This is an optimization exercise on Yosys and OpenROAD, whose aim is small area and a short achievable clock period, not a production implementation.
Where RTL was checked, it was by simulation tests only, not by an equivalence proof against the original.
Some runs may be left out. An edit can pass the tests and still lose a function that they never use.
No functional check of the RTL was part of runs 11 to 13.
Power and IR drop assume default switching activity.

**Run 1: met1 routing**

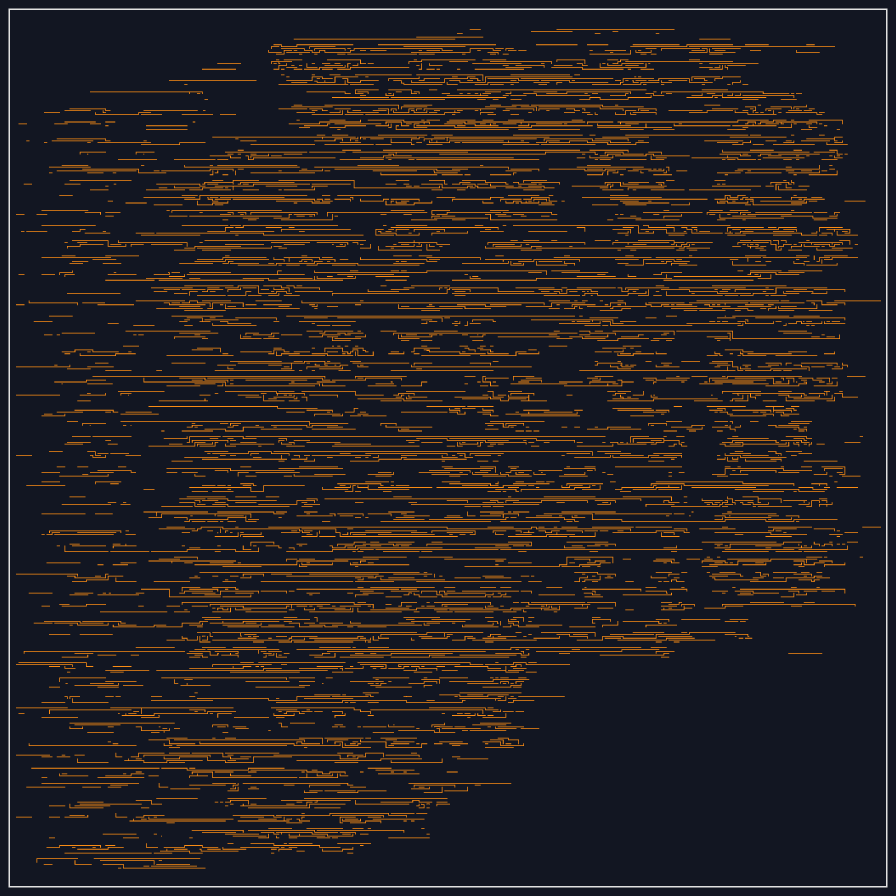
**Run 1: metal 2**

Scale bar: 50 um.
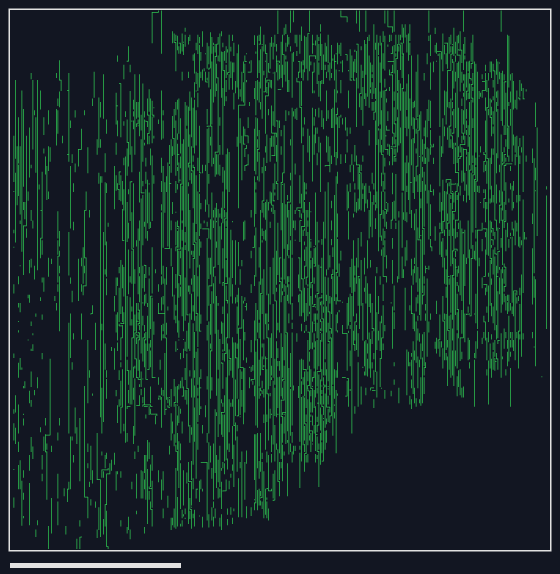
**Run 1: the metal 3 layer**

Cells faint in the background.
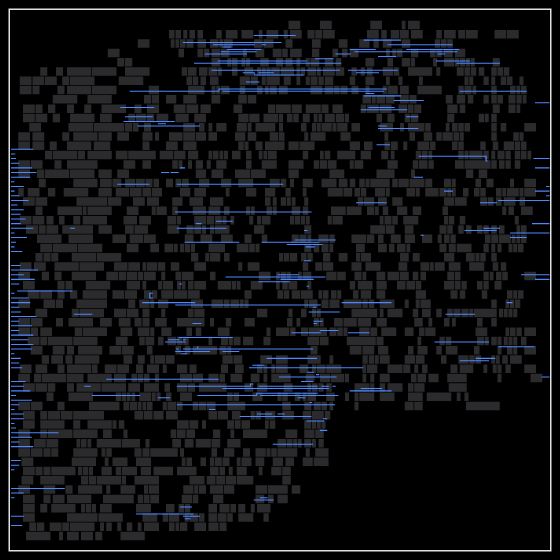
==> flow/design.v <==
module D_ff(input clk, input reset, input d, output reg q);
	always @ (posedge clk)
	begin
		if(reset==1)
			q<=0;
		else
			q<=d;
	end
endmodule
module register32bits(input clk, input reset, input [31:0] numberIn, output [31:0] numberOut);
	D_ff d0(clk, reset, numberIn[0], numberOut[0]);
	D_ff d1(clk, reset, numberIn[1], numberOut[1]);
	D_ff d2(clk, reset, numberIn[2], numberOut[2]);
	D_ff d3(clk, reset, numberIn[3], numberOut[3]);
	D_ff d4(clk, reset, numberIn[4], numberOut[4]);
	D_ff d5(clk, reset, numberIn[5], numberOut[5]);
	D_ff d6(clk, reset, numberIn[6], numberOut[6]);
	D_ff d7(clk, reset, numberIn[7], numberOut[7]);
	D_ff d8(clk, reset, numberIn[8], numberOut[8]);
	D_ff d9(clk, reset, numberIn[9], numberOut[9]);
	D_ff d10(clk, reset, numberIn[10], numberOut[10]);
	D_ff d11(clk, reset, numberIn[11], numberOut[11]);
	D_ff d12(clk, reset, numberIn[12], numberOut[12]);
	D_ff d13(clk, reset, numberIn[13], numberOut[13]);
	D_ff d14(clk, reset, numberIn[14], numberOut[14]);
	D_ff d15(clk, reset, numberIn[15], numberOut[15]);
	D_ff d16(clk, reset, numberIn[16], numberOut[16]);
	D_ff d17(clk, reset, numberIn[17], numberOut[17]);
	D_ff d18(clk, reset, numberIn[18], numberOut[18]);
	D_ff d19(clk, reset, numberIn[19], numberOut[19]);
	D_ff d20(clk, reset, numberIn[20], numberOut[20]);
	D_ff d21(clk, reset, numberIn[21], numberOut[21]);
	D_ff d22(clk, reset, numberIn[22], numberOut[22]);
	D_ff d23(clk, reset, numberIn[23], numberOut[23]);
	D_ff d24(clk, reset, numberIn[24], numberOut[24]);
	D_ff d25(clk, reset, numberIn[25], numberOut[25]);
	D_ff d26(clk, reset, numberIn[26], numberOut[26]);
	D_ff d27(clk, reset, numberIn[27], numberOut[27]);
	D_ff d28(clk, reset, numberIn[28], numberOut[28]);
	D_ff d29(clk, reset, numberIn[29], numberOut[29]);
	D_ff d30(clk, reset, numberIn[30], numberOut[30]);
	D_ff d31(clk, reset, numberIn[31], numberOut[31]);
endmodule
module signDiffExpo(input [7:0] number1OutExpo, input [7:0] number2OutExpo, output reg [8:0] diffExpo);
	always @ (number1OutExpo or number2OutExpo)
	begin
		diffExpo=number1OutExpo-number2OutExpo;
	end
endmodule
module signToUnsign9(input [8:0] diffExpo, output reg sign, output reg [7:0] absDiff);
	always @ (diffExpo)
	begin
		sign=diffExpo[8];
		absDiff=diffExpo[7:0];
		if (sign==1)
		begin
			absDiff=~absDiff+1;
		end
	end
endmodule
module muxGreaterExpo(input [7:0] number1OutExpo, input [7:0] number2OutExpo, input sign, output reg [7:0] ResultExponent8bits);
	always @ (number1OutExpo or number2OutExpo or sign)
	begin
		case (sign)
			0:
			begin
				ResultExponent8bits=number1OutExpo;
			end
			1:
			begin
				ResultExponent8bits=number2OutExpo;
			end
		endcase
	end
endmodule
module muxInputFrac(input [24:0] in1, input [24:0] in2, input selOp, output reg [24:0] Op);
	always @ (in1 or in2 or selOp)
	begin
		case (selOp)
			0:
			begin
				Op=in1;
			end
			1:
			begin
				Op=in2;
			end
		endcase
	end
endmodule
module shiftRightOp1(input [24:0] tempOp, input [7:0] absDiff, output reg [24:0] shiftOp);
	always @ (tempOp or absDiff)
	begin
		shiftOp=tempOp>>absDiff;
	end
endmodule
module muxSign(input s1, input s2, input selSign, output reg ResultSign);
	always @ (s1 or s2 or selSign)
	begin
		case (selSign)
			0:
			begin
				ResultSign=s1;
			end
			1:
			begin
				ResultSign=s2;
			end
		endcase
	end
endmodule
module unsignToSign26b(input [24:0] in25bUnsigned, input sign, output reg [25:0] out26bSigned);
	always @ (in25bUnsigned or sign)
	begin
		out26bSigned={1'b0, in25bUnsigned};
		if (sign==1)
		begin
			out26bSigned=~out26bSigned+1;
		end
	end
endmodule
module bigALU(input [25:0] ALUin1, input [25:0] ALUin2, output reg [25:0] ALUout);
	always @ (ALUin1 or ALUin2)
	begin
		ALUout=ALUin1+ALUin2;
	end
endmodule
module signToUnsign26(input [25:0] ALUout, output reg sign, output reg [24:0] frac);
	always @ (ALUout)
	begin
		sign=ALUout[25];
		frac=ALUout[24:0];
		if (sign==1)
		begin
			frac=~frac+1;
		end
	end
endmodule
module floatingPointAdder(input [31:0] in1, input [31:0] in2, input clk, input reset, output ResultSign1bit, output [7:0] ResultExponent8bits, output [24:0] ResultFraction25bits);
	wire [31:0] num1, num2;
	wire [24:0] tempOp, I1, I2;
	wire [25:0] ALUin1, ALUin2, ALUOut;
	wire [8:0] diffExpo;
	wire [7:0] absDiff;
	wire sign, signBit0, signBit1;
	register32bits R1(clk, reset, in1, num1);
	register32bits R2(clk, reset, in2, num2);
	signDiffExpo SDE(num1[30:23], num2[30:23], diffExpo);
	signToUnsign9 STU9(diffExpo, sign, absDiff);
	muxGreaterExpo MGE(num1[30:23], num2[30:23], sign, ResultExponent8bits);
	muxInputFrac MIF1({2'b01, num2[22:0]}, {2'b01, num1[22:0]}, sign, tempOp);
	shiftRightOp1 SRO(tempOp, absDiff, I1);
	muxInputFrac MIF2({2'b01, num1[22:0]}, {2'b01, num2[22:0]}, sign, I2);
	muxSign MS1(num2[31], num1[31], sign, signBit0);
	muxSign MS2(num1[31], num2[31], sign, signBit1);
	unsignToSign26b UTS1(I1, signBit0, ALUin1);
	unsignToSign26b UTS2(I2, signBit1, ALUin2);
	bigALU BA(ALUin1, ALUin2, ALUOut);
	signToUnsign26 STU26(ALUOut, ResultSign1bit, ResultFraction25bits);
endmodule
==> flow/run.sh <==
#!/bin/bash
# synth_recipe.tcl (not shown) runs the flow's synth.tcl, then flattens the netlist and writes it again
# the make line also repeats each setting of config.mk as NAME=value (left out here)
make -C /OpenROAD-flow-scripts/flow DESIGN_CONFIG=/design/flow/config.mk WORK_HOME=/design/flow/orfs CLKGATE_MAP_FILE= SYNTH_SCRIPT=/design/flow/synth_recipe.tcl finish
==> flow/config.mk <==
export PLATFORM = sky130hd
export DESIGN_NAME = floatingPointAdder
export DESIGN_NICKNAME = floatingPointAdder
export VERILOG_FILES = /design/flow/design.v
export SDC_FILE = /design/flow/constraint.sdc
export NUM_CORES = 4
export LEC_CHECK = 0
export CAP_MARGIN = 20
export CORE_MARGIN = 2
export CORE_UTILIZATION = 40
export SLEW_MARGIN = 20
==> flow/constraint.sdc <==
create_clock -name core_clock -period 11.0 [get_ports {clk}]
set_input_delay 2.2000 -clock core_clock [delete_from_list [all_inputs] [get_ports {clk}]]
set_output_delay 2.2000 -clock core_clock [all_outputs]
set_load 0.01 [all_outputs]
==> impl_metrics.json, run 1 <==
{
  "outcome": "no timing/DRC/antenna violations",
  "critical_path_buf_inv_count": 4,
  "worstSetupStartpointType": "register",
  "yosysWarnings": 10,
  "synth_cell_types": 98,
  "ctsHtreeMaxLevel": 3,
  "dp_slack_ps": 271,
  "power_density_nw_per_um2": 221,
  "slew_violations": 0,
  "maxSlewHeadroom": 0.332,
  "finish.utilization": 0.489,
  "p_leak_nw": 4.35,
  "core-area_sq_um": 23400,
  "syn-num-nets": 1457,
  "critical_path_peak_fanout": 18,
  "clock_tree.buffer_depth": 2,
  "mostFrequentLayoutCells": "nor2_1, nand2_1, clkdlybuf4s50_1",
  "seq_area_frac_synth": 0.135,
  "fillCellCount": 2445,
  "setup_total_negative_slack_ps": 0,
  "hold_viol_final": 0,
  "dieWidth_um": 158,
  "num_rows": 56,
  "drtIter0Drc": 832,
  "num-nets-final": 1530,
  "worst_pin_slew_ps": 1000,
  "diodes": 0,
  "number_of_global_route_vias_before_repair": 9560,
  "criticalPathCategory": "register to output pin",
  "achievable-frequency_mhz": 94.6,
  "netlist_top_cells_area": "dfxtp_1, mux2i_1, nor2_1",
  "critical_path_required_ps": 8800,
  "tritoncts_num_sinks": 64,
  "antenna_violation_net_count_after_detailed_routing": 0,
  "worst_setup_path_end_kind": "output pin",
  "syn-instance-count": 1352,
  "crit_arrival_ps": 8370,
  "vdd.ir_drop.worst_uv": 91.9,
  "final_cells": 1748,
  "start_util": 0.406,
  "antenna_violations_before_repair": 0,
  "flip_flop_cell_with_the_highest_count_after_synthesis": "dfxtp_1",
  "cts_made_buffers": 9,
  "final_common_cell": "nor2_1",
  "cp_top_family": "compound AO/OA/AOI/OAI gates",
  "grt_pass1_wl_mm": 51.6,
  "place.port_buffers": 99,
  "timing.final.crit_share": 0.961,
  "die_height_um": 158,
  "drt_drc_violations_left": 0,
  "global_route.overflow_total": 0,
  "area_growth_pct": 20.4,
  "path_type_of_the_worst_min_delay_path": "primary input to register",
  "post_drt_via_cell_ratio": 5.97,
  "wire_per_inst_um": 18.7,
  "ys_seq_elements": 64,
  "synth_top_cell_by_area": "dfxtp_1",
  "synth_area_per_cell_sq_um": 7.02,
  "grt_max_degree": 65,
  "cts_tree": "yes"
}
-- 'met1 routing' (at the start) --
- wire length on this layer: 15300 um
- share of all routed wire: 47%
- nets with wire on the layer: 1415
- longest straight run: 64.9 um
met1 track demand over resource in global routing: 0.365
drt total wl: 32.7 mm
routed via count: 10.4k

-- 'metal 2' (at the start) --
- share of all routed wire: 46%
- main direction: vertical
met2 track demand over resource in global routing: 0.419

-- 'the metal 3 layer' (at the start) --
- longest straight run: 49.0 um
- nets with wire on the layer: 178
- main direction: horizontal
- wire length on this layer: 1860 um
- share of all routed wire: 5.7%
met3 track utilization from global routing: 0.0170

==> run 1: metrics by stage <==
| step | total power (W) | cell area [sq um] | hold slack [ps] |
|---|---|---|---|
| 2_1_floorplan | 0.00153 | 9500 | 2330 |
| 3_3_place_gp | 0.00216 | 10900 | 2760 |
| 3_5_place_dp | 0.00217 | 10900 | 2760 |
| 4_1_cts | 0.00244 | 11200 | 2420 |
| 5_1_grt | 0.00271 | 11400 | 2440 |
| 6_report | 0.00252 | 11400 | 2430 |
==> run 1: power by group <==
group	internal [W]	switching [W]	total, W
clock	0.000162	0.0000883	0.000250
sequential	0.000245	0.0000144	0.000260
combinational	0.000825	0.00119	0.00201
==> run 1: final cells by class <==
cell class                 instances  area [sq um]  share of cell area
multi-input combinational       1164          7940               0.694
clock inverter                     3          17.5             0.00153
tap                              319           399              0.0349
clock buffer                      12           256              0.0224
sequential                        64          1280               0.112
inverter                          32           120              0.0105
timing repair buffer             154          1420               0.125
==> run 1: metal layers <==
layer,share of wire,GRT usage,vias up
met1,0.47,0.365,4900
met2,0.46,0.419,359
met5,0,0,-
li1,-,-,5133
met3,0.057,0.0170,35
met4,0.018,0.0708,0
==> run 1: cell families (layout without fill, tap and decap cells) <==
logic type                 count (synthesis)  in the layout  synth area share
AOI/OAI and AO/OA                        355            356             0.255
muxes                                    101            101             0.113
adders and majority gates                 39             39            0.0530
and+or+nand+nor                          597            597             0.322
xor gates and xnor gates                  71             71            0.0682
buffers and inverters                    125            201            0.0544
DFF                                       64             64             0.135
==> run 1: Yosys cell counts (37+ instances only) <==
cell / count
a21oi_1: 58
clkbuf_1: 58
o211ai_1: 38
nor3_1: 94
ha_1: 37
nand3_1: 48
xnor2_1: 43
nor2b_1: 76
dfxtp_1: 64
nor2_1: 135
nand2_1: 115
mux2i_1: 71
o21ai_0: 94
==> run 1: final timing paths <==
path | slack [ps] | cells after the start | endpoint | startpoint
worst min-delay path | 2430 | 2 | R2.d28.q | in2[28]
worst max-delay path | 430 | 31 | ResultFraction25bits[23] | R2.d27.q
==> run 1: timing repair <==
action	in CTS	in global routing
setup buffers	0	8
setup endpoints to repair	9	25
gates resized for setup	1	40
hold buffers	0	0
cloned	1	0
pin swaps	2	4
==> run 1 -> run 2 <==
--- a/flow/design.v
+++ b/flow/design.v
@@ -139,22 +139,42 @@
 module floatingPointAdder(input [31:0] in1, input [31:0] in2, input clk, input reset, output ResultSign1bit, output [7:0] ResultExponent8bits, output [24:0] ResultFraction25bits);
-	wire [31:0] num1, num2;
-	wire [24:0] tempOp, I1, I2;
-	wire [25:0] ALUin1, ALUin2, ALUOut;
-	wire [8:0] diffExpo;
-	wire [7:0] absDiff;
-	wire sign, signBit0, signBit1;
-	register32bits R1(clk, reset, in1, num1);
-	register32bits R2(clk, reset, in2, num2);
-	signDiffExpo SDE(num1[30:23], num2[30:23], diffExpo);
-	signToUnsign9 STU9(diffExpo, sign, absDiff);
-	muxGreaterExpo MGE(num1[30:23], num2[30:23], sign, ResultExponent8bits);
-	muxInputFrac MIF1({2'b01, num2[22:0]}, {2'b01, num1[22:0]}, sign, tempOp);
-	shiftRightOp1 SRO(tempOp, absDiff, I1);
-	muxInputFrac MIF2({2'b01, num1[22:0]}, {2'b01, num2[22:0]}, sign, I2);
-	muxSign MS1(num2[31], num1[31], sign, signBit0);
-	muxSign MS2(num1[31], num2[31], sign, signBit1);
-	unsignToSign26b UTS1(I1, signBit0, ALUin1);
-	unsignToSign26b UTS2(I2, signBit1, ALUin2);
-	bigALU BA(ALUin1, ALUin2, ALUOut);
-	signToUnsign26 STU26(ALUOut, ResultSign1bit, ResultFraction25bits);
+	wire        swap   = in2[30:0] > in1[30:0];           
+	wire        same   = in2[30:0] == in1[30:0];
+	wire        sub    = in1[31] ^ in2[31];
+	wire [7:0]  d12    = in1[30:23] - in2[30:23];
+	wire [7:0]  d21    = in2[30:23] - in1[30:23];
+	wire [7:0]  absd   = swap ? d21 : d12;
+	wire [7:0]  expBig = swap ? in2[30:23] : in1[30:23];
+	wire [22:0] fBig   = swap ? in2[22:0] : in1[22:0];
+	wire        sBig   = swap ? in2[31] : in1[31];
+	wire [23:0] s1     = {1'b1, in1[22:0]} ^ {24{sub}};
+	wire [23:0] s2     = {1'b1, in2[22:0]} ^ {24{sub}};
+	wire [23:0] sSm    = swap ? s1 : s2;
+	wire [23:0] l0     = absd[0] ? {sub, sSm[23:1]}        : sSm;
+	wire [23:0] l1     = absd[1] ? {{2{sub}}, l0[23:2]}    : l0;
+	wire [23:0] l2     = absd[2] ? {{4{sub}}, l1[23:4]}    : l1;
+	wire [23:0] l3     = absd[3] ? {{8{sub}}, l2[23:8]}    : l2;
+	wire [23:0] l4     = absd[4] ? {{16{sub}}, l3[23:16]}  : l3;
+	wire [23:0] sAl    = (absd[7:5] != 0) ? {24{sub}} : l4;
+	reg  [7:0]  rExp;
+	reg  [22:0] rBig;
+	reg  [23:0] rSm;
+	reg         rSub, rSign;
+	always @(posedge clk) begin
+		if (reset) begin
+			rExp  <= 8'd0;
+			rBig  <= 23'd0;
+			rSm   <= 24'h800000;
+			rSub  <= 1'b0;
+			rSign <= 1'b0;
+		end else begin
+			rExp  <= expBig;
+			rBig  <= fBig;
+			rSm   <= sAl;
+			rSub  <= sub;
+			rSign <= sBig & ~(sub & same);
+		end
+	end
+	assign ResultFraction25bits = {2'b01, rBig} + {rSub, rSm} + {24'd0, rSub};
+	assign ResultSign1bit       = rSign;
+	assign ResultExponent8bits  = rExp;
 endmodule
--- a/flow/config.mk
+++ b/flow/config.mk
@@ -10,2 +10,3 @@
 export CORE_UTILIZATION = 40
+export SETUP_SLACK_MARGIN = 5
 export SLEW_MARGIN = 20
**Run 2: routing congestion map**

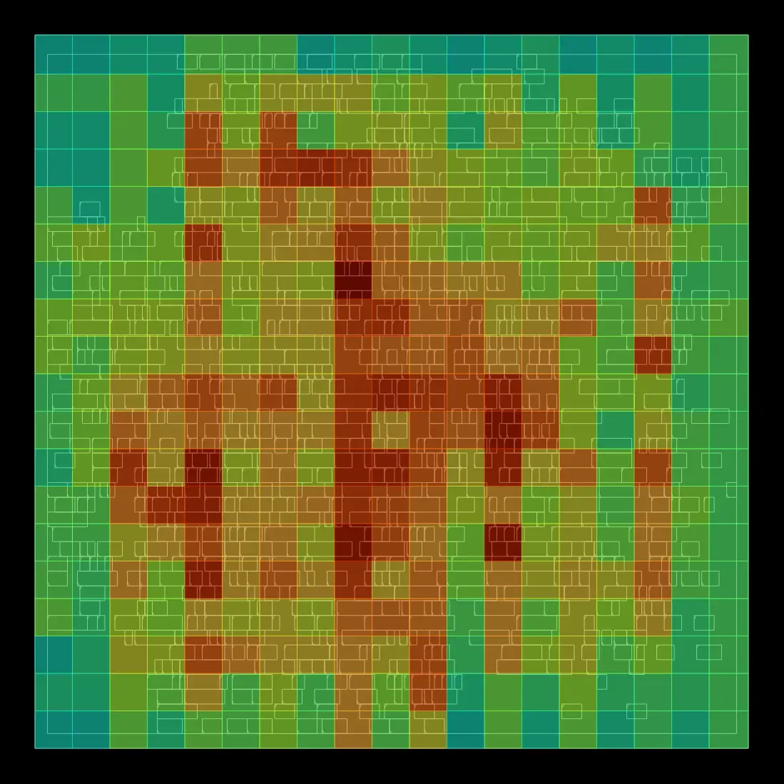
aggregate global-route resource usage: 0.233
met2 track demand over resource in global routing: 0.371

**Run 2: met1 routing**

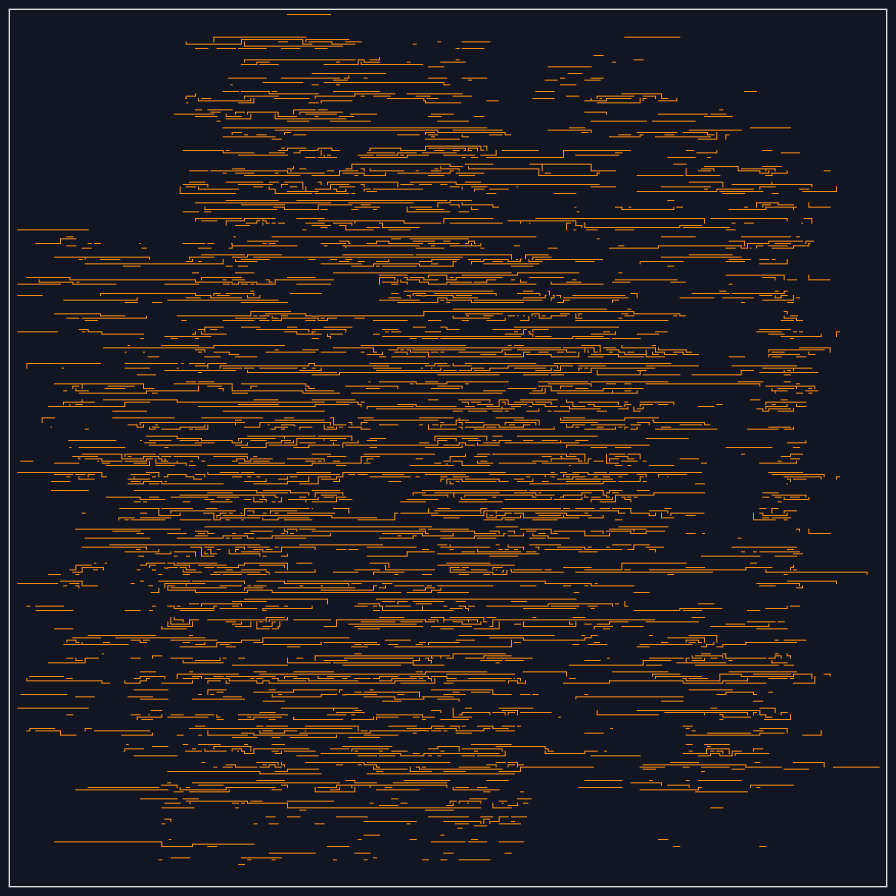
- wire length on this layer: 9200 um
- share of all routed wire: 45%
routed via count: 6595
drt total wl: 20.6 mm

==> impl_metrics.json, run 2 <==
{
  "start_util": 0.409,
  "num-nets-final": 1065,
  "yosysMostFrequentCell": "nand2_1",
  "crit_arrival_ps": 6130,
  "timing.final.crit_share": 0.541,
  "worst_pin_slew_ps": 674,
  "grt_max_degree": 51,
  "area_growth_pct": 33.5,
  "postCtsHoldBufs": 0,
  "multiInputGateArea_sq_um": 5210,
  "maxSlewHeadroom": 0.549,
  "num_rows": 46,
  "synth_top_cells_by_count": "nand2_1, a21oi_1, inv_1, ha_1, dfxtp_1",
  "critical_path_required_ps": 11180,
  "path_type_of_the_worst_min_delay_path": "primary input to register",
  "yosysWarnings": 1,
  "proportion_of_power_drawn_by_the_clock_network": 0.245,
  "diodes": 0,
  "core-area_sq_um": 15900,
  "final_common_cell": "nand2_1",
  "criticalPathCategory": "primary input to register",
  "mostFrequentLayoutCells": "nand2_1, clkdlybuf4s50_1, inv_1, a21oi_1, dfxtp_1",
  "cts_tree": "yes",
  "outcome": "no timing/DRC/antenna violations",
  "tritoncts_num_sinks": 57,
  "critPathCapture": "rSm[6]",
  "cts_made_buffers": 9,
  "p_total_w": 0.00121,
  "synth_top_cell_by_area": "dfxtp_1",
  "comb_power_share": 0.557,
  "synth_area_per_cell_sq_um": 7.95,
  "ctsHtreeMaxLevel": 3,
  "placement.cell_area_sq_um": 7630,
  "critical_path.startpoint": "in1[13]",
  "post_drt_via_cell_ratio": 5.71,
  "achievable-frequency_mhz": 168
}
**Run 2: metal 2**

Scale bar: 50 um.
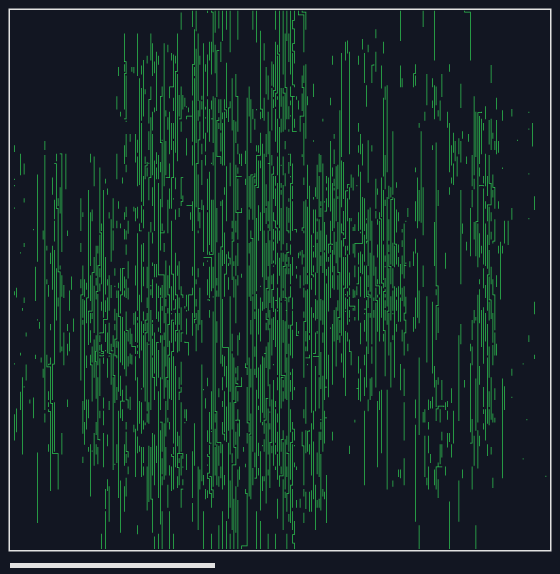
- wire length on this layer: 9620 um
- nets with wire on the layer: 852

[run 2: repair_timing]
action                                 in CTS  in global routing
gates cloned                                2                  2
setup buffers                              17                 19
resized for setup                          37                 64
setup endpoints to repair                  31                 30
endpoints found under the hold margin       0                  0
pin swaps                                  10                 26
[run 2: tightest hold or removal path: cells and delay by family]
kind            cells  cell delay, ps
simple gates        1              60
compound gates      1              60
buf+inv             1             150
[run 2: area by class of cell]
| class | instances | share of cell area |
|---|---|---|
| Inverter | 65 | 0.0281 |
| Timing Repair Buffer | 147 | 0.173 |
| Clock inverter | 5 | 0.00924 |
| Multi-Input combinational cell | 654 | 0.600 |
| Sequential cell | 57 | 0.132 |
| Clock buffer | 11 | 0.0268 |
| Tap cell | 216 | 0.0312 |
[run 2: power groups by stage]
| stage | registers (W) | clock network, W | logic [W] |
|---|---|---|---|
| final | 0.000239 | 0.000296 | 0.000671 |
| after global routing | 0.000241 | 0.000309 | 0.000724 |
| after CTS | 0.000239 | 0.000301 | 0.000625 |
| after detailed placement | 0.000243 | 0 | 0.000593 |
| after global placement | 0.000243 | 0 | 0.000593 |
| after floorplan | 0.000241 | 0 | 0.000403 |
[run 2: per-layer routing]
layer  global-route usage  vias to the layer above  part of all wire
met3               0.0417                       37             0.067
li1                     -                     3199                 -
met5                    0                        -                 0
met1                0.320                     3061              0.45
met2                0.371                      298              0.47
met4               0.0707                        0             0.019
[run 2: worst min path at each step]
| stage | startpoint | to | cells past startpoint |
|---|---|---|---|
| 2_1_floorplan | reset | rSub | 1 |
| 3_3_place_gp | in1[30] | rExp[7] | 3 |
| 6_report | in1[23] | rExp[0] | 3 |
| 5_1_grt | in1[23] | rExp[0] | 3 |
| 3_5_place_dp | in1[30] | rExp[7] | 3 |
| 4_1_cts | in1[30] | rExp[7] | 3 |
[run 2: logic make-up after synthesis]
family,count (synthesis),synth area share
multiplexers,67,0.147
flip-flops,57,0.176
AO/OA/AOI/OAI,208,0.218
adder cells (fa/ha/maj),65,0.130
XOR/XNOR,56,0.0767
buffers and inverters,107,0.0699
AND/OR/NAND/NOR,257,0.184
[run 2: metrics by stage]
| stage | util | hold slack (ps) |
|---|---|---|
| global route | 0.546 | 2190 |
| finish | 0.546 | 2180 |
| floorplan | - | 2310 |
| global placement | 0.481 | 2800 |
| detailed placement | 0.481 | 2800 |
| CTS | 0.520 | 2440 |
==> run 2 -> run 3 <==
--- a/flow/config.mk
+++ b/flow/config.mk
@@ -7,2 +7,3 @@
 export LEC_CHECK = 0
+export ABC_AREA = 1
 export CAP_MARGIN = 20
@@ -10,3 +11,2 @@
 export CORE_UTILIZATION = 40
-export SETUP_SLACK_MARGIN = 5
 export SLEW_MARGIN = 20
**Run 3: clock wiring as the flow saved it**

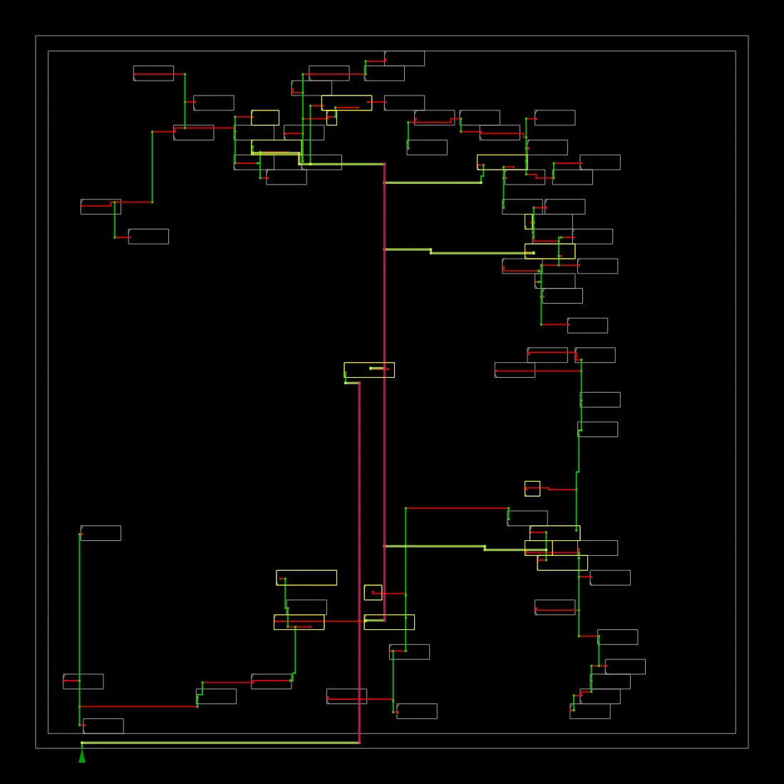
final sequential cell count: 57
clock distribution power: 0.000288 W
CTS buffer count: 9

**Run 3: routing congestion map**

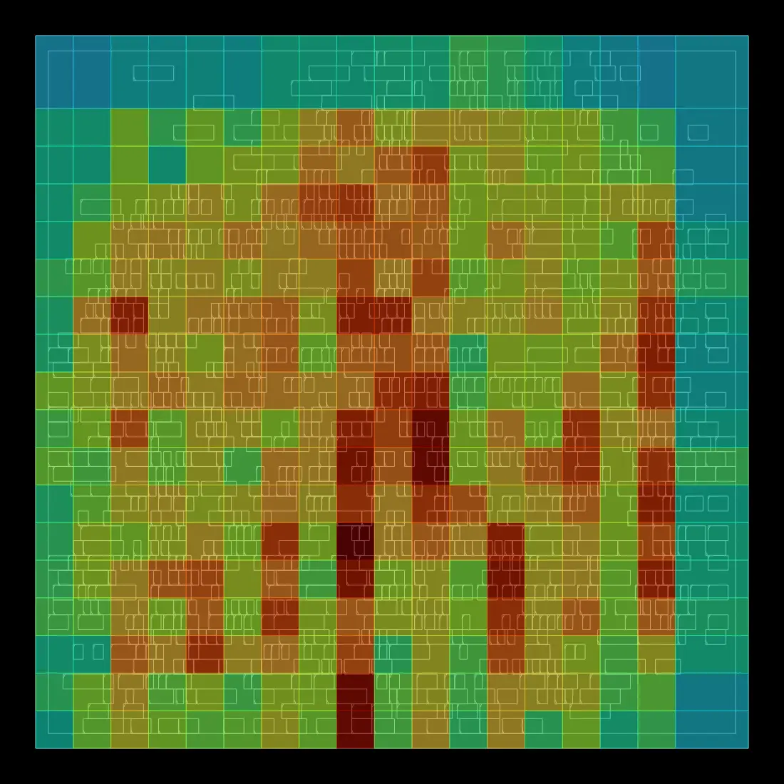
mean routed wirelength per cell: 15.6 um
aggregate global-route resource usage: 0.250
Most Used Layer, Global Route: met2
Post-Route Utilization: 0.492

==> impl_metrics.json, run 3 <==
{
  "path_type_of_the_worst_min_delay_path": "primary input to register",
  "timing.final.crit_share": 0.682,
  "crit_arrival_ps": 7740,
  "maxSlewHeadroom": 0.299,
  "synth_top_cells_by_count": "nand2_1, nand3_1, inv_1, a21oi_1, ha_1",
  "yosysMostFrequentCell": "nand2_1",
  "grt_max_degree": 108,
  "synth-compound-area-share": 0.145,
  "num_rows": 46,
  "tritoncts_num_sinks": 57,
  "final_common_cell": "nand2_1",
  "postCtsHoldBufs": 0,
  "ctsHtreeMaxLevel": 3,
  "worst_pin_slew_ps": 1050,
  "outcome": "no timing/DRC/antenna violations",
  "comb_power_share": 0.534,
  "p_total_w": 0.00115,
  "critical_path_required_ps": 11230,
  "area_growth_pct": 20.9,
  "core-area_sq_um": 15800,
  "synth_simple_gate_area_frac": 0.397,
  "gr-usage-met3": 0.0525,
  "yosysWarnings": 1,
  "diodes": 0,
  "synth_top_family_by_area": "simple AND/OR/NAND/NOR gates",
  "post_cts_resized": 0
}
**Run 3: M4 wires**

Scale bar: 50 um. Cells faint in the background.
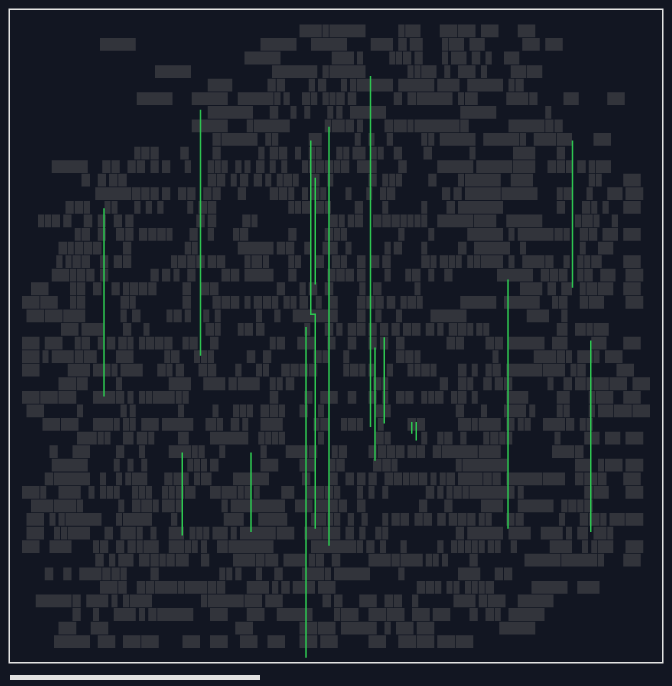
- longest straight run: 83.6 um
- share of all routed wire: 2.9%
- main direction: vertical
- wire length on this layer: 599 um
- nets with wire on the layer: 16
drt total wl: 20.8 mm
routed via count: 7017

==> run 3: changes by cell type after synthesis, moves of 9 or more <==
cell,previous run,this run
a21o_1,10,1
a21oi_1,67,87
inv_1,65,110
mux2i_1,40,0
mux4_2,21,0
nand2_1,113,276
nand3_1,26,248
nor2_1,46,21
nor3_1,15,0
o21ai_0,26,45
xnor2_1,51,4
xor2_1,4,25
==> run 3: cell families (layout without fill, tap and decap cells) <==
group | count (synthesis) | after routing
XOR/XNOR | 29 | 29
AND/OR/NAND/NOR | 566 | 566
flip-flops | 57 | 57
buffers and inverters | 169 | 235
adder cells (fa/ha/maj) | 65 | 65
AO/OA/AOI/OAI | 164 | 164
==> run 3: area by class of cell <==
cell class                 count  area [sq um]  area share
tap                          216           270      0.0348
clock inverter                 4          51.3     0.00661
clock buffer                  12           256      0.0331
inverter                     118           445      0.0574
timing repair buffer         101          1010       0.130
multi-input combinational    824          4590       0.591
sequential                    57          1140       0.147
==> run 3: worst paths after layout <==
| path | start | end |
|---|---|---|
| setup / recovery | in1[23] | rSm[5] |
| hold / removal | in1[30] | rExp[7] |
==> run 3: power by group through the flow <==
stage | clock [W] | sequential, W | combinational, W
after floorplan | 0 | 0.000245 | 0.000420
after global placement | 0 | 0.000256 | 0.000612
after detailed placement | 0 | 0.000255 | 0.000611
after CTS | 0.000294 | 0.000251 | 0.000613
after global routing | 0.000303 | 0.000252 | 0.000690
final | 0.000288 | 0.000250 | 0.000616
==> run 3: metal layers <==
metal / vias up / wire, um / share of wire
met1: 3125 / 9540 / 0.46
li1: 3640 / - / -
met4: 0 / 599 / 0.029
met2: 216 / 9410 / 0.45
met5: - / 0 / 0
met3: 36 / 1210 / 0.058
==> run 3: metrics by stage <==
stage	hold WS [ps]	setup slack [ps]	area, sq um
floorplan	2350	6450	6420
global placement	2790	2910	7440
detailed placement	2800	3230	7450
CTS	2450	3560	7760
global route	2460	2960	7760
finish	2460	3500	7760
==> run 3: worst max-delay path: cells and delay by family <==
kind | cells | cell delay, ps
compound gates | 1 | 780
fa+ha+maj | 1 | 970
buf+inv | 5 | 1100
simple gates | 11 | 2650
==> run 3 -> run 4 <==
--- a/flow/config.mk
+++ b/flow/config.mk
@@ -7,3 +7,2 @@
 export LEC_CHECK = 0
-export ABC_AREA = 1
 export CAP_MARGIN = 20
**Run 4: met1 routing**

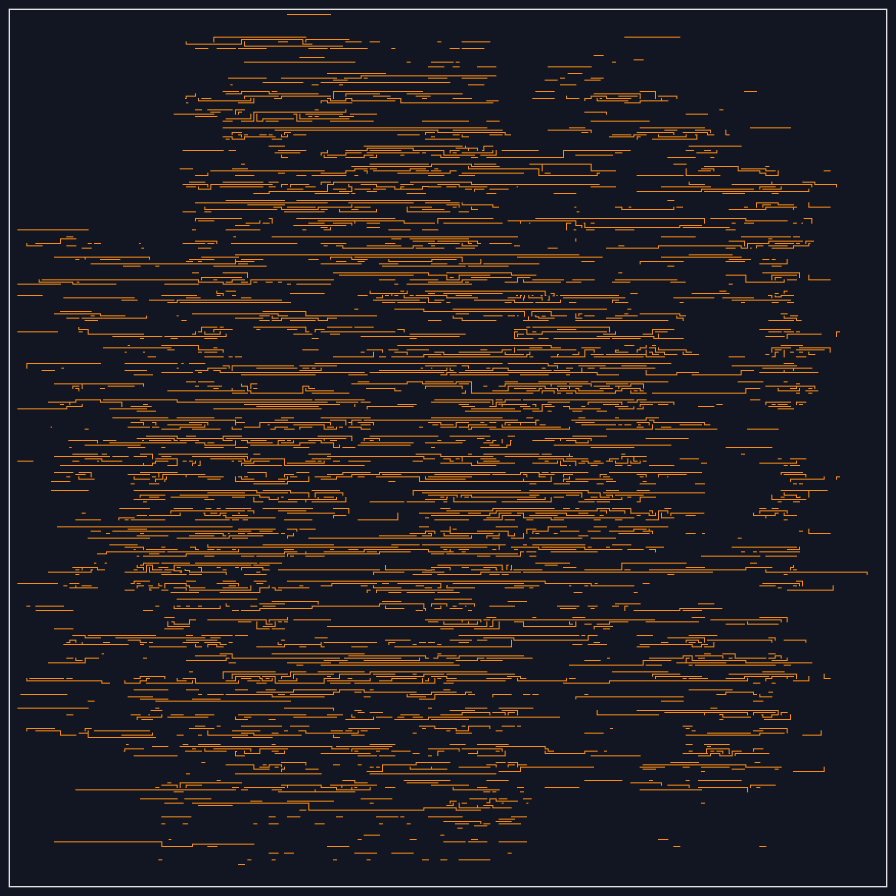
- nets with wire on the layer: 934
- main direction: horizontal
- wire length on this layer: 8850 um
- share of all routed wire: 46%
drt total wl: 19.3 mm
routed via count: 6330

**Run 4: clock wiring as the flow saved it**

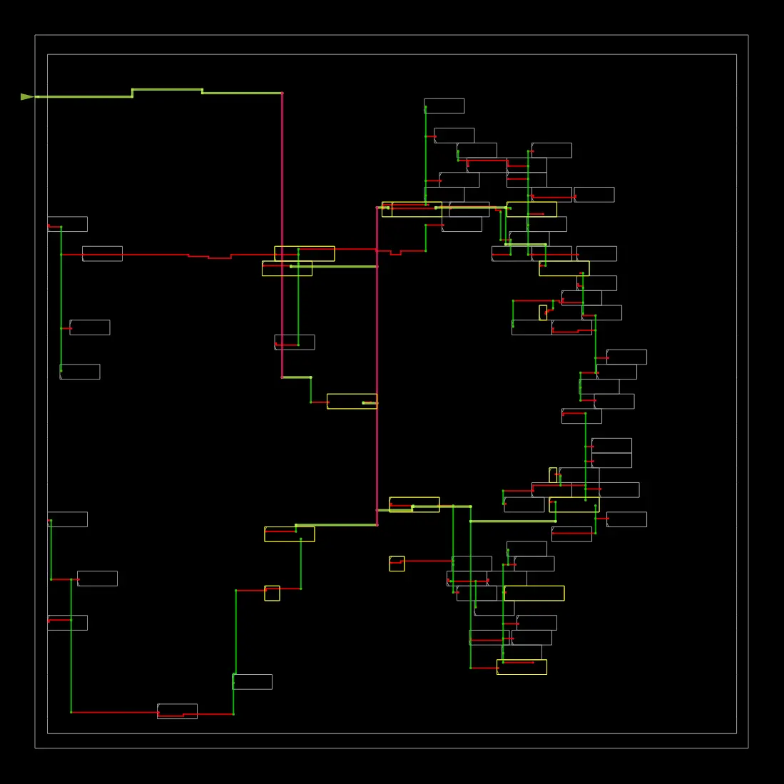
number of sinks driven by the clock tree: 57
clock buffers: 11
clock distribution power: 0.000296 W

==> impl_metrics.json, run 4 <==
{
  "gr-max-usage-layer": "met2",
  "critical_path.startpoint": "in1[23]",
  "post_drt_via_cell_ratio": 5.68,
  "placement.cell_area_sq_um": 7630,
  "critical_path_required_ps": 11190,
  "post_cts_resized": 0,
  "vdd.ir_drop.worst_uv": 65.3,
  "postCtsHoldBufs": 0,
  "synth_cell_types": 78,
  "timing.critical_path.cells": "clkdlybuf4s50_1 > inv_1 > ha_1 > buf_4 > nand3_1 > o21bai_1 > o31ai_2 > nand3_1 > o21ai_4 > buf_4 > mux4_2 > xnor2_1 > mux2i_1 > mux2i_4 > a222oi_1 > o22ai_1",
  "worst_pin_slew_ps": 834,
  "outcome": "no timing/DRC/antenna violations",
  "gr-usage-met3": 0.0421,
  "start_util": 0.409,
  "num_rows": 46,
  "max_flop_register": "rSm",
  "floorplan.io_pins": 100,
  "path_type_of_the_worst_min_delay_path": "primary input to register",
  "yosysWarnings": 1,
  "rsz0062_at_grt": "no",
  "timing.hold.worst_endpoint": "rExp[7]",
  "area_growth_pct": 22.4,
  "critical_path_peak_fanout": 46,
  "setup_total_negative_slack_ps": 0,
  "final_common_cell": "nand2_1",
  "fp.dieArea_sq_um": 17300,
  "synth-async-reset-ratio": 0,
  "postCtsSetupBuffers": 0,
  "diodes": 0,
  "final.hold.worst_slack_ps": 2440,
  "maxSlewHeadroom": 0.441,
  "synth_enable_flop_cells": 0,
  "hold_path_startpoint": "in1[30]",
  "wire_per_inst_um": 17.3,
  "criticalPathCategory": "primary input to register",
  "stdcell_area_sq_um": 7950,
  "grt_max_degree": 51,
  "yosysMostFrequentCell": "nand2_1",
  "global_route.usage.total": 0.224,
  "antenna_violations_before_repair": 0,
  "reg.largest.list": "rSm (24), rBig (23), rExp (8)",
  "syn-num-nets": 948,
  "cts_made_buffers": 9,
  "timing.final.crit_share": 0.632,
  "drv.max_cap_violation_count": 0,
  "crit_arrival_ps": 7140,
  "core-area_sq_um": 15900,
  "synth_top_cells_by_count": "nand2_1, a21oi_1, inv_1, ha_1, dfxtp_1",
  "drt_drc_violations_left": 0,
  "ctsHtreeMaxLevel": 3
}
**Run 4: M4 wires**

Scale bar: 50 um. Cells faint in the background.
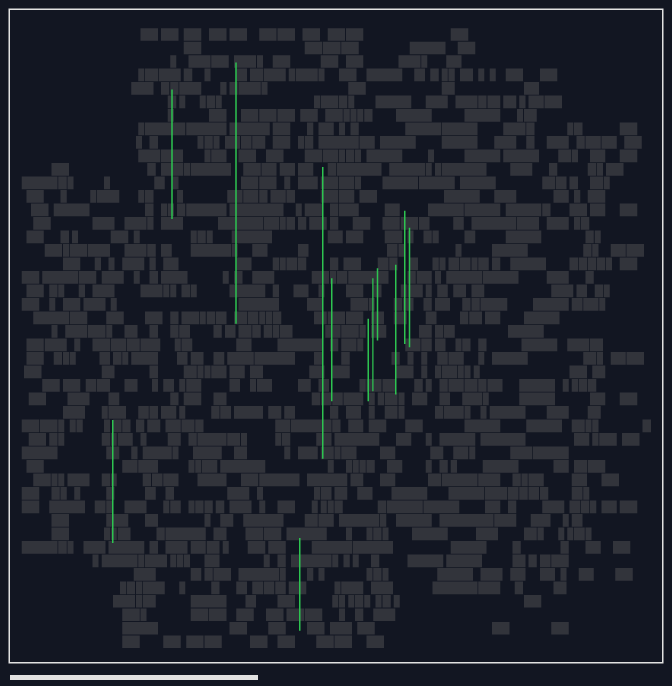
- main direction: vertical
- wire length on this layer: 333 um

-- run 4: worst max path at each step --
stage | endpoint | slack (ps) | cells after the start
2_1_floorplan | rSm[7] | 5660 | 16
3_3_place_gp | rSm[3] | 3750 | 16
3_5_place_dp | rSm[5] | 3650 | 16
4_1_cts | rSm[5] | 4020 | 16
5_1_grt | rSm[1] | 3580 | 16
6_report | rSm[5] | 4050 | 16
-- run 4: final cells by class --
| cell class | instances | area [sq um] |
|---|---|---|
| Fill cell | 1588 | 7940 |
| Multi-Input combinational cell | 653 | 4920 |
| Sequential cell | 57 | 1140 |
| Clock inverter | 5 | 80.1 |
| Tap cell | 216 | 270 |
| Timing Repair Buffer | 108 | 1050 |
| Clock buffer | 11 | 233 |
| Inverter | 65 | 244 |
-- run 4: layer usage --
| layer | vias up | part of all wire | routed length, um |
|---|---|---|---|
| met1 | 2959 | 0.46 | 8850 |
| met4 | 0 | 0.017 | 333 |
| met3 | 27 | 0.064 | 1240 |
| met2 | 239 | 0.46 | 8910 |
| met5 | - | 0 | 0 |
| li1 | 3105 | - | - |
-- run 4: logic make-up after synthesis --
family | Yosys count | share of synthesized area
AND/OR/NAND/NOR | 257 | 0.184
AO/OA/AOI/OAI | 208 | 0.218
buffers and inverters | 107 | 0.0699
multiplexers | 67 | 0.147
adder cells (fa/ha/maj) | 65 | 0.130
flip-flops | 57 | 0.176
XOR/XNOR | 56 | 0.0767
-- run 4: through the flow --
stage / setup WS, ps / utilization / total power [W]
floorplan: 5660 / - / 0.000645
global placement: 3750 / 0.481 / 0.000837
detailed placement: 3650 / 0.481 / 0.000836
CTS: 4020 / 0.500 / 0.00114
global route: 3580 / 0.500 / 0.00120
finish: 4050 / 0.500 / 0.00114
-- run 4: worst max-delay path: cells and delay by family --
family                   cells  cell delay, ps
AND/OR/NAND/NOR              2             410
AO/OA/AOI/OAI                5            1540
XOR/XNOR                     1             170
multiplexers                 3            1030
adder cells (fa/ha/maj)      1             280
buffers and inverters        4            1470
-- run 4: power by group --
group          total, W  internal [W]  switching (W)
Sequential     0.000239      0.000230     0.00000872
Clock          0.000296      0.000198      0.0000983
Combinational  0.000602      0.000270       0.000332
Total           0.00114      0.000698       0.000439
==> run 4 -> run 5 <==
--- a/flow/design.v
+++ b/flow/design.v
@@ -139,8 +139,33 @@
 module floatingPointAdder(input [31:0] in1, input [31:0] in2, input clk, input reset, output ResultSign1bit, output [7:0] ResultExponent8bits, output [24:0] ResultFraction25bits);
-	wire        swap   = in2[30:0] > in1[30:0];           
-	wire        same   = in2[30:0] == in1[30:0];
+	wire [31:0] g0 = {1'b0, in2[30:0] & ~in1[30:0]};
+	wire [31:0] e0 = {1'b1, ~(in2[30:0] ^ in1[30:0])};
+	wire [15:0] g1, e1;
+	wire [7:0]  g2, e2;
+	wire [3:0]  g3, e3;
+	wire [1:0]  g4, e4;
+	genvar i;
+	generate
+		for (i = 0; i < 16; i = i + 1) begin : lv1
+			assign g1[i] = g0[2*i+1] | (e0[2*i+1] & g0[2*i]);
+			assign e1[i] = e0[2*i+1] & e0[2*i];
+		end
+		for (i = 0; i < 8; i = i + 1) begin : lv2
+			assign g2[i] = g1[2*i+1] | (e1[2*i+1] & g1[2*i]);
+			assign e2[i] = e1[2*i+1] & e1[2*i];
+		end
+		for (i = 0; i < 4; i = i + 1) begin : lv3
+			assign g3[i] = g2[2*i+1] | (e2[2*i+1] & g2[2*i]);
+			assign e3[i] = e2[2*i+1] & e2[2*i];
+		end
+		for (i = 0; i < 2; i = i + 1) begin : lv4
+			assign g4[i] = g3[2*i+1] | (e3[2*i+1] & g3[2*i]);
+			assign e4[i] = e3[2*i+1] & e3[2*i];
+		end
+	endgenerate
+	wire        swap   = g4[1] | (e4[1] & g4[0]);       
+	wire        same   = e4[1] & e4[0];                 
 	wire        sub    = in1[31] ^ in2[31];
-	wire [7:0]  d12    = in1[30:23] - in2[30:23];
+	wire [8:0]  d12    = {1'b0, in1[30:23]} - {1'b0, in2[30:23]};
 	wire [7:0]  d21    = in2[30:23] - in1[30:23];
-	wire [7:0]  absd   = swap ? d21 : d12;
+	wire [7:0]  absd   = d12[8] ? d21 : d12[7:0];       
 	wire [7:0]  expBig = swap ? in2[30:23] : in1[30:23];
@@ -148,5 +173,3 @@
 	wire        sBig   = swap ? in2[31] : in1[31];
-	wire [23:0] s1     = {1'b1, in1[22:0]} ^ {24{sub}};
-	wire [23:0] s2     = {1'b1, in2[22:0]} ^ {24{sub}};
-	wire [23:0] sSm    = swap ? s1 : s2;
+	wire [23:0] sSm    = {1'b1, swap ? in1[22:0] : in2[22:0]} ^ {24{sub}};
 	wire [23:0] l0     = absd[0] ? {sub, sSm[23:1]}        : sSm;
==> flow/flow/run.sh (new file) <==
#!/bin/bash
# Standard layout with two changes: synthesis maps the logic with the ABC script
# in flow/abc_area.script (area-oriented mapping, then gate sizing), and the
# ports get a plain buf_2 as their buffer.
set -e
rm -rf scripts_mod
cp -r "$FLOW_HOME/scripts" scripts_mod
cp flow/abc_area.script scripts_mod/abc_area.script
export BUFFER_PORTS_ARGS="-buffer_cell sky130_fd_sc_hd__buf_2"
SCRIPTS_DIR=$PWD/scripts_mod bash standard.sh synth > synth.log 2>&1
bash standard.sh > standard.log 2>&1
==> flow/flow/abc_area.script (new file) <==
strash
dch
amap
topo
stime -c
buffer -c
upsize -c
dnsize -c
==> flow/standard.sh (new file) <==
#!/bin/bash
# synth_recipe.tcl (not shown) runs the flow's synth.tcl, then flattens the netlist and writes it again
# the make line also repeats each setting of config.mk as NAME=value (left out here)
make -C /OpenROAD-flow-scripts/flow DESIGN_CONFIG=/design/flow/config.mk WORK_HOME=/design/flow/orfs CLKGATE_MAP_FILE= SYNTH_SCRIPT=/design/flow/synth_recipe.tcl "${@:-finish}"
--- a/flow/config.mk
+++ b/flow/config.mk
@@ -7,2 +7,3 @@
 export LEC_CHECK = 0
+export ABC_AREA = 1
 export CAP_MARGIN = 20
@@ -10,2 +11,4 @@
 export CORE_UTILIZATION = 40
+export CTS_BUF_LIST = sky130_fd_sc_hd__clkbuf_4 sky130_fd_sc_hd__clkbuf_8
+export SETUP_SLACK_MARGIN = 5
 export SLEW_MARGIN = 20
removed: flow/run.sh
**Run 5: metal 2**

Scale bar: 20 um.
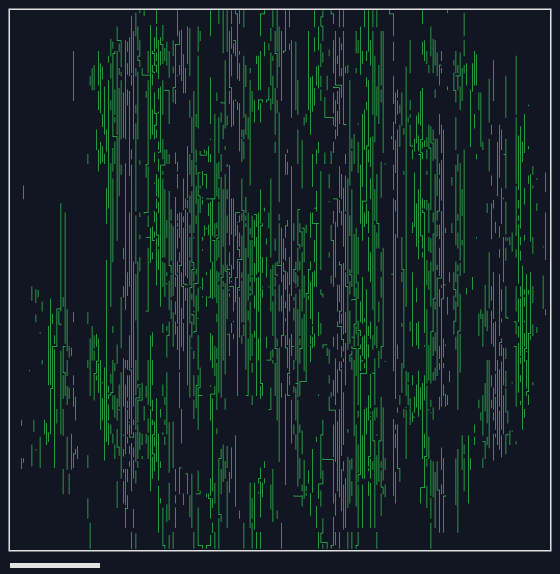
- wire length on this layer: 8550 um
- share of all routed wire: 47%
- nets with wire on the layer: 847
- longest straight run: 53.0 um
routed via count: 5928
drt total wl: 18.3 mm
met2 track demand over resource in global routing: 0.390

**Run 5: M4 wires**

Scale bar: 20 um. Cells faint in the background.
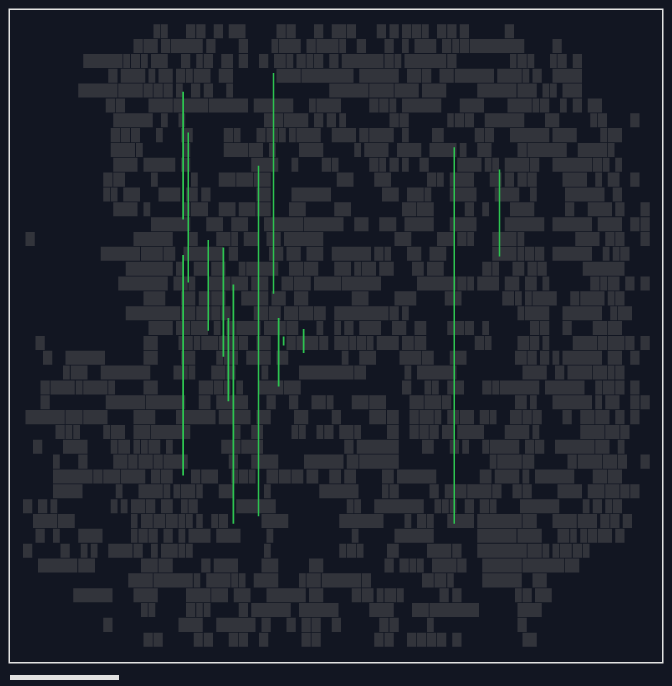
- wire length on this layer: 391 um
- main direction: vertical
- longest straight run: 68.7 um

==> impl_metrics.json, run 5 <==
{
  "post_drt_via_cell_ratio": 5.75,
  "synth_top_cells_by_count": "a21oi_1, inv_1, nor2_1, o21ai_0, ha_1",
  "crit_arrival_ps": 4210,
  "fillCellCount": 1304,
  "cts_made_buffers": 9,
  "drt_drc_violations_left": 0,
  "outcome": "no timing/DRC/antenna violations",
  "maxSlewHeadroom": 0.495,
  "diodes": 0,
  "hold_path_startpoint": "in1[8]",
  "reg.largest.list": "rSm (24), rBig (23), rExp (8)",
  "yosysWarnings": 1,
  "floorplan.io_pins": 100,
  "postCtsHoldBufs": 0,
  "vdd.ir_drop.worst_uv": 48.1,
  "global_route.usage.total": 0.234,
  "synth-async-reset-ratio": 0,
  "rsz0062_at_grt": "yes",
  "start_util": 0.406,
  "critical_path_peak_fanout": 3,
  "cp_top_family": "compound AO/OA/AOI/OAI gates",
  "timing.final.crit_share": 0.583,
  "grt_max_degree": 79,
  "netlist_top_cells_area": "dfxtp_1, ha_1, a21oi_1",
  "yosysMostFrequentCell": "a21oi_1",
  "critical_path_required_ps": 8800,
  "fp.dieArea_sq_um": 14300,
  "wire_per_inst_um": 17.8,
  "drv.max_cap_violation_count": 0,
  "final_common_cell": "buf_2",
  "num_rows": 42,
  "tritoncts_num_sinks": 57,
  "antenna_violations_before_repair": 0,
  "critical_path_buf_inv_count": 6,
  "syn-num-nets": 853,
  "ctsHtreeMaxLevel": 3,
  "synth_enable_flop_cells": 0,
  "max_flop_register": "rSm",
  "criticalPathCategory": "register to output pin",
  "synth_cell_types": 50
}
**Run 5: met1 routing**

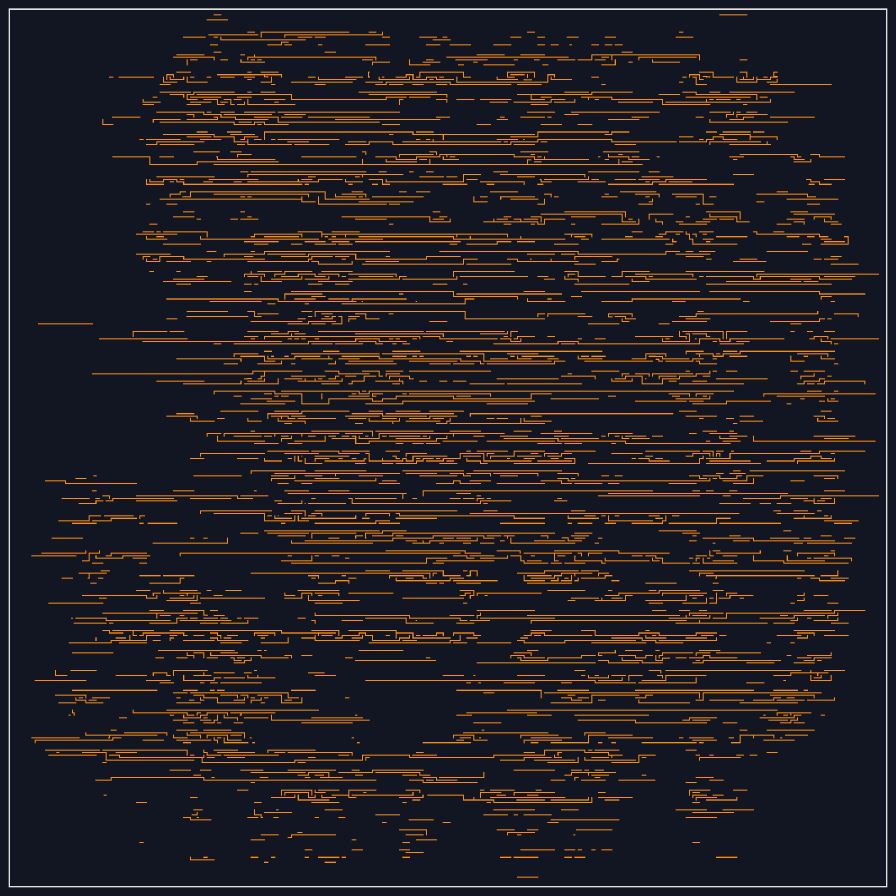
- wire length on this layer: 8210 um
- longest straight run: 58.4 um
met1 track demand over resource in global routing: 0.311

[run 5: routing by layer]
| layer | wire length [um] | up-vias | track usage |
|---|---|---|---|
| li1 | - | 2919 | - |
| met1 | 8210 | 2773 | 0.311 |
| met2 | 8550 | 201 | 0.390 |
| met3 | 1200 | 35 | 0.0323 |
| met4 | 391 | 0 | 0.0787 |
| met5 | 0 | - | 0 |
[run 5: cell type report]
cell class	instances	area [sq um]	share of cell area
Clock buffer	12	153	0.0220
Clock inverter	1	5.00	0.000722
Inverter	78	313	0.0452
Multi-Input combinational cell	545	4060	0.586
Sequential cell	57	1150	0.165
Tap cell	176	220	0.0318
Timing Repair Buffer	159	1010	0.146
Timing Repair inverter	3	22.5	0.00325
[run 5: repair_timing]
item / in CTS / in global routing
setup buffers: 20 / 29
gates resized for setup: 37 / 63
setup endpoints to repair: 34 / 34
gates cloned: 0 / 10
pin swaps: 25 / 39
[run 5: kinds of logic after synthesis]
logic type               count (synthesis)  share of synthesized area
AO/OA/AOI/OAI                          328                      0.417
flip-flops                              57                      0.214
AND/OR/NAND/NOR                        150                      0.116
adder cells (fa/ha/maj)                 66                      0.160
buffers and inverters                  120                     0.0933
[run 5: report_power, final]
part | internal [W] | total (W) | leakage, nW | switching (W)
Clock | 0.0000889 | 0.000176 | 0.0850 | 0.0000875
Combinational | 0.000225 | 0.000553 | 2.55 | 0.000328
Sequential | 0.000230 | 0.000241 | 0.477 | 0.0000112
Total | 0.000543 | 0.000970 | 3.11 | 0.000427
[run 5: through the flow]
step	worst slack, ps	power, W	hold WS, ps	util	instance area [sq um]
5_1_grt	4250	0.00103	2150	0.527	6930
4_1_cts	4430	0.000889	2120	0.484	6360
3_3_place_gp	4170	0.000682	2490	0.448	5890
3_5_place_dp	4060	0.000682	2490	0.448	5890
6_report	4590	0.000970	2130	0.527	6930
2_1_floorplan	5200	0.000562	2350	-	5340
[run 5: worst max-delay path by stage]
| stage | startpoint | endpoint | slack (ps) | cells after the start |
|---|---|---|---|---|
| global placement | in1[23] | rSm[8] | 4170 | 22 |
| global route | rSub | ResultFraction25bits[24] | 4250 | 25 |
| floorplan | rBig[0] | ResultFraction25bits[24] | 5200 | 22 |
| finish | rSub | ResultFraction25bits[24] | 4590 | 25 |
| detailed placement | in1[23] | rSm[15] | 4060 | 24 |
| CTS | rBig[0] | ResultFraction25bits[24] | 4430 | 25 |
==> run 5 -> run 6 <==
--- a/flow/flow/run.sh
+++ b/flow/flow/run.sh
@@ -9,2 +9,3 @@
 export BUFFER_PORTS_ARGS="-buffer_cell sky130_fd_sc_hd__buf_2"
+export SETUP_SLACK_MARGIN=6
 SCRIPTS_DIR=$PWD/scripts_mod bash standard.sh synth > synth.log 2>&1
==> flow/flow/abc_area.script (replaced) <==
strash
dch
map -a
topo
stime -c
buffer -c
upsize -c
dnsize -c
--- a/flow/config.mk
+++ b/flow/config.mk
@@ -12,3 +12,2 @@
 export CTS_BUF_LIST = sky130_fd_sc_hd__clkbuf_4 sky130_fd_sc_hd__clkbuf_8
-export SETUP_SLACK_MARGIN = 5
 export SLEW_MARGIN = 20
**Run 6: routing congestion map**

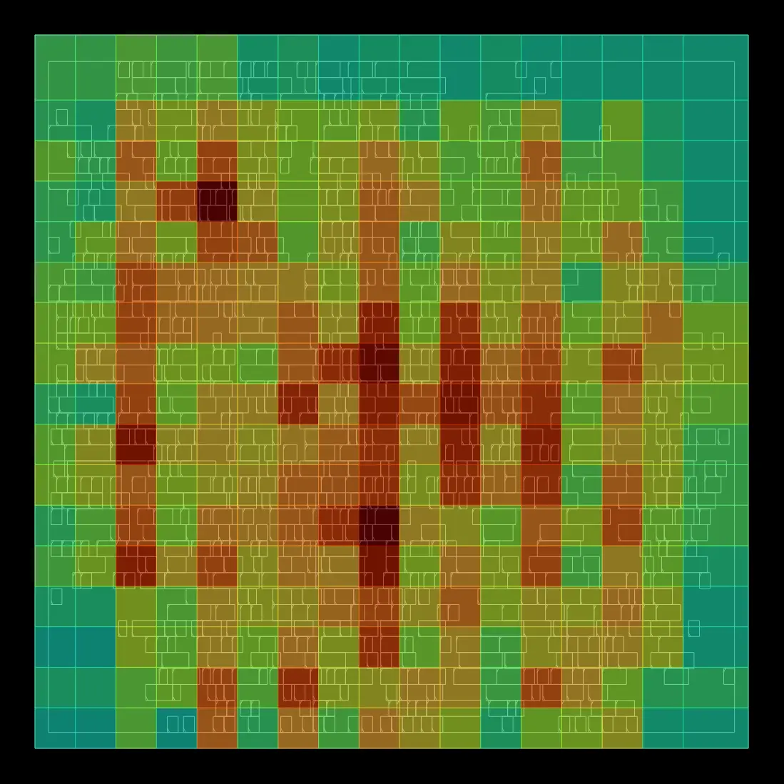
aggregate global-route resource usage: 0.231
mean routed wirelength per cell: 15.6 um
Post-Route Utilization: 0.593

**Run 6: M4 wires**

Scale bar: 20 um. Cells faint in the background.
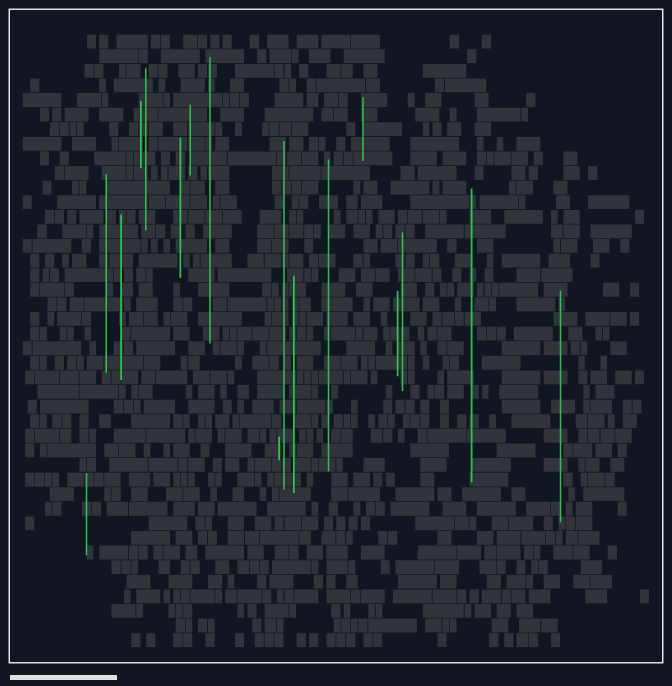
- main direction: vertical
- wire length on this layer: 537 um
- nets with wire on the layer: 15
- longest straight run: 64.6 um
- share of all routed wire: 3.0%
routed via count: 6041
drt total wl: 17.9 mm

==> impl_metrics.json, run 6 <==
{
  "sh_seq_area": 0.145,
  "layout.clock.cell_area_share": 0.0252,
  "critical_path_required_ps": 8800,
  "num_rows": 42,
  "timing.final.crit_share": 0.524,
  "drt_drc_violations_left": 0,
  "layout.non_clock_inverters": 105,
  "sequentialPowerShare": 0.216,
  "synth-async-reset-ratio": 0,
  "synth_top_cells_by_count": "nand2_1, a21oi_1, inv_1, o21ai_1, ha_1",
  "netlist_top_cells_area": "dfxtp_1, ha_1, a21oi_1",
  "ctsHtreeMaxLevel": 3,
  "yosysWarnings": 1,
  "diodes": 0,
  "tap_count": 176,
  "num-clock-buffers": 10,
  "maxSlewHeadroom": 0.454,
  "cp_top_family": "compound AO/OA/AOI/OAI gates",
  "syn-num-nets": 943,
  "power_switching_w": 0.000525,
  "multiInputGateArea_sq_um": 4700,
  "postCtsHoldBufs": 0,
  "multi_input_area_share": 0.594,
  "grt_max_degree": 46,
  "fp.dieArea_sq_um": 14800,
  "floorplan.io_pins": 100,
  "outcome": "no timing/DRC/antenna violations",
  "fillCellCount": 1283,
  "antenna_violations_before_repair": 0,
  "critical_path_buf_inv_count": 4,
  "reg.largest.list": "rSm (24), rBig (23), rExp (8)",
  "numSequentialCells": 57,
  "internal_power_w": 0.000617,
  "count_of_buffers_not_belonging_to_the_clock_network_in_the_layout": 172,
  "largest_class": "multi-input gates",
  "yosysMostFrequentCell": "nand2_1",
  "cts_made_buffers": 9,
  "post_drt_via_cell_ratio": 5.29,
  "vdd.ir_drop.worst_uv": 53.3,
  "critical_path_peak_fanout": 2,
  "switching_share": 0.460,
  "synth_cell_types": 50,
  "hold_path_startpoint": "in1[2]"
}
**Run 6: met1 routing**

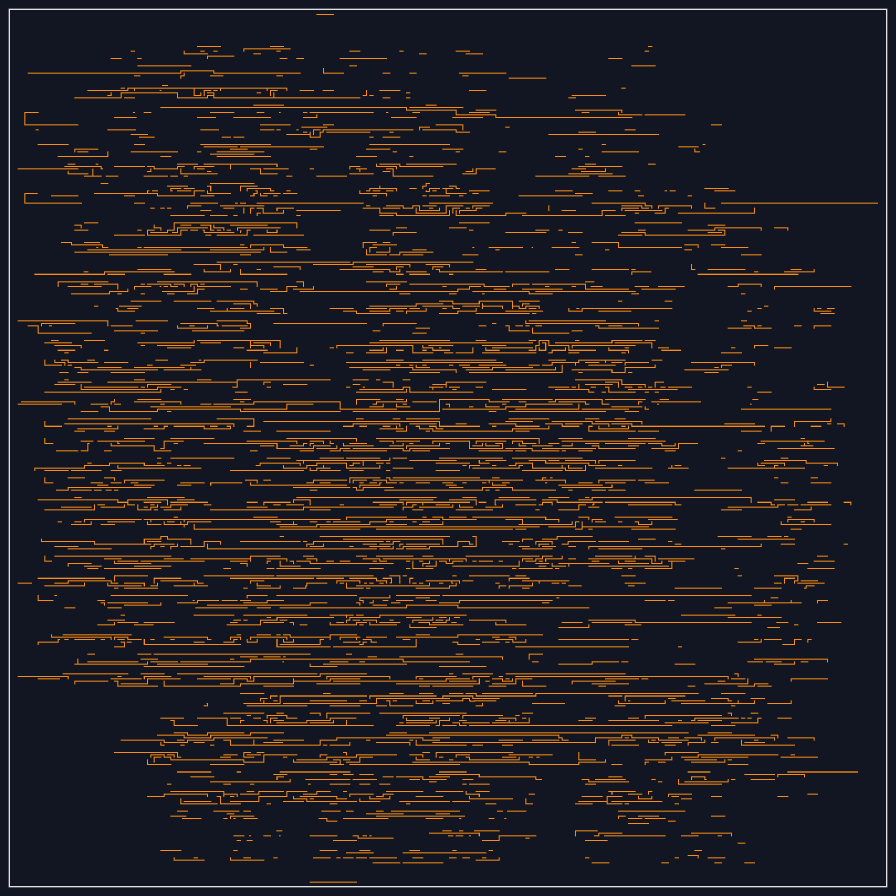
- longest straight run: 42.8 um
- main direction: horizontal
- share of all routed wire: 44%
- nets with wire on the layer: 1006
met1 track demand over resource in global routing: 0.299

## run 6: power by group through the flow
stage	clock network, W	registers, W	logic [W]
floorplan	0	0.000245	0.000368
global placement	0	0.000250	0.000496
detailed placement	0	0.000250	0.000495
CTS	0.000206	0.000246	0.000553
global route	0.000215	0.000248	0.000755
finish	0.000203	0.000246	0.000693
## run 6: timing repair
action,4_1_cts,5_1_grt
gates resized for setup,54,178
gates cloned,5,2
pin swaps,18,67
endpoints found under the hold margin,0,0
buffers inserted,25,40
setup endpoints to repair,60,38
## run 6: worst max-delay path by stage
stage	start	to	slack, ps	depth (start not counted)
4_1_cts	rBig[0]	ResultFraction25bits[24]	5230	21
6_report	rBig[0]	ResultFraction25bits[24]	5240	21
5_1_grt	rBig[0]	ResultFraction25bits[24]	5010	21
3_3_place_gp	in1[23]	rSm[4]	4680	19
3_5_place_dp	in1[23]	rSm[2]	4630	21
2_1_floorplan	rBig[0]	ResultFraction25bits[24]	5910	20
## run 6: kinds of logic (layout without fill, tap and decap cells)
| kind of cell | after synthesis | after routing | synth area share |
|---|---|---|---|
| AO/OA/AOI/OAI | 284 | 284 | 0.284 |
| AND/OR/NAND/NOR | 206 | 209 | 0.157 |
| multiplexers | 4 | 4 | 0.00725 |
| adder cells (fa/ha/maj) | 66 | 66 | 0.155 |
| XOR/XNOR | 52 | 53 | 0.0838 |
| buffers and inverters | 142 | 293 | 0.107 |
| flip-flops | 57 | 57 | 0.207 |
## run 6: per-layer routing
layer	track usage	vias up	part of all wire
met4	0.0869	0	0.030
met3	0.0399	38	0.057
li1	-	3042	-
met1	0.299	2763	0.44
met2	0.384	198	0.47
met5	0	-	0
## run 6: through the flow
| stage | worst slack (ps) | hold slack [ps] | utilization | total power, W | instance area [sq um] |
|---|---|---|---|---|---|
| 2_1_floorplan | 5910 | 2320 | - | 0.000613 | 5550 |
| 3_3_place_gp | 4680 | 2480 | 0.458 | 0.000746 | 6110 |
| 3_5_place_dp | 4630 | 2480 | 0.458 | 0.000745 | 6110 |
| 4_1_cts | 5230 | 2100 | 0.511 | 0.00100 | 6830 |
| 5_1_grt | 5010 | 2090 | 0.593 | 0.00122 | 7910 |
| 6_report | 5240 | 2100 | 0.593 | 0.00114 | 7910 |
==> run 6 -> run 7 <==
--- a/flow/flow/run.sh
+++ b/flow/flow/run.sh
@@ -9,3 +9,2 @@
 export BUFFER_PORTS_ARGS="-buffer_cell sky130_fd_sc_hd__buf_2"
-export SETUP_SLACK_MARGIN=6
 SCRIPTS_DIR=$PWD/scripts_mod bash standard.sh synth > synth.log 2>&1
--- a/flow/config.mk
+++ b/flow/config.mk
@@ -12,2 +12,3 @@
 export CTS_BUF_LIST = sky130_fd_sc_hd__clkbuf_4 sky130_fd_sc_hd__clkbuf_8
+export SETUP_SLACK_MARGIN = 4
 export SLEW_MARGIN = 20
**Run 7: metal 2**

Scale bar: 20 um.
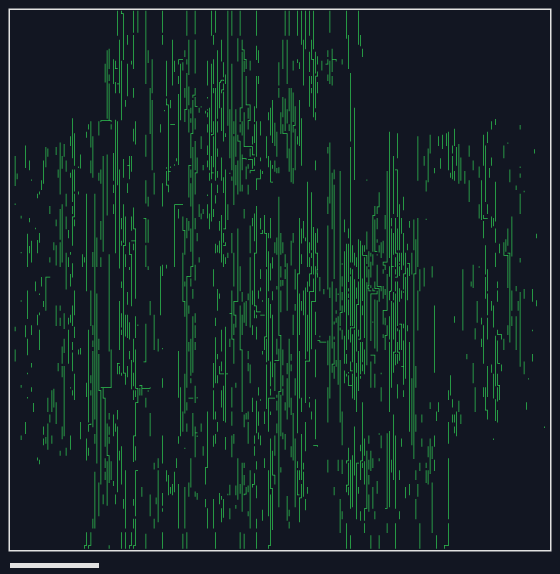
- main direction: vertical
- share of all routed wire: 40%
drt total wl: 14.7 mm
met2 track demand over resource in global routing: 0.287
routed via count: 5475

**Run 7: the metal 3 layer**

Cells faint in the background.
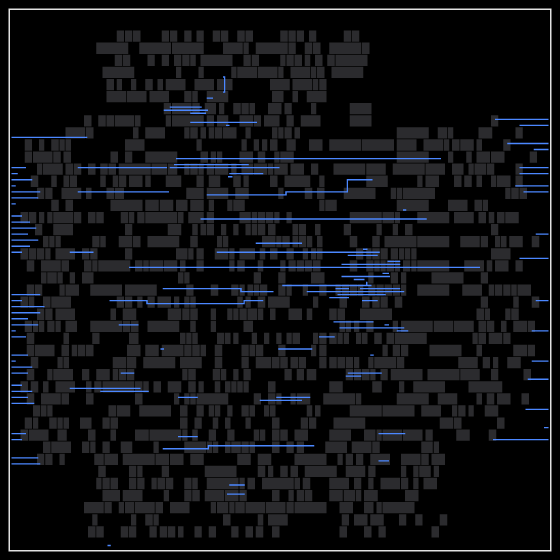
- nets with wire on the layer: 98
- main direction: horizontal
- wire length on this layer: 972 um
met3 track utilization from global routing: 0.0362

==> impl_metrics.json, run 7 <==
{
  "finish.utilization": 0.469,
  "vdd.ir_drop.worst_uv": 51.0,
  "synth_cell_types": 50,
  "post_drt_via_cell_ratio": 5.12,
  "synth-async-reset-ratio": 0,
  "grt_max_degree": 43,
  "synth_top_cells_by_count": "nand2_1, a21oi_1, inv_1, o21ai_1, ha_1",
  "yosysWarnings": 1,
  "critical_path_buf_inv_count": 4,
  "routabilityCongestion": 0.937,
  "maxSlewHeadroom": 0.447,
  "wire_per_inst_um": 13.7,
  "syn-num-nets": 943,
  "outcome": "no timing/DRC/antenna violations",
  "final.hold.worst_slack_ps": 2110,
  "p_total_w": 0.000918,
  "diodes": 0,
  "place.port_buffers": 99,
  "global_route.overflow_total": 0,
  "global_route.usage.total": 0.202,
  "floorplan.io_pins": 100,
  "critical_path_required_ps": 8800,
  "ctsHtreeMaxLevel": 3,
  "postCtsSetupBuffers": 0,
  "reg.largest.list": "rSm (24), rBig (23), rExp (8)",
  "timing.final.crit_share": 0.548,
  "critical_path_peak_fanout": 3,
  "yosysMostFrequentCell": "nand2_1",
  "largest_register_ff_count": 24,
  "cts_made_buffers": 9,
  "start_util": 0.414,
  "number_of_global_route_vias_before_repair": 4859,
  "met3_wirelength_um": 971,
  "netlist_top_cells_area": "dfxtp_1, ha_1, a21oi_1",
  "met1_length_mm": 7.54,
  "fp.dieArea_sq_um": 14800,
  "flip_flop_cell_with_the_highest_count_after_synthesis": "dfxtp_1",
  "cp_top_family": "compound AO/OA/AOI/OAI gates",
  "postCtsHoldBufs": 0,
  "drt_drc_violations_left": 0,
  "antenna_violations_before_repair": 0,
  "top_signal_layer_used": "met4"
}
**Run 7: met1 routing**

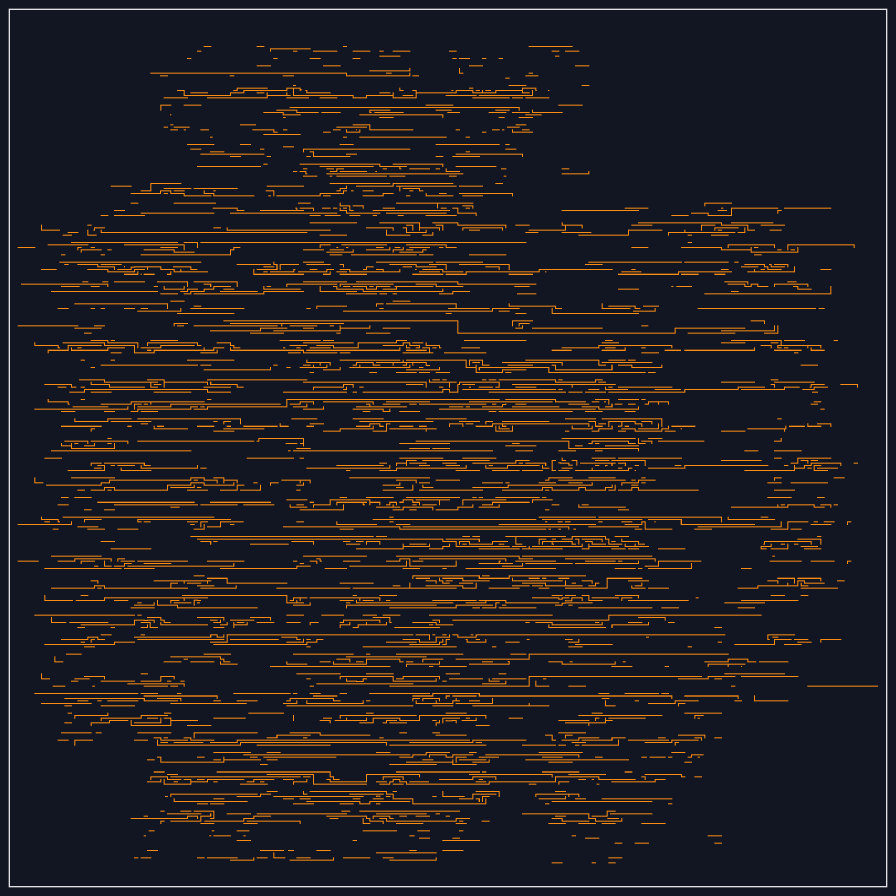
- longest straight run: 45.0 um
- main direction: horizontal
met1 track demand over resource in global routing: 0.303

==> run 7: cell counts after synthesis <==
No cell type changed its count.
==> run 7: final timing paths <==
path | from | cells after the start | to | slack [ps]
max | rBig[0] | 21 | ResultFraction25bits[24] | 4980
min | in2[30] | 3 | rExp[7] | 2110
==> run 7: layout make-up <==
cell class	instances	area [sq um]
clock buffers	12	165
clock inverters	3	15.0
fillers	1473	7080
inverters	104	390
multi-input cells	612	3790
flip-flops and latches	57	1140
well taps	176	220
repair buffers	105	541
==> run 7: kinds of logic (layout without fill, tap and decap cells) <==
group,Yosys count,count (layout),share of synthesized area
flops,57,57,0.207
xor+xnor,52,52,0.0838
fa+ha+maj,66,66,0.155
mux,4,4,0.00725
buf+inv,142,224,0.107
simple gates,206,206,0.157
compound gates,284,284,0.284
==> run 7: metrics by stage <==
stage / area, sq um / std cells / worst slack, ps
floorplan: 5520 / 811 / 5800
global placement: 6080 / 1054 / 4720
detailed placement: 6080 / 1054 / 4670
CTS: 6260 / 1069 / 4940
global route: 6260 / 1069 / 4460
finish: 6260 / 1069 / 4980
==> run 7: power by group <==
| group | internal, W | total, W | switching [W] | leakage, nW |
|---|---|---|---|---|
| Clock | 0.0000976 | 0.000184 | 0.0000869 | 0.0980 |
| Combinational | 0.000175 | 0.000488 | 0.000313 | 2.59 |
| Sequential | 0.000232 | 0.000246 | 0.0000145 | 0.476 |
| Total | 0.000504 | 0.000918 | 0.000414 | 3.16 |
==> run 7: layer usage <==
layer	up-vias	global-route usage
li1	2876	-
met1	2415	0.303
met2	164	0.287
met3	20	0.0362
met4	0	0.0690
met5	-	0
==> run 7 -> run 8 <==
--- a/flow/config.mk
+++ b/flow/config.mk
@@ -12,3 +12,3 @@
 export CTS_BUF_LIST = sky130_fd_sc_hd__clkbuf_4 sky130_fd_sc_hd__clkbuf_8
-export SETUP_SLACK_MARGIN = 4
+export SETUP_SLACK_MARGIN = 3
 export SLEW_MARGIN = 20
**Run 8: clock wiring as the flow saved it**

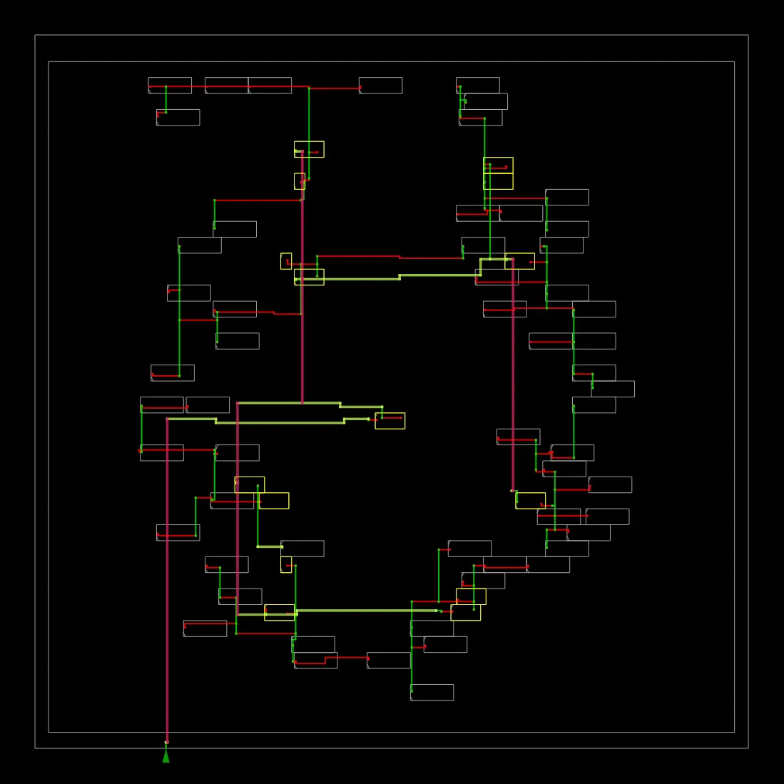
clock distribution power: 0.000184 W
clock buffers: 12

**Run 8: M4 wires**

Scale bar: 20 um. Cells faint in the background.
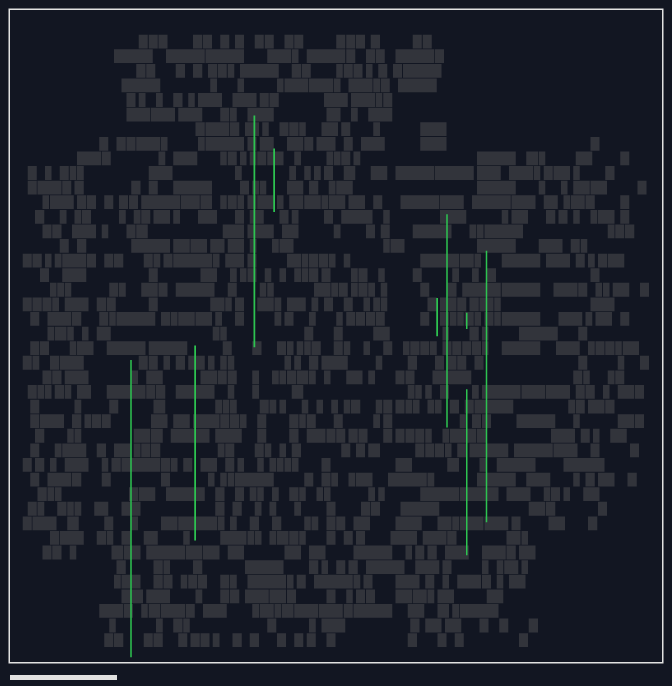
- longest straight run: 55.1 um
- share of all routed wire: 1.9%
- nets with wire on the layer: 7
- main direction: vertical

==> impl_metrics.json, run 8 <==
{
  "outcome": "no timing/DRC/antenna violations",
  "flip_flop_cell_with_the_highest_count_after_synthesis": "dfxtp_1",
  "syn-num-nets": 943,
  "wl_mm": 14.7,
  "ctsHtreeMaxLevel": 3,
  "critical_path_required_ps": 8800,
  "timing.final.crit_share": 0.548,
  "yosysWarnings": 1,
  "reg.largest.list": "rSm (24), rBig (23), rExp (8)",
  "timing.hold.worst_endpoint": "rExp[7]",
  "setup_ws_ps": 4980,
  "postCtsHoldBufs": 0,
  "internal_power_w": 0.000504,
  "fp.dieArea_sq_um": 14800,
  "vdd.ir_drop.worst_uv": 51.0,
  "drt_drc_violations_left": 0,
  "comb_power_share": 0.531,
  "synth-async-reset-ratio": 0,
  "yosysMostFrequentCell": "nand2_1",
  "hold_path_startpoint": "in2[30]",
  "floorplan.io_pins": 100,
  "p_total_w": 0.000918,
  "routabilityCongestion": 0.937,
  "grt_max_degree": 43,
  "hold_depth": 3,
  "netlist_top_cells_area": "dfxtp_1, ha_1, a21oi_1",
  "post_drt_via_cell_ratio": 5.12,
  "routed_via_count": 5475,
  "maxSlewHeadroom": 0.447,
  "diodes": 0,
  "synth_cell_types": 50,
  "critical_path_peak_fanout": 3
}
**Run 8: routing congestion map**

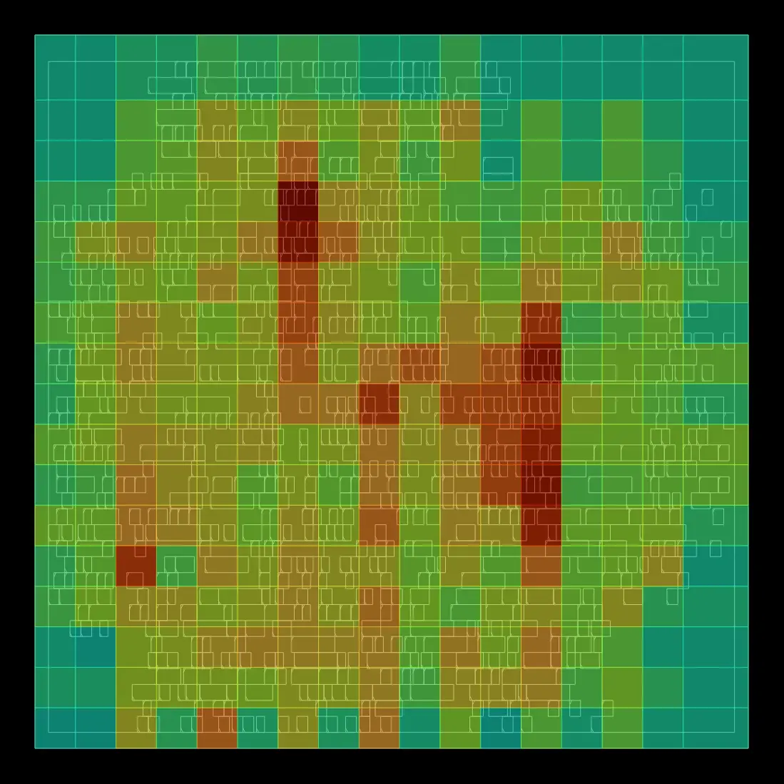
aggregate global-route resource usage: 0.202
Post-Route Utilization: 0.469
mean routed wirelength per cell: 13.7 um
Most Used Layer, Global Route: met1

run 8: logic make-up after synthesis:
group / after synthesis / synth area share
AO/OA/AOI/OAI: 284 / 0.284
XOR/XNOR: 52 / 0.0838
adder cells (fa/ha/maj): 66 / 0.155
buffers and inverters: 142 / 0.107
flip-flops: 57 / 0.207
multiplexers: 4 / 0.00725
AND/OR/NAND/NOR: 206 / 0.157
run 8: stage by stage:
step                std cells  cell area (sq um)  hold WS [ps]
finish                   1069               6260          2110
global route             1069               6260          2120
detailed placement       1054               6080          2480
global placement         1054               6080          2480
floorplan                 811               5520          2330
CTS                      1069               6260          2100
run 8: worst max-delay path by stage:
stage / start / end / slack, ps
floorplan: rBig[0] / ResultFraction25bits[24] / 5800
global placement: in1[23] / rSm[1] / 4720
detailed placement: in1[23] / rSm[1] / 4670
CTS: rBig[0] / ResultFraction25bits[24] / 4940
global route: in1[23] / rSm[1] / 4460
finish: rBig[0] / ResultFraction25bits[24] / 4980
run 8: power groups by stage:
| stage | sequential [W] | combinational, W | clock [W] |
|---|---|---|---|
| 2_1_floorplan | 0.000244 | 0.000364 | 0 |
| 3_3_place_gp | 0.000250 | 0.000484 | 0 |
| 3_5_place_dp | 0.000250 | 0.000484 | 0 |
| 4_1_cts | 0.000246 | 0.000486 | 0.000187 |
| 5_1_grt | 0.000248 | 0.000551 | 0.000196 |
| 6_report | 0.000246 | 0.000488 | 0.000184 |
run 8: cell type report:
class | instances | area, sq um | area share
multi-input cells | 612 | 3790 | 0.605
well taps | 176 | 220 | 0.0352
clock inverters | 3 | 15.0 | 0.00240
flip-flops and latches | 57 | 1140 | 0.182
repair buffers | 105 | 541 | 0.0863
clock buffers | 12 | 165 | 0.0264
inverters | 104 | 390 | 0.0623
run 8: critical path: cells and delay by family (launching register included):
| kind | cells | cell delay, ps |
|---|---|---|
| buffers and inverters | 4 | 370 |
| adder cells (fa/ha/maj) | 2 | 710 |
| AO/OA/AOI/OAI | 8 | 1280 |
| flip-flops | 1 | 310 |
| XOR/XNOR | 1 | 160 |
| AND/OR/NAND/NOR | 6 | 620 |
run 8: per-layer routing:
| layer | part of all wire | up-vias | GRT usage |
|---|---|---|---|
| met4 | 0.019 | 0 | 0.0690 |
| met2 | 0.40 | 164 | 0.287 |
| met3 | 0.066 | 20 | 0.0362 |
| li1 | - | 2876 | - |
| met5 | 0 | - | 0 |
| met1 | 0.51 | 2415 | 0.303 |
==> run 8 -> run 9 <==
--- a/flow/config.mk
+++ b/flow/config.mk
@@ -12,3 +12,3 @@
 export CTS_BUF_LIST = sky130_fd_sc_hd__clkbuf_4 sky130_fd_sc_hd__clkbuf_8
-export SETUP_SLACK_MARGIN = 3
+export SETUP_SLACK_MARGIN = 5
 export SLEW_MARGIN = 20
**Run 9: the metal 3 layer**

Cells faint in the background.
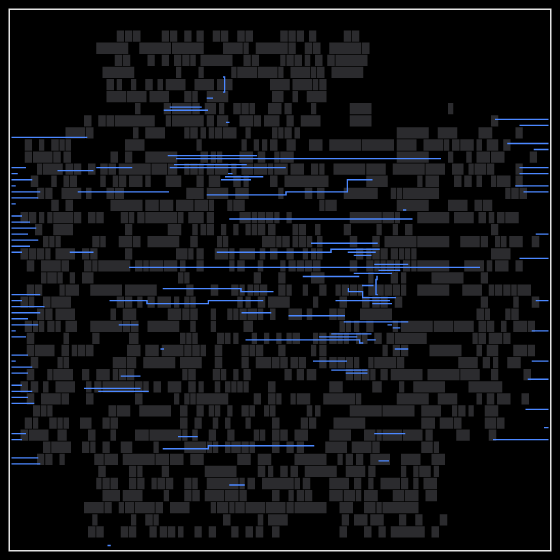
- nets with wire on the layer: 90
- share of all routed wire: 6.6%
- main direction: horizontal
- longest straight run: 78.7 um
- wire length on this layer: 974 um
drt total wl: 14.8 mm
routed via count: 5485

**Run 9: met1 routing**

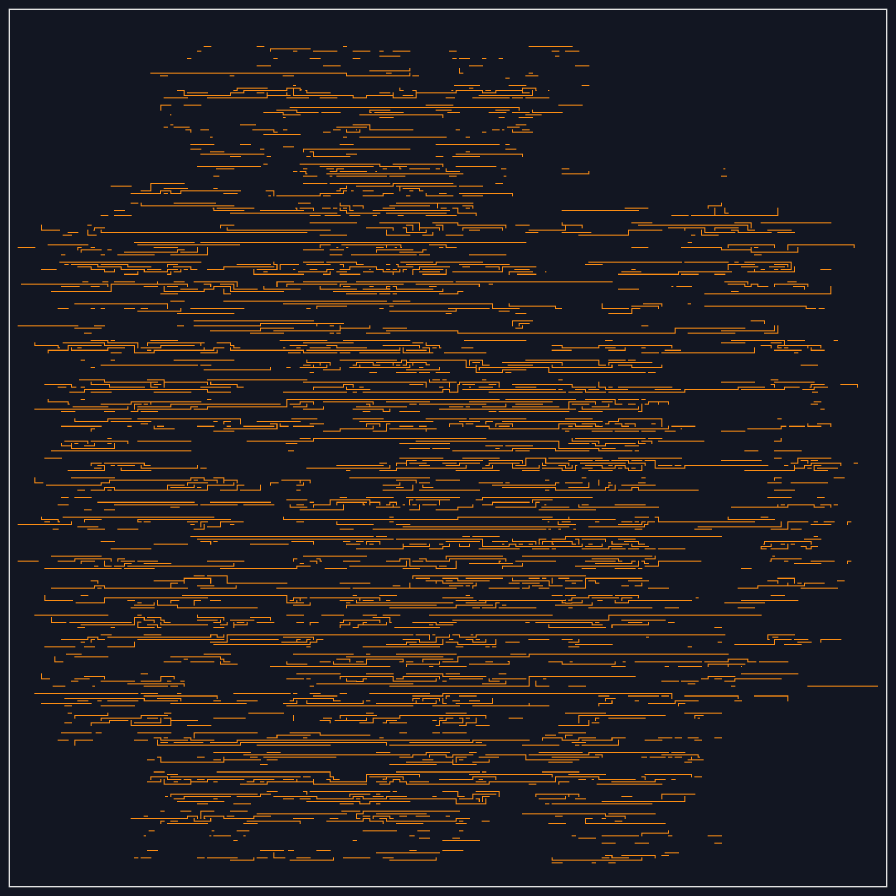
- main direction: horizontal
- share of all routed wire: 51%
met1 track demand over resource in global routing: 0.304

==> impl_metrics.json, run 9 <==
{
  "synth-async-reset-ratio": 0,
  "cts_tree": "yes",
  "worst_setup_path_end_kind": "output pin",
  "antenna_violation_net_count_after_detailed_routing": 0,
  "netlist_area_sq_um": 5520,
  "drt-pass1-iter-count": 5,
  "post_drt_via_cell_ratio": 5.10,
  "timing.final.crit_share": 0.520,
  "flip_flop_cell_with_the_highest_count_after_synthesis": "dfxtp_1",
  "path_type_of_the_worst_min_delay_path": "primary input to register",
  "num_rows": 42,
  "global_route.usage.total": 0.202,
  "critical_path_peak_fanout": 2,
  "maxSlewHeadroom": 0.481,
  "met2_wirelength_mm": 6.00,
  "seqCellArea_sq_um": 1140,
  "cp_num_cells": 21,
  "tritoncts_num_sinks": 57,
  "postCtsHoldBufs": 0,
  "yosysWarnings": 1,
  "synthDominantCellAreaShare": 0.207,
  "diodes": 0,
  "drv.max_cap_violation_count": 0,
  "final_common_cell": "nand2_1",
  "top_signal_layer_used": "met4",
  "ctsHtreeMaxLevel": 3,
  "antenna_violations_before_repair": 0,
  "netlist_top_cells_area": "dfxtp_1, ha_1, a21oi_1",
  "reg.largest.list": "rSm (24), rBig (23), rExp (8)",
  "die_height_um": 121,
  "grt_max_degree": 43,
  "met3_wirelength_um": 974,
  "outcome": "no timing/DRC/antenna violations",
  "synth_cell_types": 50,
  "seq_area_frac_synth": 0.207,
  "global_route.overflow_total": 0,
  "criticalPathCategory": "register to output pin",
  "ctsRootBufferMaster": "clkbuf_8",
  "clock_pin_transition_on_the_worst_setup_and_hold_timing_paths_ps": 70,
  "cell_with_the_largest_stage_delay_on_the_worst_path": "fa_2",
  "finish.utilization": 0.477,
  "power_density_nw_per_um2": 146,
  "multiInputGateArea_sq_um": 3850,
  "yosysMostFrequentCell": "nand2_1",
  "fp.dieArea_sq_um": 14800,
  "vdd.ir_drop.worst_uv": 51.0,
  "syn-num-nets": 943,
  "worst_pin_slew_ps": 776,
  "critical_path_buf_inv_count": 4,
  "routabilityCongestion": 0.937,
  "hold_depth": 3,
  "wire_per_inst_um": 13.8,
  "cp_top_family": "compound AO/OA/AOI/OAI gates",
  "met1_length_mm": 7.60,
  "drt_drc_violations_left": 0,
  "critical_path_required_ps": 8800,
  "floorplan.io_pins": 100
}
**Run 9: M4 wires**

Scale bar: 20 um. Cells faint in the background.
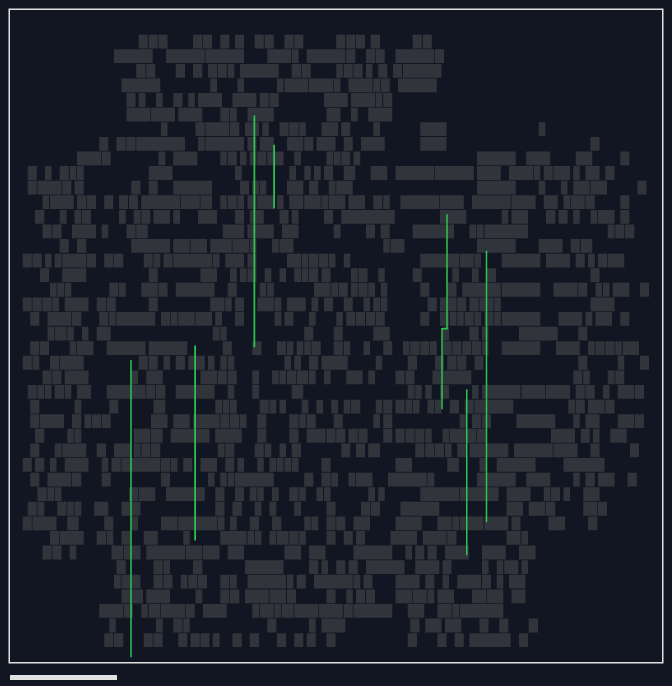
- main direction: vertical
- share of all routed wire: 1.8%
- longest straight run: 55.1 um
- nets with wire on the layer: 5
- wire length on this layer: 263 um

run 9: changes by cell type in the layout (fill, tap and decap cells not counted), moves of 2 or more:
cell,delta
buf_4,+5
inv_1,-3
inv_2,+3
fa_1,-2
fa_2,+2
run 9: tightest hold or removal path: stages:
cell	delay, ps
buf_2	110
inv_1	60
a21oi_1	50
run 9: cell type report:
cell class	instances	area share
multi-input cells	612	0.604
flip-flops and latches	57	0.179
repair buffers	111	0.0925
inverters	104	0.0613
well taps	176	0.0346
clock buffers	12	0.0259
clock inverters	3	0.00236
run 9: cells by family after synthesis:
| group | after synthesis | share of synthesized area |
|---|---|---|
| compound gates | 284 | 0.284 |
| flops | 57 | 0.207 |
| mux | 4 | 0.00725 |
| xor+xnor | 52 | 0.0838 |
| buf+inv | 142 | 0.107 |
| simple gates | 206 | 0.157 |
| fa+ha+maj | 66 | 0.155 |
run 9: worst paths after layout:
check                from                        to
hold / removal    in2[30]                   rExp[7]
setup / recovery  rBig[0]  ResultFraction25bits[24]
run 9: stage by stage:
step	worst slack (ps)	hold WS (ps)	area, sq um	power [W]	cells
2_1_floorplan	5800	2330	5520	0.000609	811
3_3_place_gp	4720	2480	6080	0.000734	1054
3_5_place_dp	4670	2480	6080	0.000734	1054
4_1_cts	5010	2100	6270	0.000920	1069
5_1_grt	4970	2120	6370	0.00101	1075
6_report	5280	2110	6370	0.000932	1075
run 9: power by group:
part	total [W]	internal (W)	switching (W)
logic	0.000501	0.000182	0.000319
registers	0.000247	0.000232	0.0000147
clock network	0.000184	0.0000976	0.0000867
run 9: timing repair:
item	4_1_cts	5_1_grt
endpoints found under the setup margin	1	31
setup buffers	0	6
resized for setup	1	14
run 9: per-layer routing:
layer  GRT usage  vias up
met2       0.288      167
li1            -     2885
met3      0.0362       16
met5           0        -
met4      0.0690        0
met1       0.304     2417
==> run 9 -> run 10 <==
--- a/flow/flow/run.sh
+++ b/flow/flow/run.sh
@@ -8,3 +8,3 @@
 cp flow/abc_area.script scripts_mod/abc_area.script
-export BUFFER_PORTS_ARGS="-buffer_cell sky130_fd_sc_hd__buf_2"
+export BUFFER_PORTS_ARGS="-buffer_cell sky130_fd_sc_hd__buf_1"
 SCRIPTS_DIR=$PWD/scripts_mod bash standard.sh synth > synth.log 2>&1
**Run 10: metal 2**

Scale bar: 20 um.
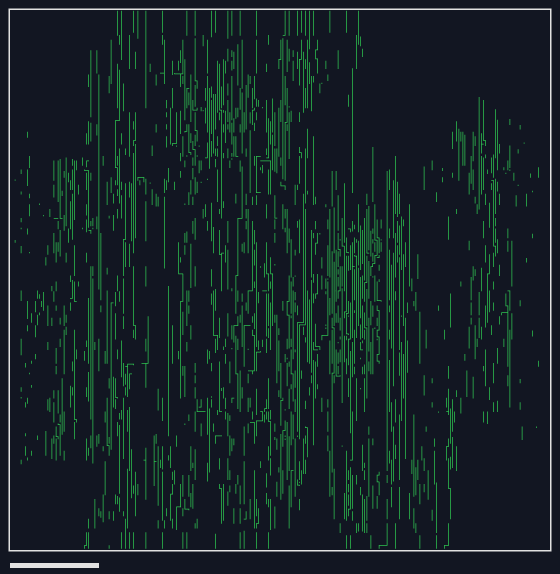
- longest straight run: 67.3 um
- wire length on this layer: 5810 um
- main direction: vertical
- share of all routed wire: 40%
- nets with wire on the layer: 783
routed via count: 5487
drt total wl: 14.7 mm

**Run 10: met1 routing**

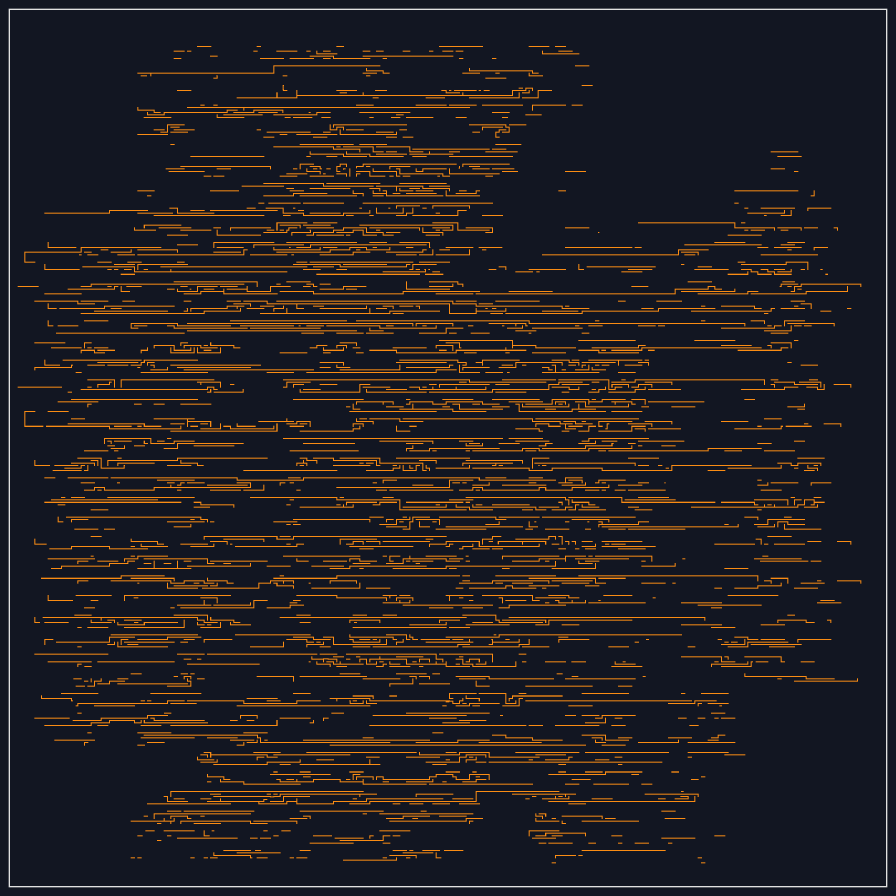
- longest straight run: 39.1 um
- main direction: horizontal
- wire length on this layer: 7800 um
- nets with wire on the layer: 927
- share of all routed wire: 53%
met1 track demand over resource in global routing: 0.320

==> impl_metrics.json, run 10 <==
{
  "num_rows": 42,
  "global_route.overflow_total": 0,
  "stdcell_area_sq_um": 6300,
  "drt_drc_violations_left": 0,
  "power_density_nw_per_um2": 149,
  "seqCellArea_sq_um": 1140,
  "placement.cell_area_sq_um": 5950,
  "netlist_top_cells_area": "dfxtp_1, ha_1, a21oi_1",
  "routabilityCongestion": 0.951,
  "synth-async-reset-ratio": 0,
  "criticalPathCategory": "register to output pin",
  "global_route.usage.total": 0.205,
  "wire_per_inst_um": 13.6,
  "seq_area_frac_synth": 0.207,
  "path_type_of_the_worst_min_delay_path": "primary input to register",
  "syn-num-nets": 943,
  "final_common_cell": "nand2_1",
  "drt-pass1-iter-count": 5,
  "tritoncts_num_sinks": 57,
  "antenna_violations_before_repair": 0,
  "fp.dieArea_sq_um": 14800,
  "worst_setup_path_end_kind": "output pin",
  "synthDominantCellAreaShare": 0.207,
  "ctsHtreeMaxLevel": 3,
  "setup_ws_ps": 5040,
  "vdd.ir_drop.worst_uv": 51.9,
  "postCtsHoldBufs": 0,
  "final_cells": 1077,
  "die_height_um": 121,
  "drv.max_cap_violation_count": 0,
  "synth_cell_types": 50,
  "hold_path_startpoint": "in2[28]",
  "outcome": "no timing/DRC/antenna violations",
  "timing.final.crit_share": 0.542
}
**Run 10: the metal 3 layer**

Cells faint in the background.
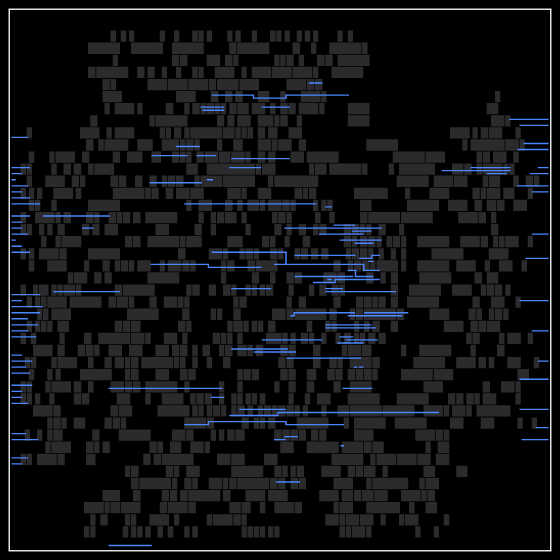
- wire length on this layer: 876 um
- share of all routed wire: 6.0%
- longest straight run: 36.1 um
- main direction: horizontal
met3 track utilization from global routing: 0.0320

[run 10: critical path: cells and delay by family (launching register included)]
family / cells / cell delay (ps)
flops: 1 / 320
xor+xnor: 1 / 170
compound gates: 8 / 1250
simple gates: 6 / 690
buf+inv: 4 / 320
fa+ha+maj: 2 / 650
[run 10: final cells by class]
| cell class | instances | share of cell area |
|---|---|---|
| multi-input combinational | 612 | 0.614 |
| sequential | 57 | 0.181 |
| timing repair buffer | 113 | 0.0758 |
| clock inverter | 3 | 0.00635 |
| tap | 176 | 0.0349 |
| clock buffer | 12 | 0.0252 |
| inverter | 104 | 0.0619 |
[run 10: worst paths after layout]
| path | to | depth (start not counted) |
|---|---|---|
| hold / removal | rExp[5] | 3 |
| setup / recovery | ResultFraction25bits[24] | 21 |
[run 10: routing by layer]
layer,wire [um],vias up,track usage
met5,0,-,0
met4,206,0,0.0625
met3,876,16,0.0320
met2,5810,170,0.283
met1,7800,2403,0.320
li1,-,2898,-
[run 10: cells by family (layout without fill, tap and decap cells)]
group,Yosys count,after routing,share of synthesized area
compound gates,284,284,0.284
xor+xnor,52,52,0.0838
fa+ha+maj,66,66,0.155
buf+inv,142,232,0.107
flops,57,57,0.207
mux,4,4,0.00725
simple gates,206,206,0.157
[run 10: stage by stage]
step	utilization	hold WS, ps
2_1_floorplan	-	2330
3_3_place_gp	0.446	2470
3_5_place_dp	0.446	2470
4_1_cts	0.463	2090
5_1_grt	0.472	2120
6_report	0.472	2110
[run 10: what timing repair did]
action	in CTS	in global routing
pin swaps	1	16
gates resized for setup	3	18
setup endpoints to repair	8	27
setup buffers	1	8
hold endpoints to repair	0	0
[run 10: where the power goes]
group | internal [W] | leakage [nW] | switching (W)
Combinational | 0.000171 | 2.36 | 0.000321
Clock | 0.000117 | 0.106 | 0.0000854
Sequential | 0.000232 | 0.477 | 0.0000146
==> run 10 -> run 11 <==
--- a/flow/design.v
+++ b/flow/design.v
@@ -199,3 +199,4 @@
 	end
-	assign ResultFraction25bits = {2'b01, rBig} + {rSub, rSm} + {24'd0, rSub};
+	wire [25:0] sum = {2'b01, rBig, 1'b1} + {rSub, rSm, rSub};
+	assign ResultFraction25bits = sum[25:1];
 	assign ResultSign1bit       = rSign;
--- a/flow/flow/run.sh
+++ b/flow/flow/run.sh
@@ -8,3 +8,3 @@
 cp flow/abc_area.script scripts_mod/abc_area.script
-export BUFFER_PORTS_ARGS="-buffer_cell sky130_fd_sc_hd__buf_1"
+export BUFFER_PORTS_ARGS="-buffer_cell sky130_fd_sc_hd__buf_2"
 SCRIPTS_DIR=$PWD/scripts_mod bash standard.sh synth > synth.log 2>&1
==> flow/flow/abc_area.script (replaced) <==
strash
dch
map -D 2500
topo
stime -c
buffer -c
upsize -c -D 2500
dnsize -c -D 2500
**Run 11: the metal 3 layer**

Cells faint in the background.
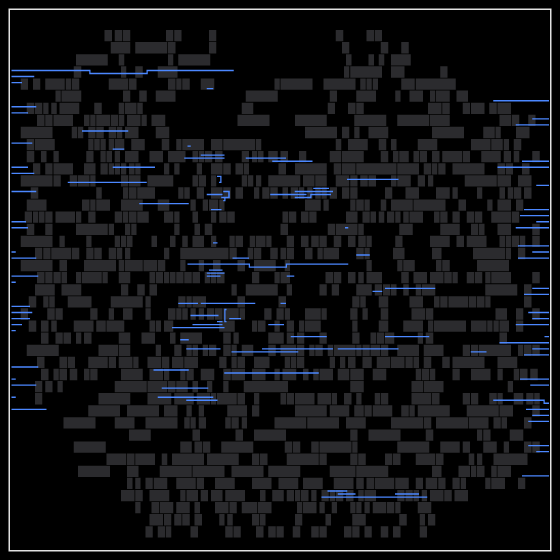
- main direction: horizontal
- longest straight run: 23.5 um
- share of all routed wire: 4.6%
- nets with wire on the layer: 98
met3 track utilization from global routing: 0.0338
drt total wl: 15.8 mm
routed via count: 5657

**Run 11: M4 wires**

Scale bar: 20 um. Cells faint in the background.
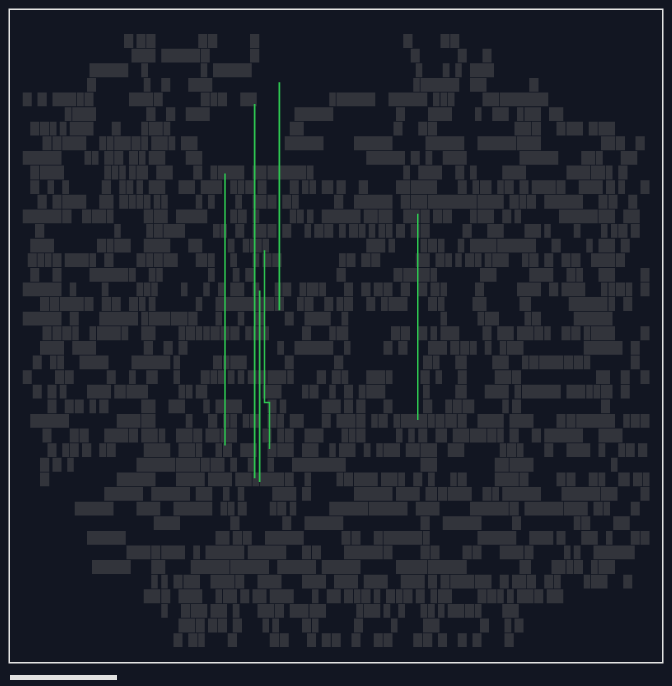
- share of all routed wire: 1.7%
- nets with wire on the layer: 5
- wire length on this layer: 273 um

==> impl_metrics.json, run 11 <==
{
  "outcome": "no timing/DRC/antenna violations",
  "wire_per_inst_um": 14.5,
  "synth_cell_types": 46,
  "global_route.usage.total": 0.214,
  "drt-pass1-iter-count": 5,
  "num_rows": 42,
  "max_flop_register": "rSm",
  "routabilityCongestion": 0.893,
  "achievable-frequency_mhz": 174,
  "synth_top_cell_by_area": "dfxtp_1",
  "power_density_nw_per_um2": 150,
  "worst_path_largest_cell_delay_ps": 380,
  "cell_with_the_largest_stage_delay_on_the_worst_path": "dfxtp_1",
  "seqCellArea_sq_um": 1140,
  "synth-async-reset-ratio": 0,
  "seq_area_frac_synth": 0.207,
  "die_height_um": 121,
  "final_common_cell": "a21oi_1",
  "ctsHtreeMaxLevel": 3,
  "cts_tree": "yes",
  "ys_seq_elements": 57,
  "final.hold.worst_slack_ps": 2110,
  "criticalPathCategory": "register to output pin",
  "fp.dieArea_sq_um": 14700,
  "maxSlewHeadroom": 0.545,
  "place.port_buffers": 99,
  "slew_violations": 0,
  "netlist_top_cells_area": "dfxtp_1, ha_1, a21oi_1",
  "drt_drc_violations_left": 0,
  "worst_setup_path_end_kind": "output pin",
  "vdd.ir_drop.worst_uv": 64.9,
  "timing.final.crit_share": 0.523,
  "syn-num-nets": 943,
  "critical_path_required_ps": 8800,
  "tritoncts_num_sinks": 57,
  "drive_above_1_share": 0.188,
  "path_type_of_the_worst_min_delay_path": "primary input to register",
  "global_route.overflow_total": 0,
  "synthDominantCellAreaShare": 0.207,
  "drv.max_cap_violation_count": 0,
  "antenna_violations_before_repair": 0
}
**Run 11: met1 routing**

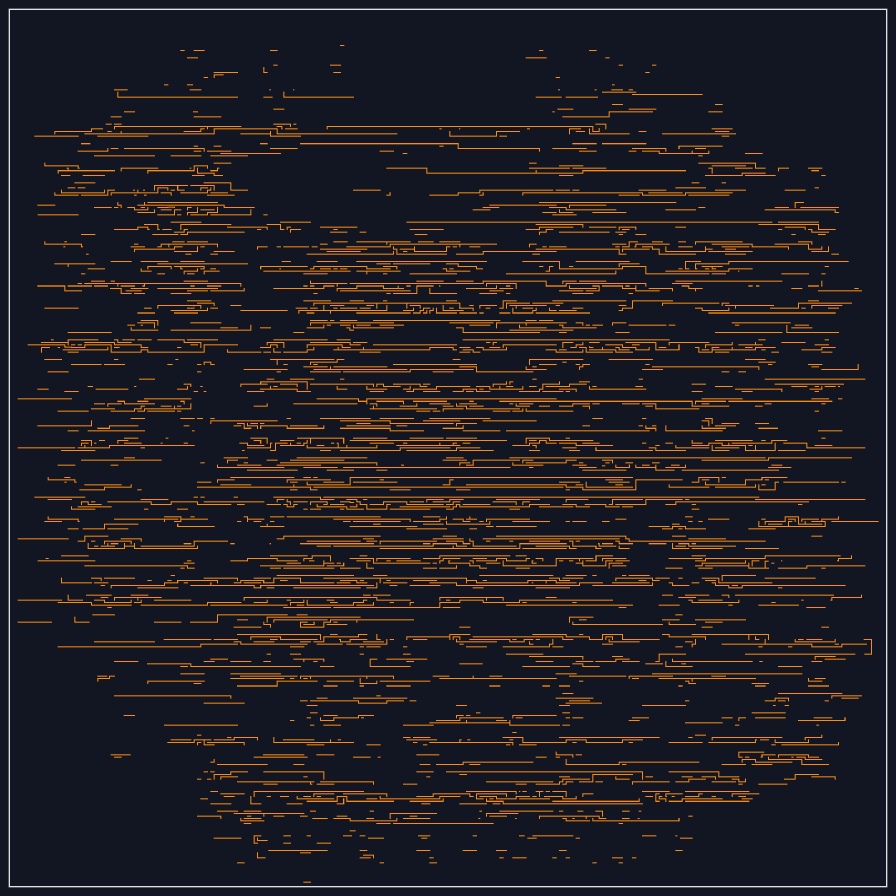
- wire length on this layer: 7320 um
- share of all routed wire: 46%
met1 track demand over resource in global routing: 0.276

==> run 11: cell types whose count changed in the layout (fill, tap and decap cells not counted), moves of 9 or more <==
cell	previous run	this run
buf_1	98	0
buf_2	1	99
nand2_1	132	106
nor2_1	36	74
o21ai_0	56	65
o21ai_1	69	44
==> run 11: per-layer routing <==
metal / global-route usage / wire length, um / vias to the layer above
met5: 0 / 0 / -
met4: 0.0639 / 272 / 0
met3: 0.0338 / 730 / 17
met2: 0.367 / 7470 / 164
met1: 0.276 / 7320 / 2560
li1: - / - / 2916
==> run 11: critical path, delay by kind of cell, from the launching register on <==
family / cells / cell delay [ps]
compound gates: 8 / 1690
buf+inv: 4 / 400
flops: 1 / 380
simple gates: 4 / 320
fa+ha+maj: 1 / 230
xor+xnor: 1 / 170
==> run 11: final timing paths <==
kind / end / cells past startpoint / slack (ps) / from
hold / removal: rExp[3] / 3 / 2110 / in1[26]
setup / recovery: ResultFraction25bits[24] / 18 / 5250 / rSm[1]
==> run 11: area by class of cell <==
cell class,count,area share
clock buffers,14,0.0274
repair buffers,118,0.100
inverters,96,0.0556
multi-input cells,624,0.605
flip-flops and latches,57,0.174
well taps,176,0.0335
clock inverters,2,0.00533
==> run 11: report_power, final <==
| part | internal (W) | switching, W |
|---|---|---|
| Clock | 0.000128 | 0.0000903 |
| Sequential | 0.000232 | 0.0000118 |
| Combinational | 0.000195 | 0.000326 |
==> run 11: metrics by stage <==
step	area, sq um	power (W)	std cells	utilization	setup slack (ps)
final	6580	0.000983	1087	0.493	5250
after global routing	6580	0.00106	1087	0.493	4990
after CTS	6360	0.000958	1073	0.476	5000
after detailed placement	6080	0.000729	1056	0.456	4330
after global placement	6080	0.000729	1056	0.456	4350
after floorplan	5510	0.000600	811	-	5770
==> run 11: repair_timing <==
item,4_1_cts,5_1_grt
pin swaps,2,15
setup endpoints to repair,26,27
buffers inserted,1,13
hold buffers,0,0
gates resized for setup,14,20
gates cloned,0,1
==> run 11: cell families after synthesis <==
logic type                 after synthesis  synth area share
AOI/OAI and AO/OA                      270             0.266
muxes                                   12            0.0218
and+or+nand+nor                        221             0.167
adders and majority gates               66             0.154
DFF                                     57             0.207
xor gates and xnor gates                54            0.0858
buffers and inverters                  131            0.0979
==> run 11 -> run 12 <==
==> flow/flow/abc_area.script (replaced) <==
strash
dch
map -D 3000
topo
stime -c
buffer -c
upsize -c -D 3000
dnsize -c -D 3000
**Run 12: the metal 3 layer**

Cells faint in the background.
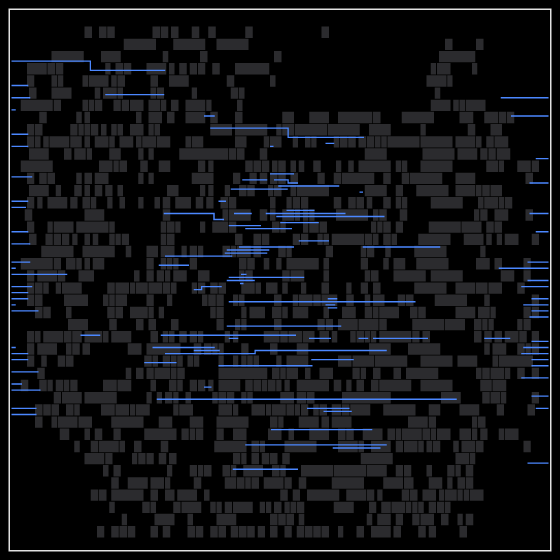
- share of all routed wire: 5.8%
- main direction: horizontal
- nets with wire on the layer: 95
routed via count: 5625
drt total wl: 16.2 mm

**Run 12: metal 2**

Scale bar: 20 um.
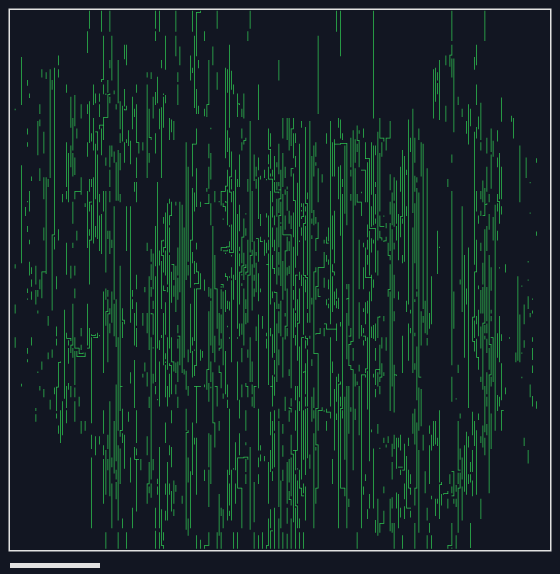
- wire length on this layer: 7250 um
- share of all routed wire: 45%
- longest straight run: 50.3 um
met2 track demand over resource in global routing: 0.366

==> impl_metrics.json, run 12 <==
{
  "post_synth_mux_area_share": 0.0129,
  "power_density_nw_per_um2": 155,
  "p_total_w": 0.000995,
  "syn-num-nets": 954,
  "post_synthesis_share_of_cell_area_spent_on_xor_and_xnor_gates": 0.0870,
  "synth_cell_types": 36,
  "synth_simple_gate_area_frac": 0.154,
  "synth-async-reset-ratio": 0,
  "outcome": "no timing/DRC/antenna violations",
  "synth-compound-area-share": 0.282,
  "cell_with_the_largest_stage_delay_on_the_worst_path": "fa_2",
  "drv.max_cap_violation_count": 0,
  "synthDominantCellAreaShare": 0.210,
  "antenna_violations_before_repair": 0,
  "drt_drc_violations_left": 0,
  "timing.final.crit_share": 0.528,
  "final_common_cell": "o21ai_0",
  "synth_top_family_by_area": "compound AO/OA/AOI/OAI gates",
  "stdcell_area_sq_um": 6430,
  "place.port_buffers": 99,
  "critical_path_required_ps": 8800,
  "maxSlewHeadroom": 0.590,
  "global_route.overflow_total": 0,
  "ys_seq_elements": 57,
  "worst_path_largest_cell_delay_ps": 410,
  "path_type_of_the_worst_min_delay_path": "primary input to register",
  "routabilityCongestion": 0.921,
  "drt-pass1-iter-count": 5,
  "ctsHtreeMaxLevel": 3,
  "postCtsHoldBufs": 0,
  "worst_setup_path_end_kind": "output pin",
  "vdd.ir_drop.worst_uv": 61.4,
  "num_rows": 42,
  "synth-adder-area-share": 0.156,
  "flip_flop_cell_with_the_highest_count_after_synthesis": "dfxtp_1",
  "tritoncts_num_sinks": 57,
  "cts_tree": "yes",
  "placement.cell_area_sq_um": 6070,
  "max_flop_register": "rSm",
  "wire_per_inst_um": 14.9,
  "cp_top_family": "compound AO/OA/AOI/OAI gates",
  "criticalPathCategory": "register to output pin",
  "seq_area_frac_synth": 0.210,
  "die_height_um": 121
}
**Run 12: clock wiring as the flow saved it**

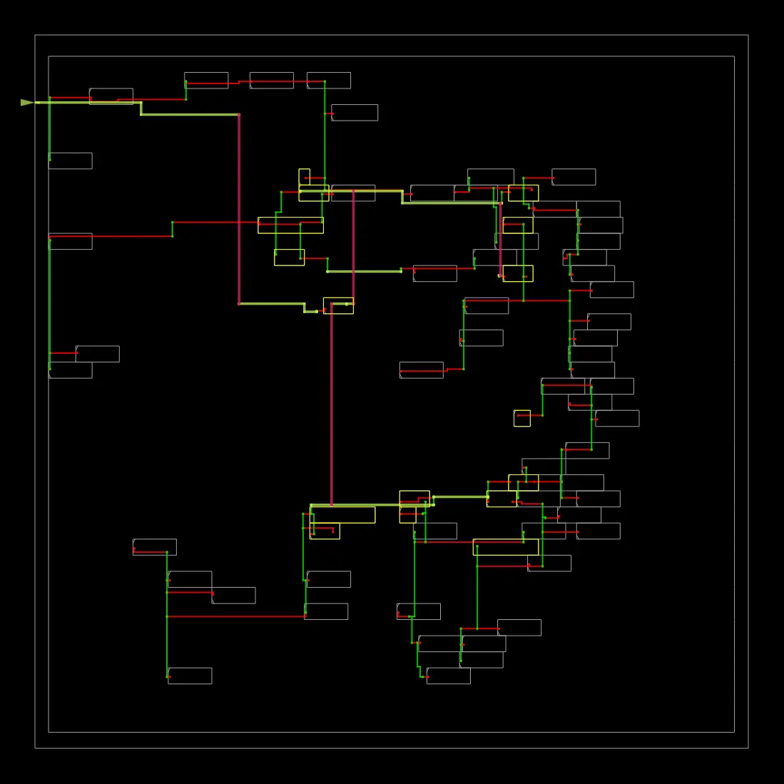
clock buffers: 11
clock distribution power: 0.000250 W

-- run 12: changes by cell type in the layout (fill, tap and decap cells not counted), sizes merged, moves of 5 or more --
cell	delta
nor2	-28
o21ai	+25
nand2	+24
inv	+14
a21oi	-13
buf	-9
mux2i	-5
or2	-5
-- run 12: worst paths after layout --
check	start	to	slack, ps	cells after the start
setup / recovery	rSm[0]	ResultFraction25bits[23]	5190	22
hold / removal	in2[0]	rBig[0]	2110	3
-- run 12: cell families after synthesis --
kind of cell / after synthesis
and+or+nand+nor: 210
buffers and inverters: 143
DFF: 57
adders and majority gates: 66
AOI/OAI and AO/OA: 285
muxes: 7
xor gates and xnor gates: 54
-- run 12: metal layers --
layer | track usage | share of wire
met5 | 0 | 0
met4 | 0.0545 | 0.019
met3 | 0.0325 | 0.058
met2 | 0.366 | 0.45
met1 | 0.302 | 0.48
-- run 12: metrics by stage --
stage	std cells	setup WS (ps)	utilization	hold WS, ps
3_3_place_gp	1068	4520	0.458	2480
2_1_floorplan	822	5760	-	2280
3_5_place_dp	1068	4430	0.458	2480
5_1_grt	1088	4950	0.485	2110
4_1_cts	1084	4970	0.479	2110
6_report	1088	5190	0.485	2110
-- run 12: power by group --
part / switching (W) / internal (W) / total (W)
combinational: 0.000323 / 0.000176 / 0.000499
clock: 0.0000910 / 0.000159 / 0.000250
sequential: 0.0000135 / 0.000232 / 0.000246
total: 0.000428 / 0.000567 / 0.000995
-- run 12: worst min-delay path: stages --
cell and delay [ps]:
buf_2 120, inv_1 50, a21oi_1 50
-- run 12: area by class of cell --
class	count	area share
Clock buffer	11	0.0226
Inverter	107	0.0631
Clock inverter	5	0.0160
Multi-Input combinational cell	623	0.597
Timing Repair Buffer	109	0.0888
Sequential cell	57	0.178
Tap cell	176	0.0343
-- run 12: timing repair --
item	4_1_cts	5_1_grt
resized for setup	6	19
gates cloned	0	1
setup endpoints to repair	19	24
pin swaps	0	11
buffers inserted	0	3
## Run 13: large edit since run 12, in outline
flow/design.v: 204 -> 436 lines; modules unchanged: 10
  prefixAdder25: new, 239 lines
  floatingPointAdder: edited, 66 -> 65 lines
  removed: bigALU
==> flow/flow/abc_area.script (replaced) <==
strash
dch
map -a
topo
stime -c
buffer -c
upsize -c
dnsize -c
**Run 13: met1 routing**

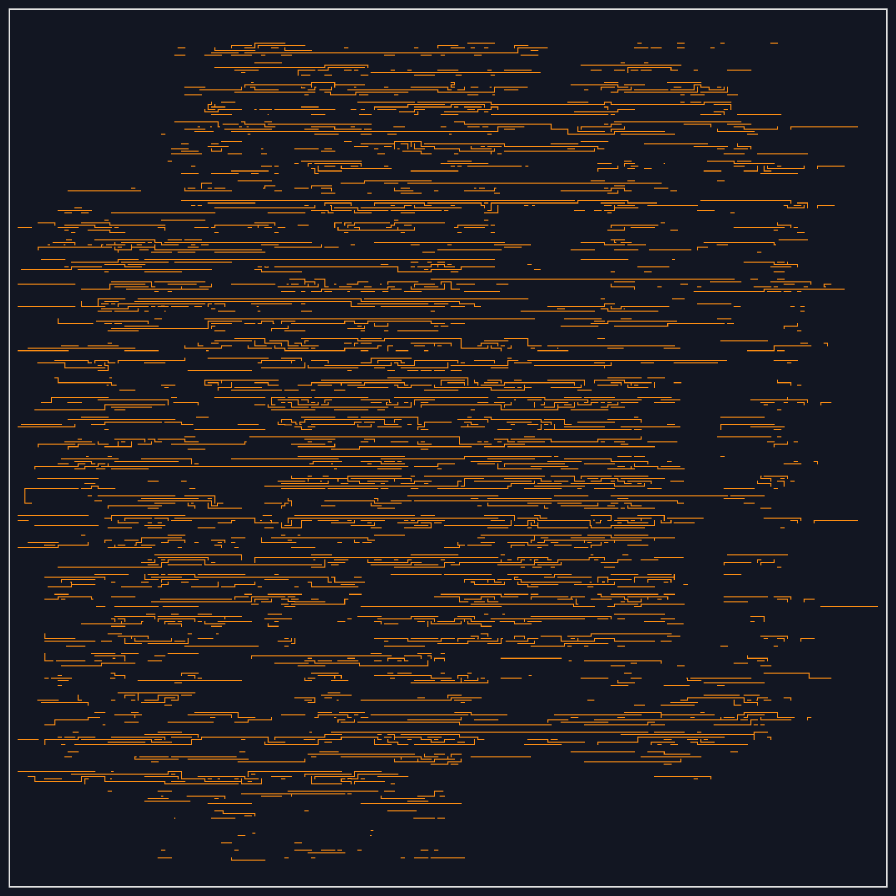
- share of all routed wire: 47%
- wire length on this layer: 7180 um
- longest straight run: 54.3 um
- nets with wire on the layer: 935
- main direction: horizontal
met1 track demand over resource in global routing: 0.287
drt total wl: 15.2 mm
routed via count: 5528

**Run 13: routing congestion map**

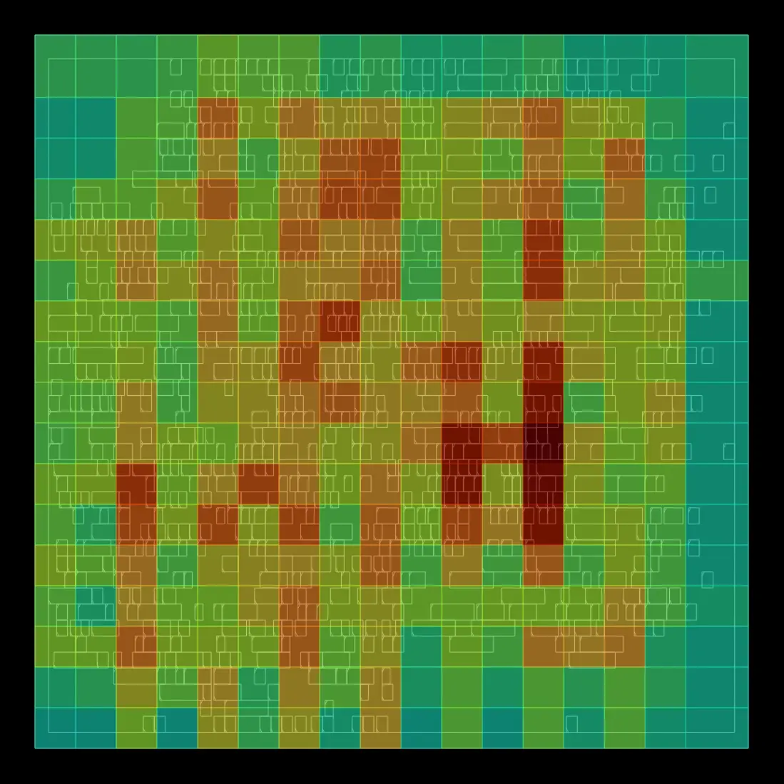
mean routed wirelength per cell: 14.0 um
Most Used Layer, Global Route: met2

==> impl_metrics.json, run 13 <==
{
  "drv.max_cap_violation_count": 0,
  "synth_cell_types": 43,
  "setup_total_negative_slack_ps": 0,
  "synth_top_cell_by_area": "dfxtp_1",
  "mostFrequentLayoutCells": "nand2_1, a21oi_1, inv_1",
  "flip_flop_cell_with_the_highest_count_after_synthesis": "dfxtp_1",
  "syn-num-nets": 953,
  "cts_tree": "yes",
  "start_util": 0.412,
  "drt-pass1-iter-count": 5,
  "synth_enable_flop_cells": 0,
  "place_hpwl_mm": 12.1,
  "tritoncts_num_sinks": 57,
  "area_growth_pct": 16.9,
  "rsz0062_at_grt": "no",
  "setup_ws_ps": 5360,
  "vdd.ir_drop.worst_uv": 53.8,
  "synth-async-reset-ratio": 0,
  "diodes": 0,
  "timing.final.crit_share": 0.513,
  "global_route.overflow_total": 0,
  "post_drt_via_cell_ratio": 5.10,
  "outcome": "no timing/DRC/antenna violations",
  "seqCellArea_sq_um": 1140,
  "max_flop_register": "rSm",
  "critical_path_required_ps": 8800,
  "ctsRootBufferMaster": "clkbuf_8",
  "yosysWarnings": 1,
  "ys_seq_elements": 57,
  "global_route.usage.total": 0.212,
  "criticalPathCategory": "register to output pin",
  "worst_setup_path_end_kind": "output pin",
  "num_rows": 42,
  "dp_slack_ps": 4700,
  "drt_drc_violations_left": 0,
  "drtIter0Drc": 334,
  "postCtsHoldBufs": 0,
  "final_common_cell": "nand2_1",
  "maxSlewHeadroom": 0.581,
  "path_type_of_the_worst_min_delay_path": "primary input to register",
  "num-nets-final": 1034,
  "synthDominantCellAreaShare": 0.208,
  "antenna_violations_before_repair": 0,
  "reg.largest.list": "rSm (24), rBig (23), rExp (8)",
  "worst_pin_slew_ps": 628,
  "place.port_buffers": 99,
  "crit_arrival_ps": 3440,
  "number_of_global_route_vias_before_repair": 5092,
  "synth_area_per_cell_sq_um": 6.67,
  "die_height_um": 121,
  "routabilityCongestion": 0.913,
  "power_density_nw_per_um2": 151,
  "ctsHtreeMaxLevel": 3,
  "seq_area_frac_synth": 0.208
}
**Run 13: clock wiring as the flow saved it**

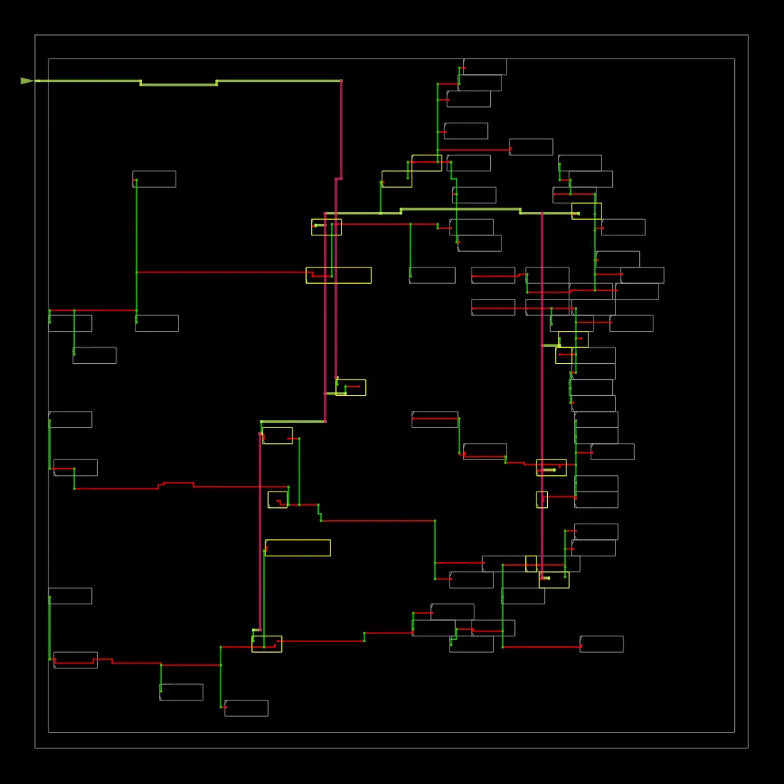
clock distribution power: 0.000230 W

## run 13: logic make-up after synthesis
group,share of synthesized area
mux,0.0110
buf+inv,0.106
flops,0.208
fa+ha+maj,0.155
compound gates,0.267
xor+xnor,0.0864
simple gates,0.167
## run 13: worst paths after layout
| kind | from | depth (start not counted) | slack, ps | endpoint |
|---|---|---|---|---|
| setup / recovery | rBig[3] | 24 | 5360 | ResultFraction25bits[24] |
| hold / removal | in2[3] | 3 | 2090 | rBig[3] |
## run 13: metal layers
metal | global-route usage | share of wire | up-vias
met1 | 0.287 | 0.47 | 2450
met4 | 0.0749 | 0.019 | 0
met5 | 0 | 0 | -
met2 | 0.343 | 0.46 | 142
met3 | 0.0315 | 0.050 | 22
li1 | - | - | 2914
## run 13: layout make-up
| type | count | area share |
|---|---|---|
| multi-input combinational | 617 | 0.599 |
| sequential | 57 | 0.179 |
| timing repair buffer | 107 | 0.0874 |
| inverter | 109 | 0.0645 |
| tap | 176 | 0.0344 |
| clock buffer | 11 | 0.0227 |
| clock inverter | 5 | 0.0123 |
| timing repair inverter | 1 | 0.00117 |
## run 13: metrics by stage
stage          utilization  power [W]  hold slack [ps]  area [sq um]  cells
2_1_floorplan            -   0.000595             2280          5480    821
3_3_place_gp         0.457   0.000732             2470          6080   1065
3_5_place_dp         0.457   0.000730             2480          6080   1065
4_1_cts              0.474   0.000961             2080          6300   1081
5_1_grt              0.482    0.00105             2120          6400   1083
6_report             0.482   0.000970             2090          6400   1083
## run 13: where the power goes
group | leakage, nW | internal (W) | switching (W) | total, W
Sequential | 0.477 | 0.000232 | 0.0000103 | 0.000242
Combinational | 2.70 | 0.000178 | 0.000320 | 0.000497
Clock | 0.117 | 0.000136 | 0.0000944 | 0.000230
## run 13: timing repair
action	CTS	global route
hold endpoints to repair	0	0
endpoints found under the setup margin	0	27
setup buffers	0	1
resized for setup	0	21
## run 13: worst max-delay path, cell delays in order (launching register included)
cell and delay, ps:
dfxtp_1 400, ha_1 300, a21oi_1 190, nand2_2 90
nand3_1 70, nand2_1 90, nand3_1 100, nand2_2 70
nand3_1 70, nand2_1 80, nand3_1 70, nand2_1 80
nand3_1 70, nand2_1 80, nand3_1 70, nand2_1 80
nand3_1 70, nand2_1 80, nand3_1 70, nand2_1 90
nand3_2 110, nor2_4 40, nor4_4 340, xor2_1 210
buf_2 160

what the ideal ports hide:
No port has a modelled driver above. Below, the same layouts with a new extraction and two added sets of constraints.
Step 1, drivers: a clkbuf_16 drives clk and a buf_2 each remaining input, both assumed.
Step 2 times the ports against the registers' clock, not the clock port: input delays grow and output delays shrink by t, the midpoint of the rising clock arrivals with the driver on.
a / b / c = ideal / step 1 / step 2; a / b = the first two.
run	t (ns)	slack for setup (ns)
run 1	0.345	0.426 / 0.394 / 0.739
run 2	0.373	5.051 / 5.055 / 4.682
run 3	0.378	3.499 / 3.519 / 3.141
run 4	0.374	4.047 / 4.063 / 3.689
run 5	0.384	4.587 / 4.551 / 4.806
run 6	0.398	5.239 / 5.199 / 5.597
run 7	0.390	4.975 / 4.941 / 4.639
run 8	0.390	4.975 / 4.941 / 4.639
run 9	0.390	5.284 / 5.250 / 4.976
run 10	0.386	5.043 / 5.009 / 5.156
run 11	0.386	5.252 / 5.218 / 5.023
run 12	0.373	5.193 / 5.161 / 4.936
run 13	0.393	5.356 / 5.321 / 5.032
After both steps every run listed still meets setup and hold.
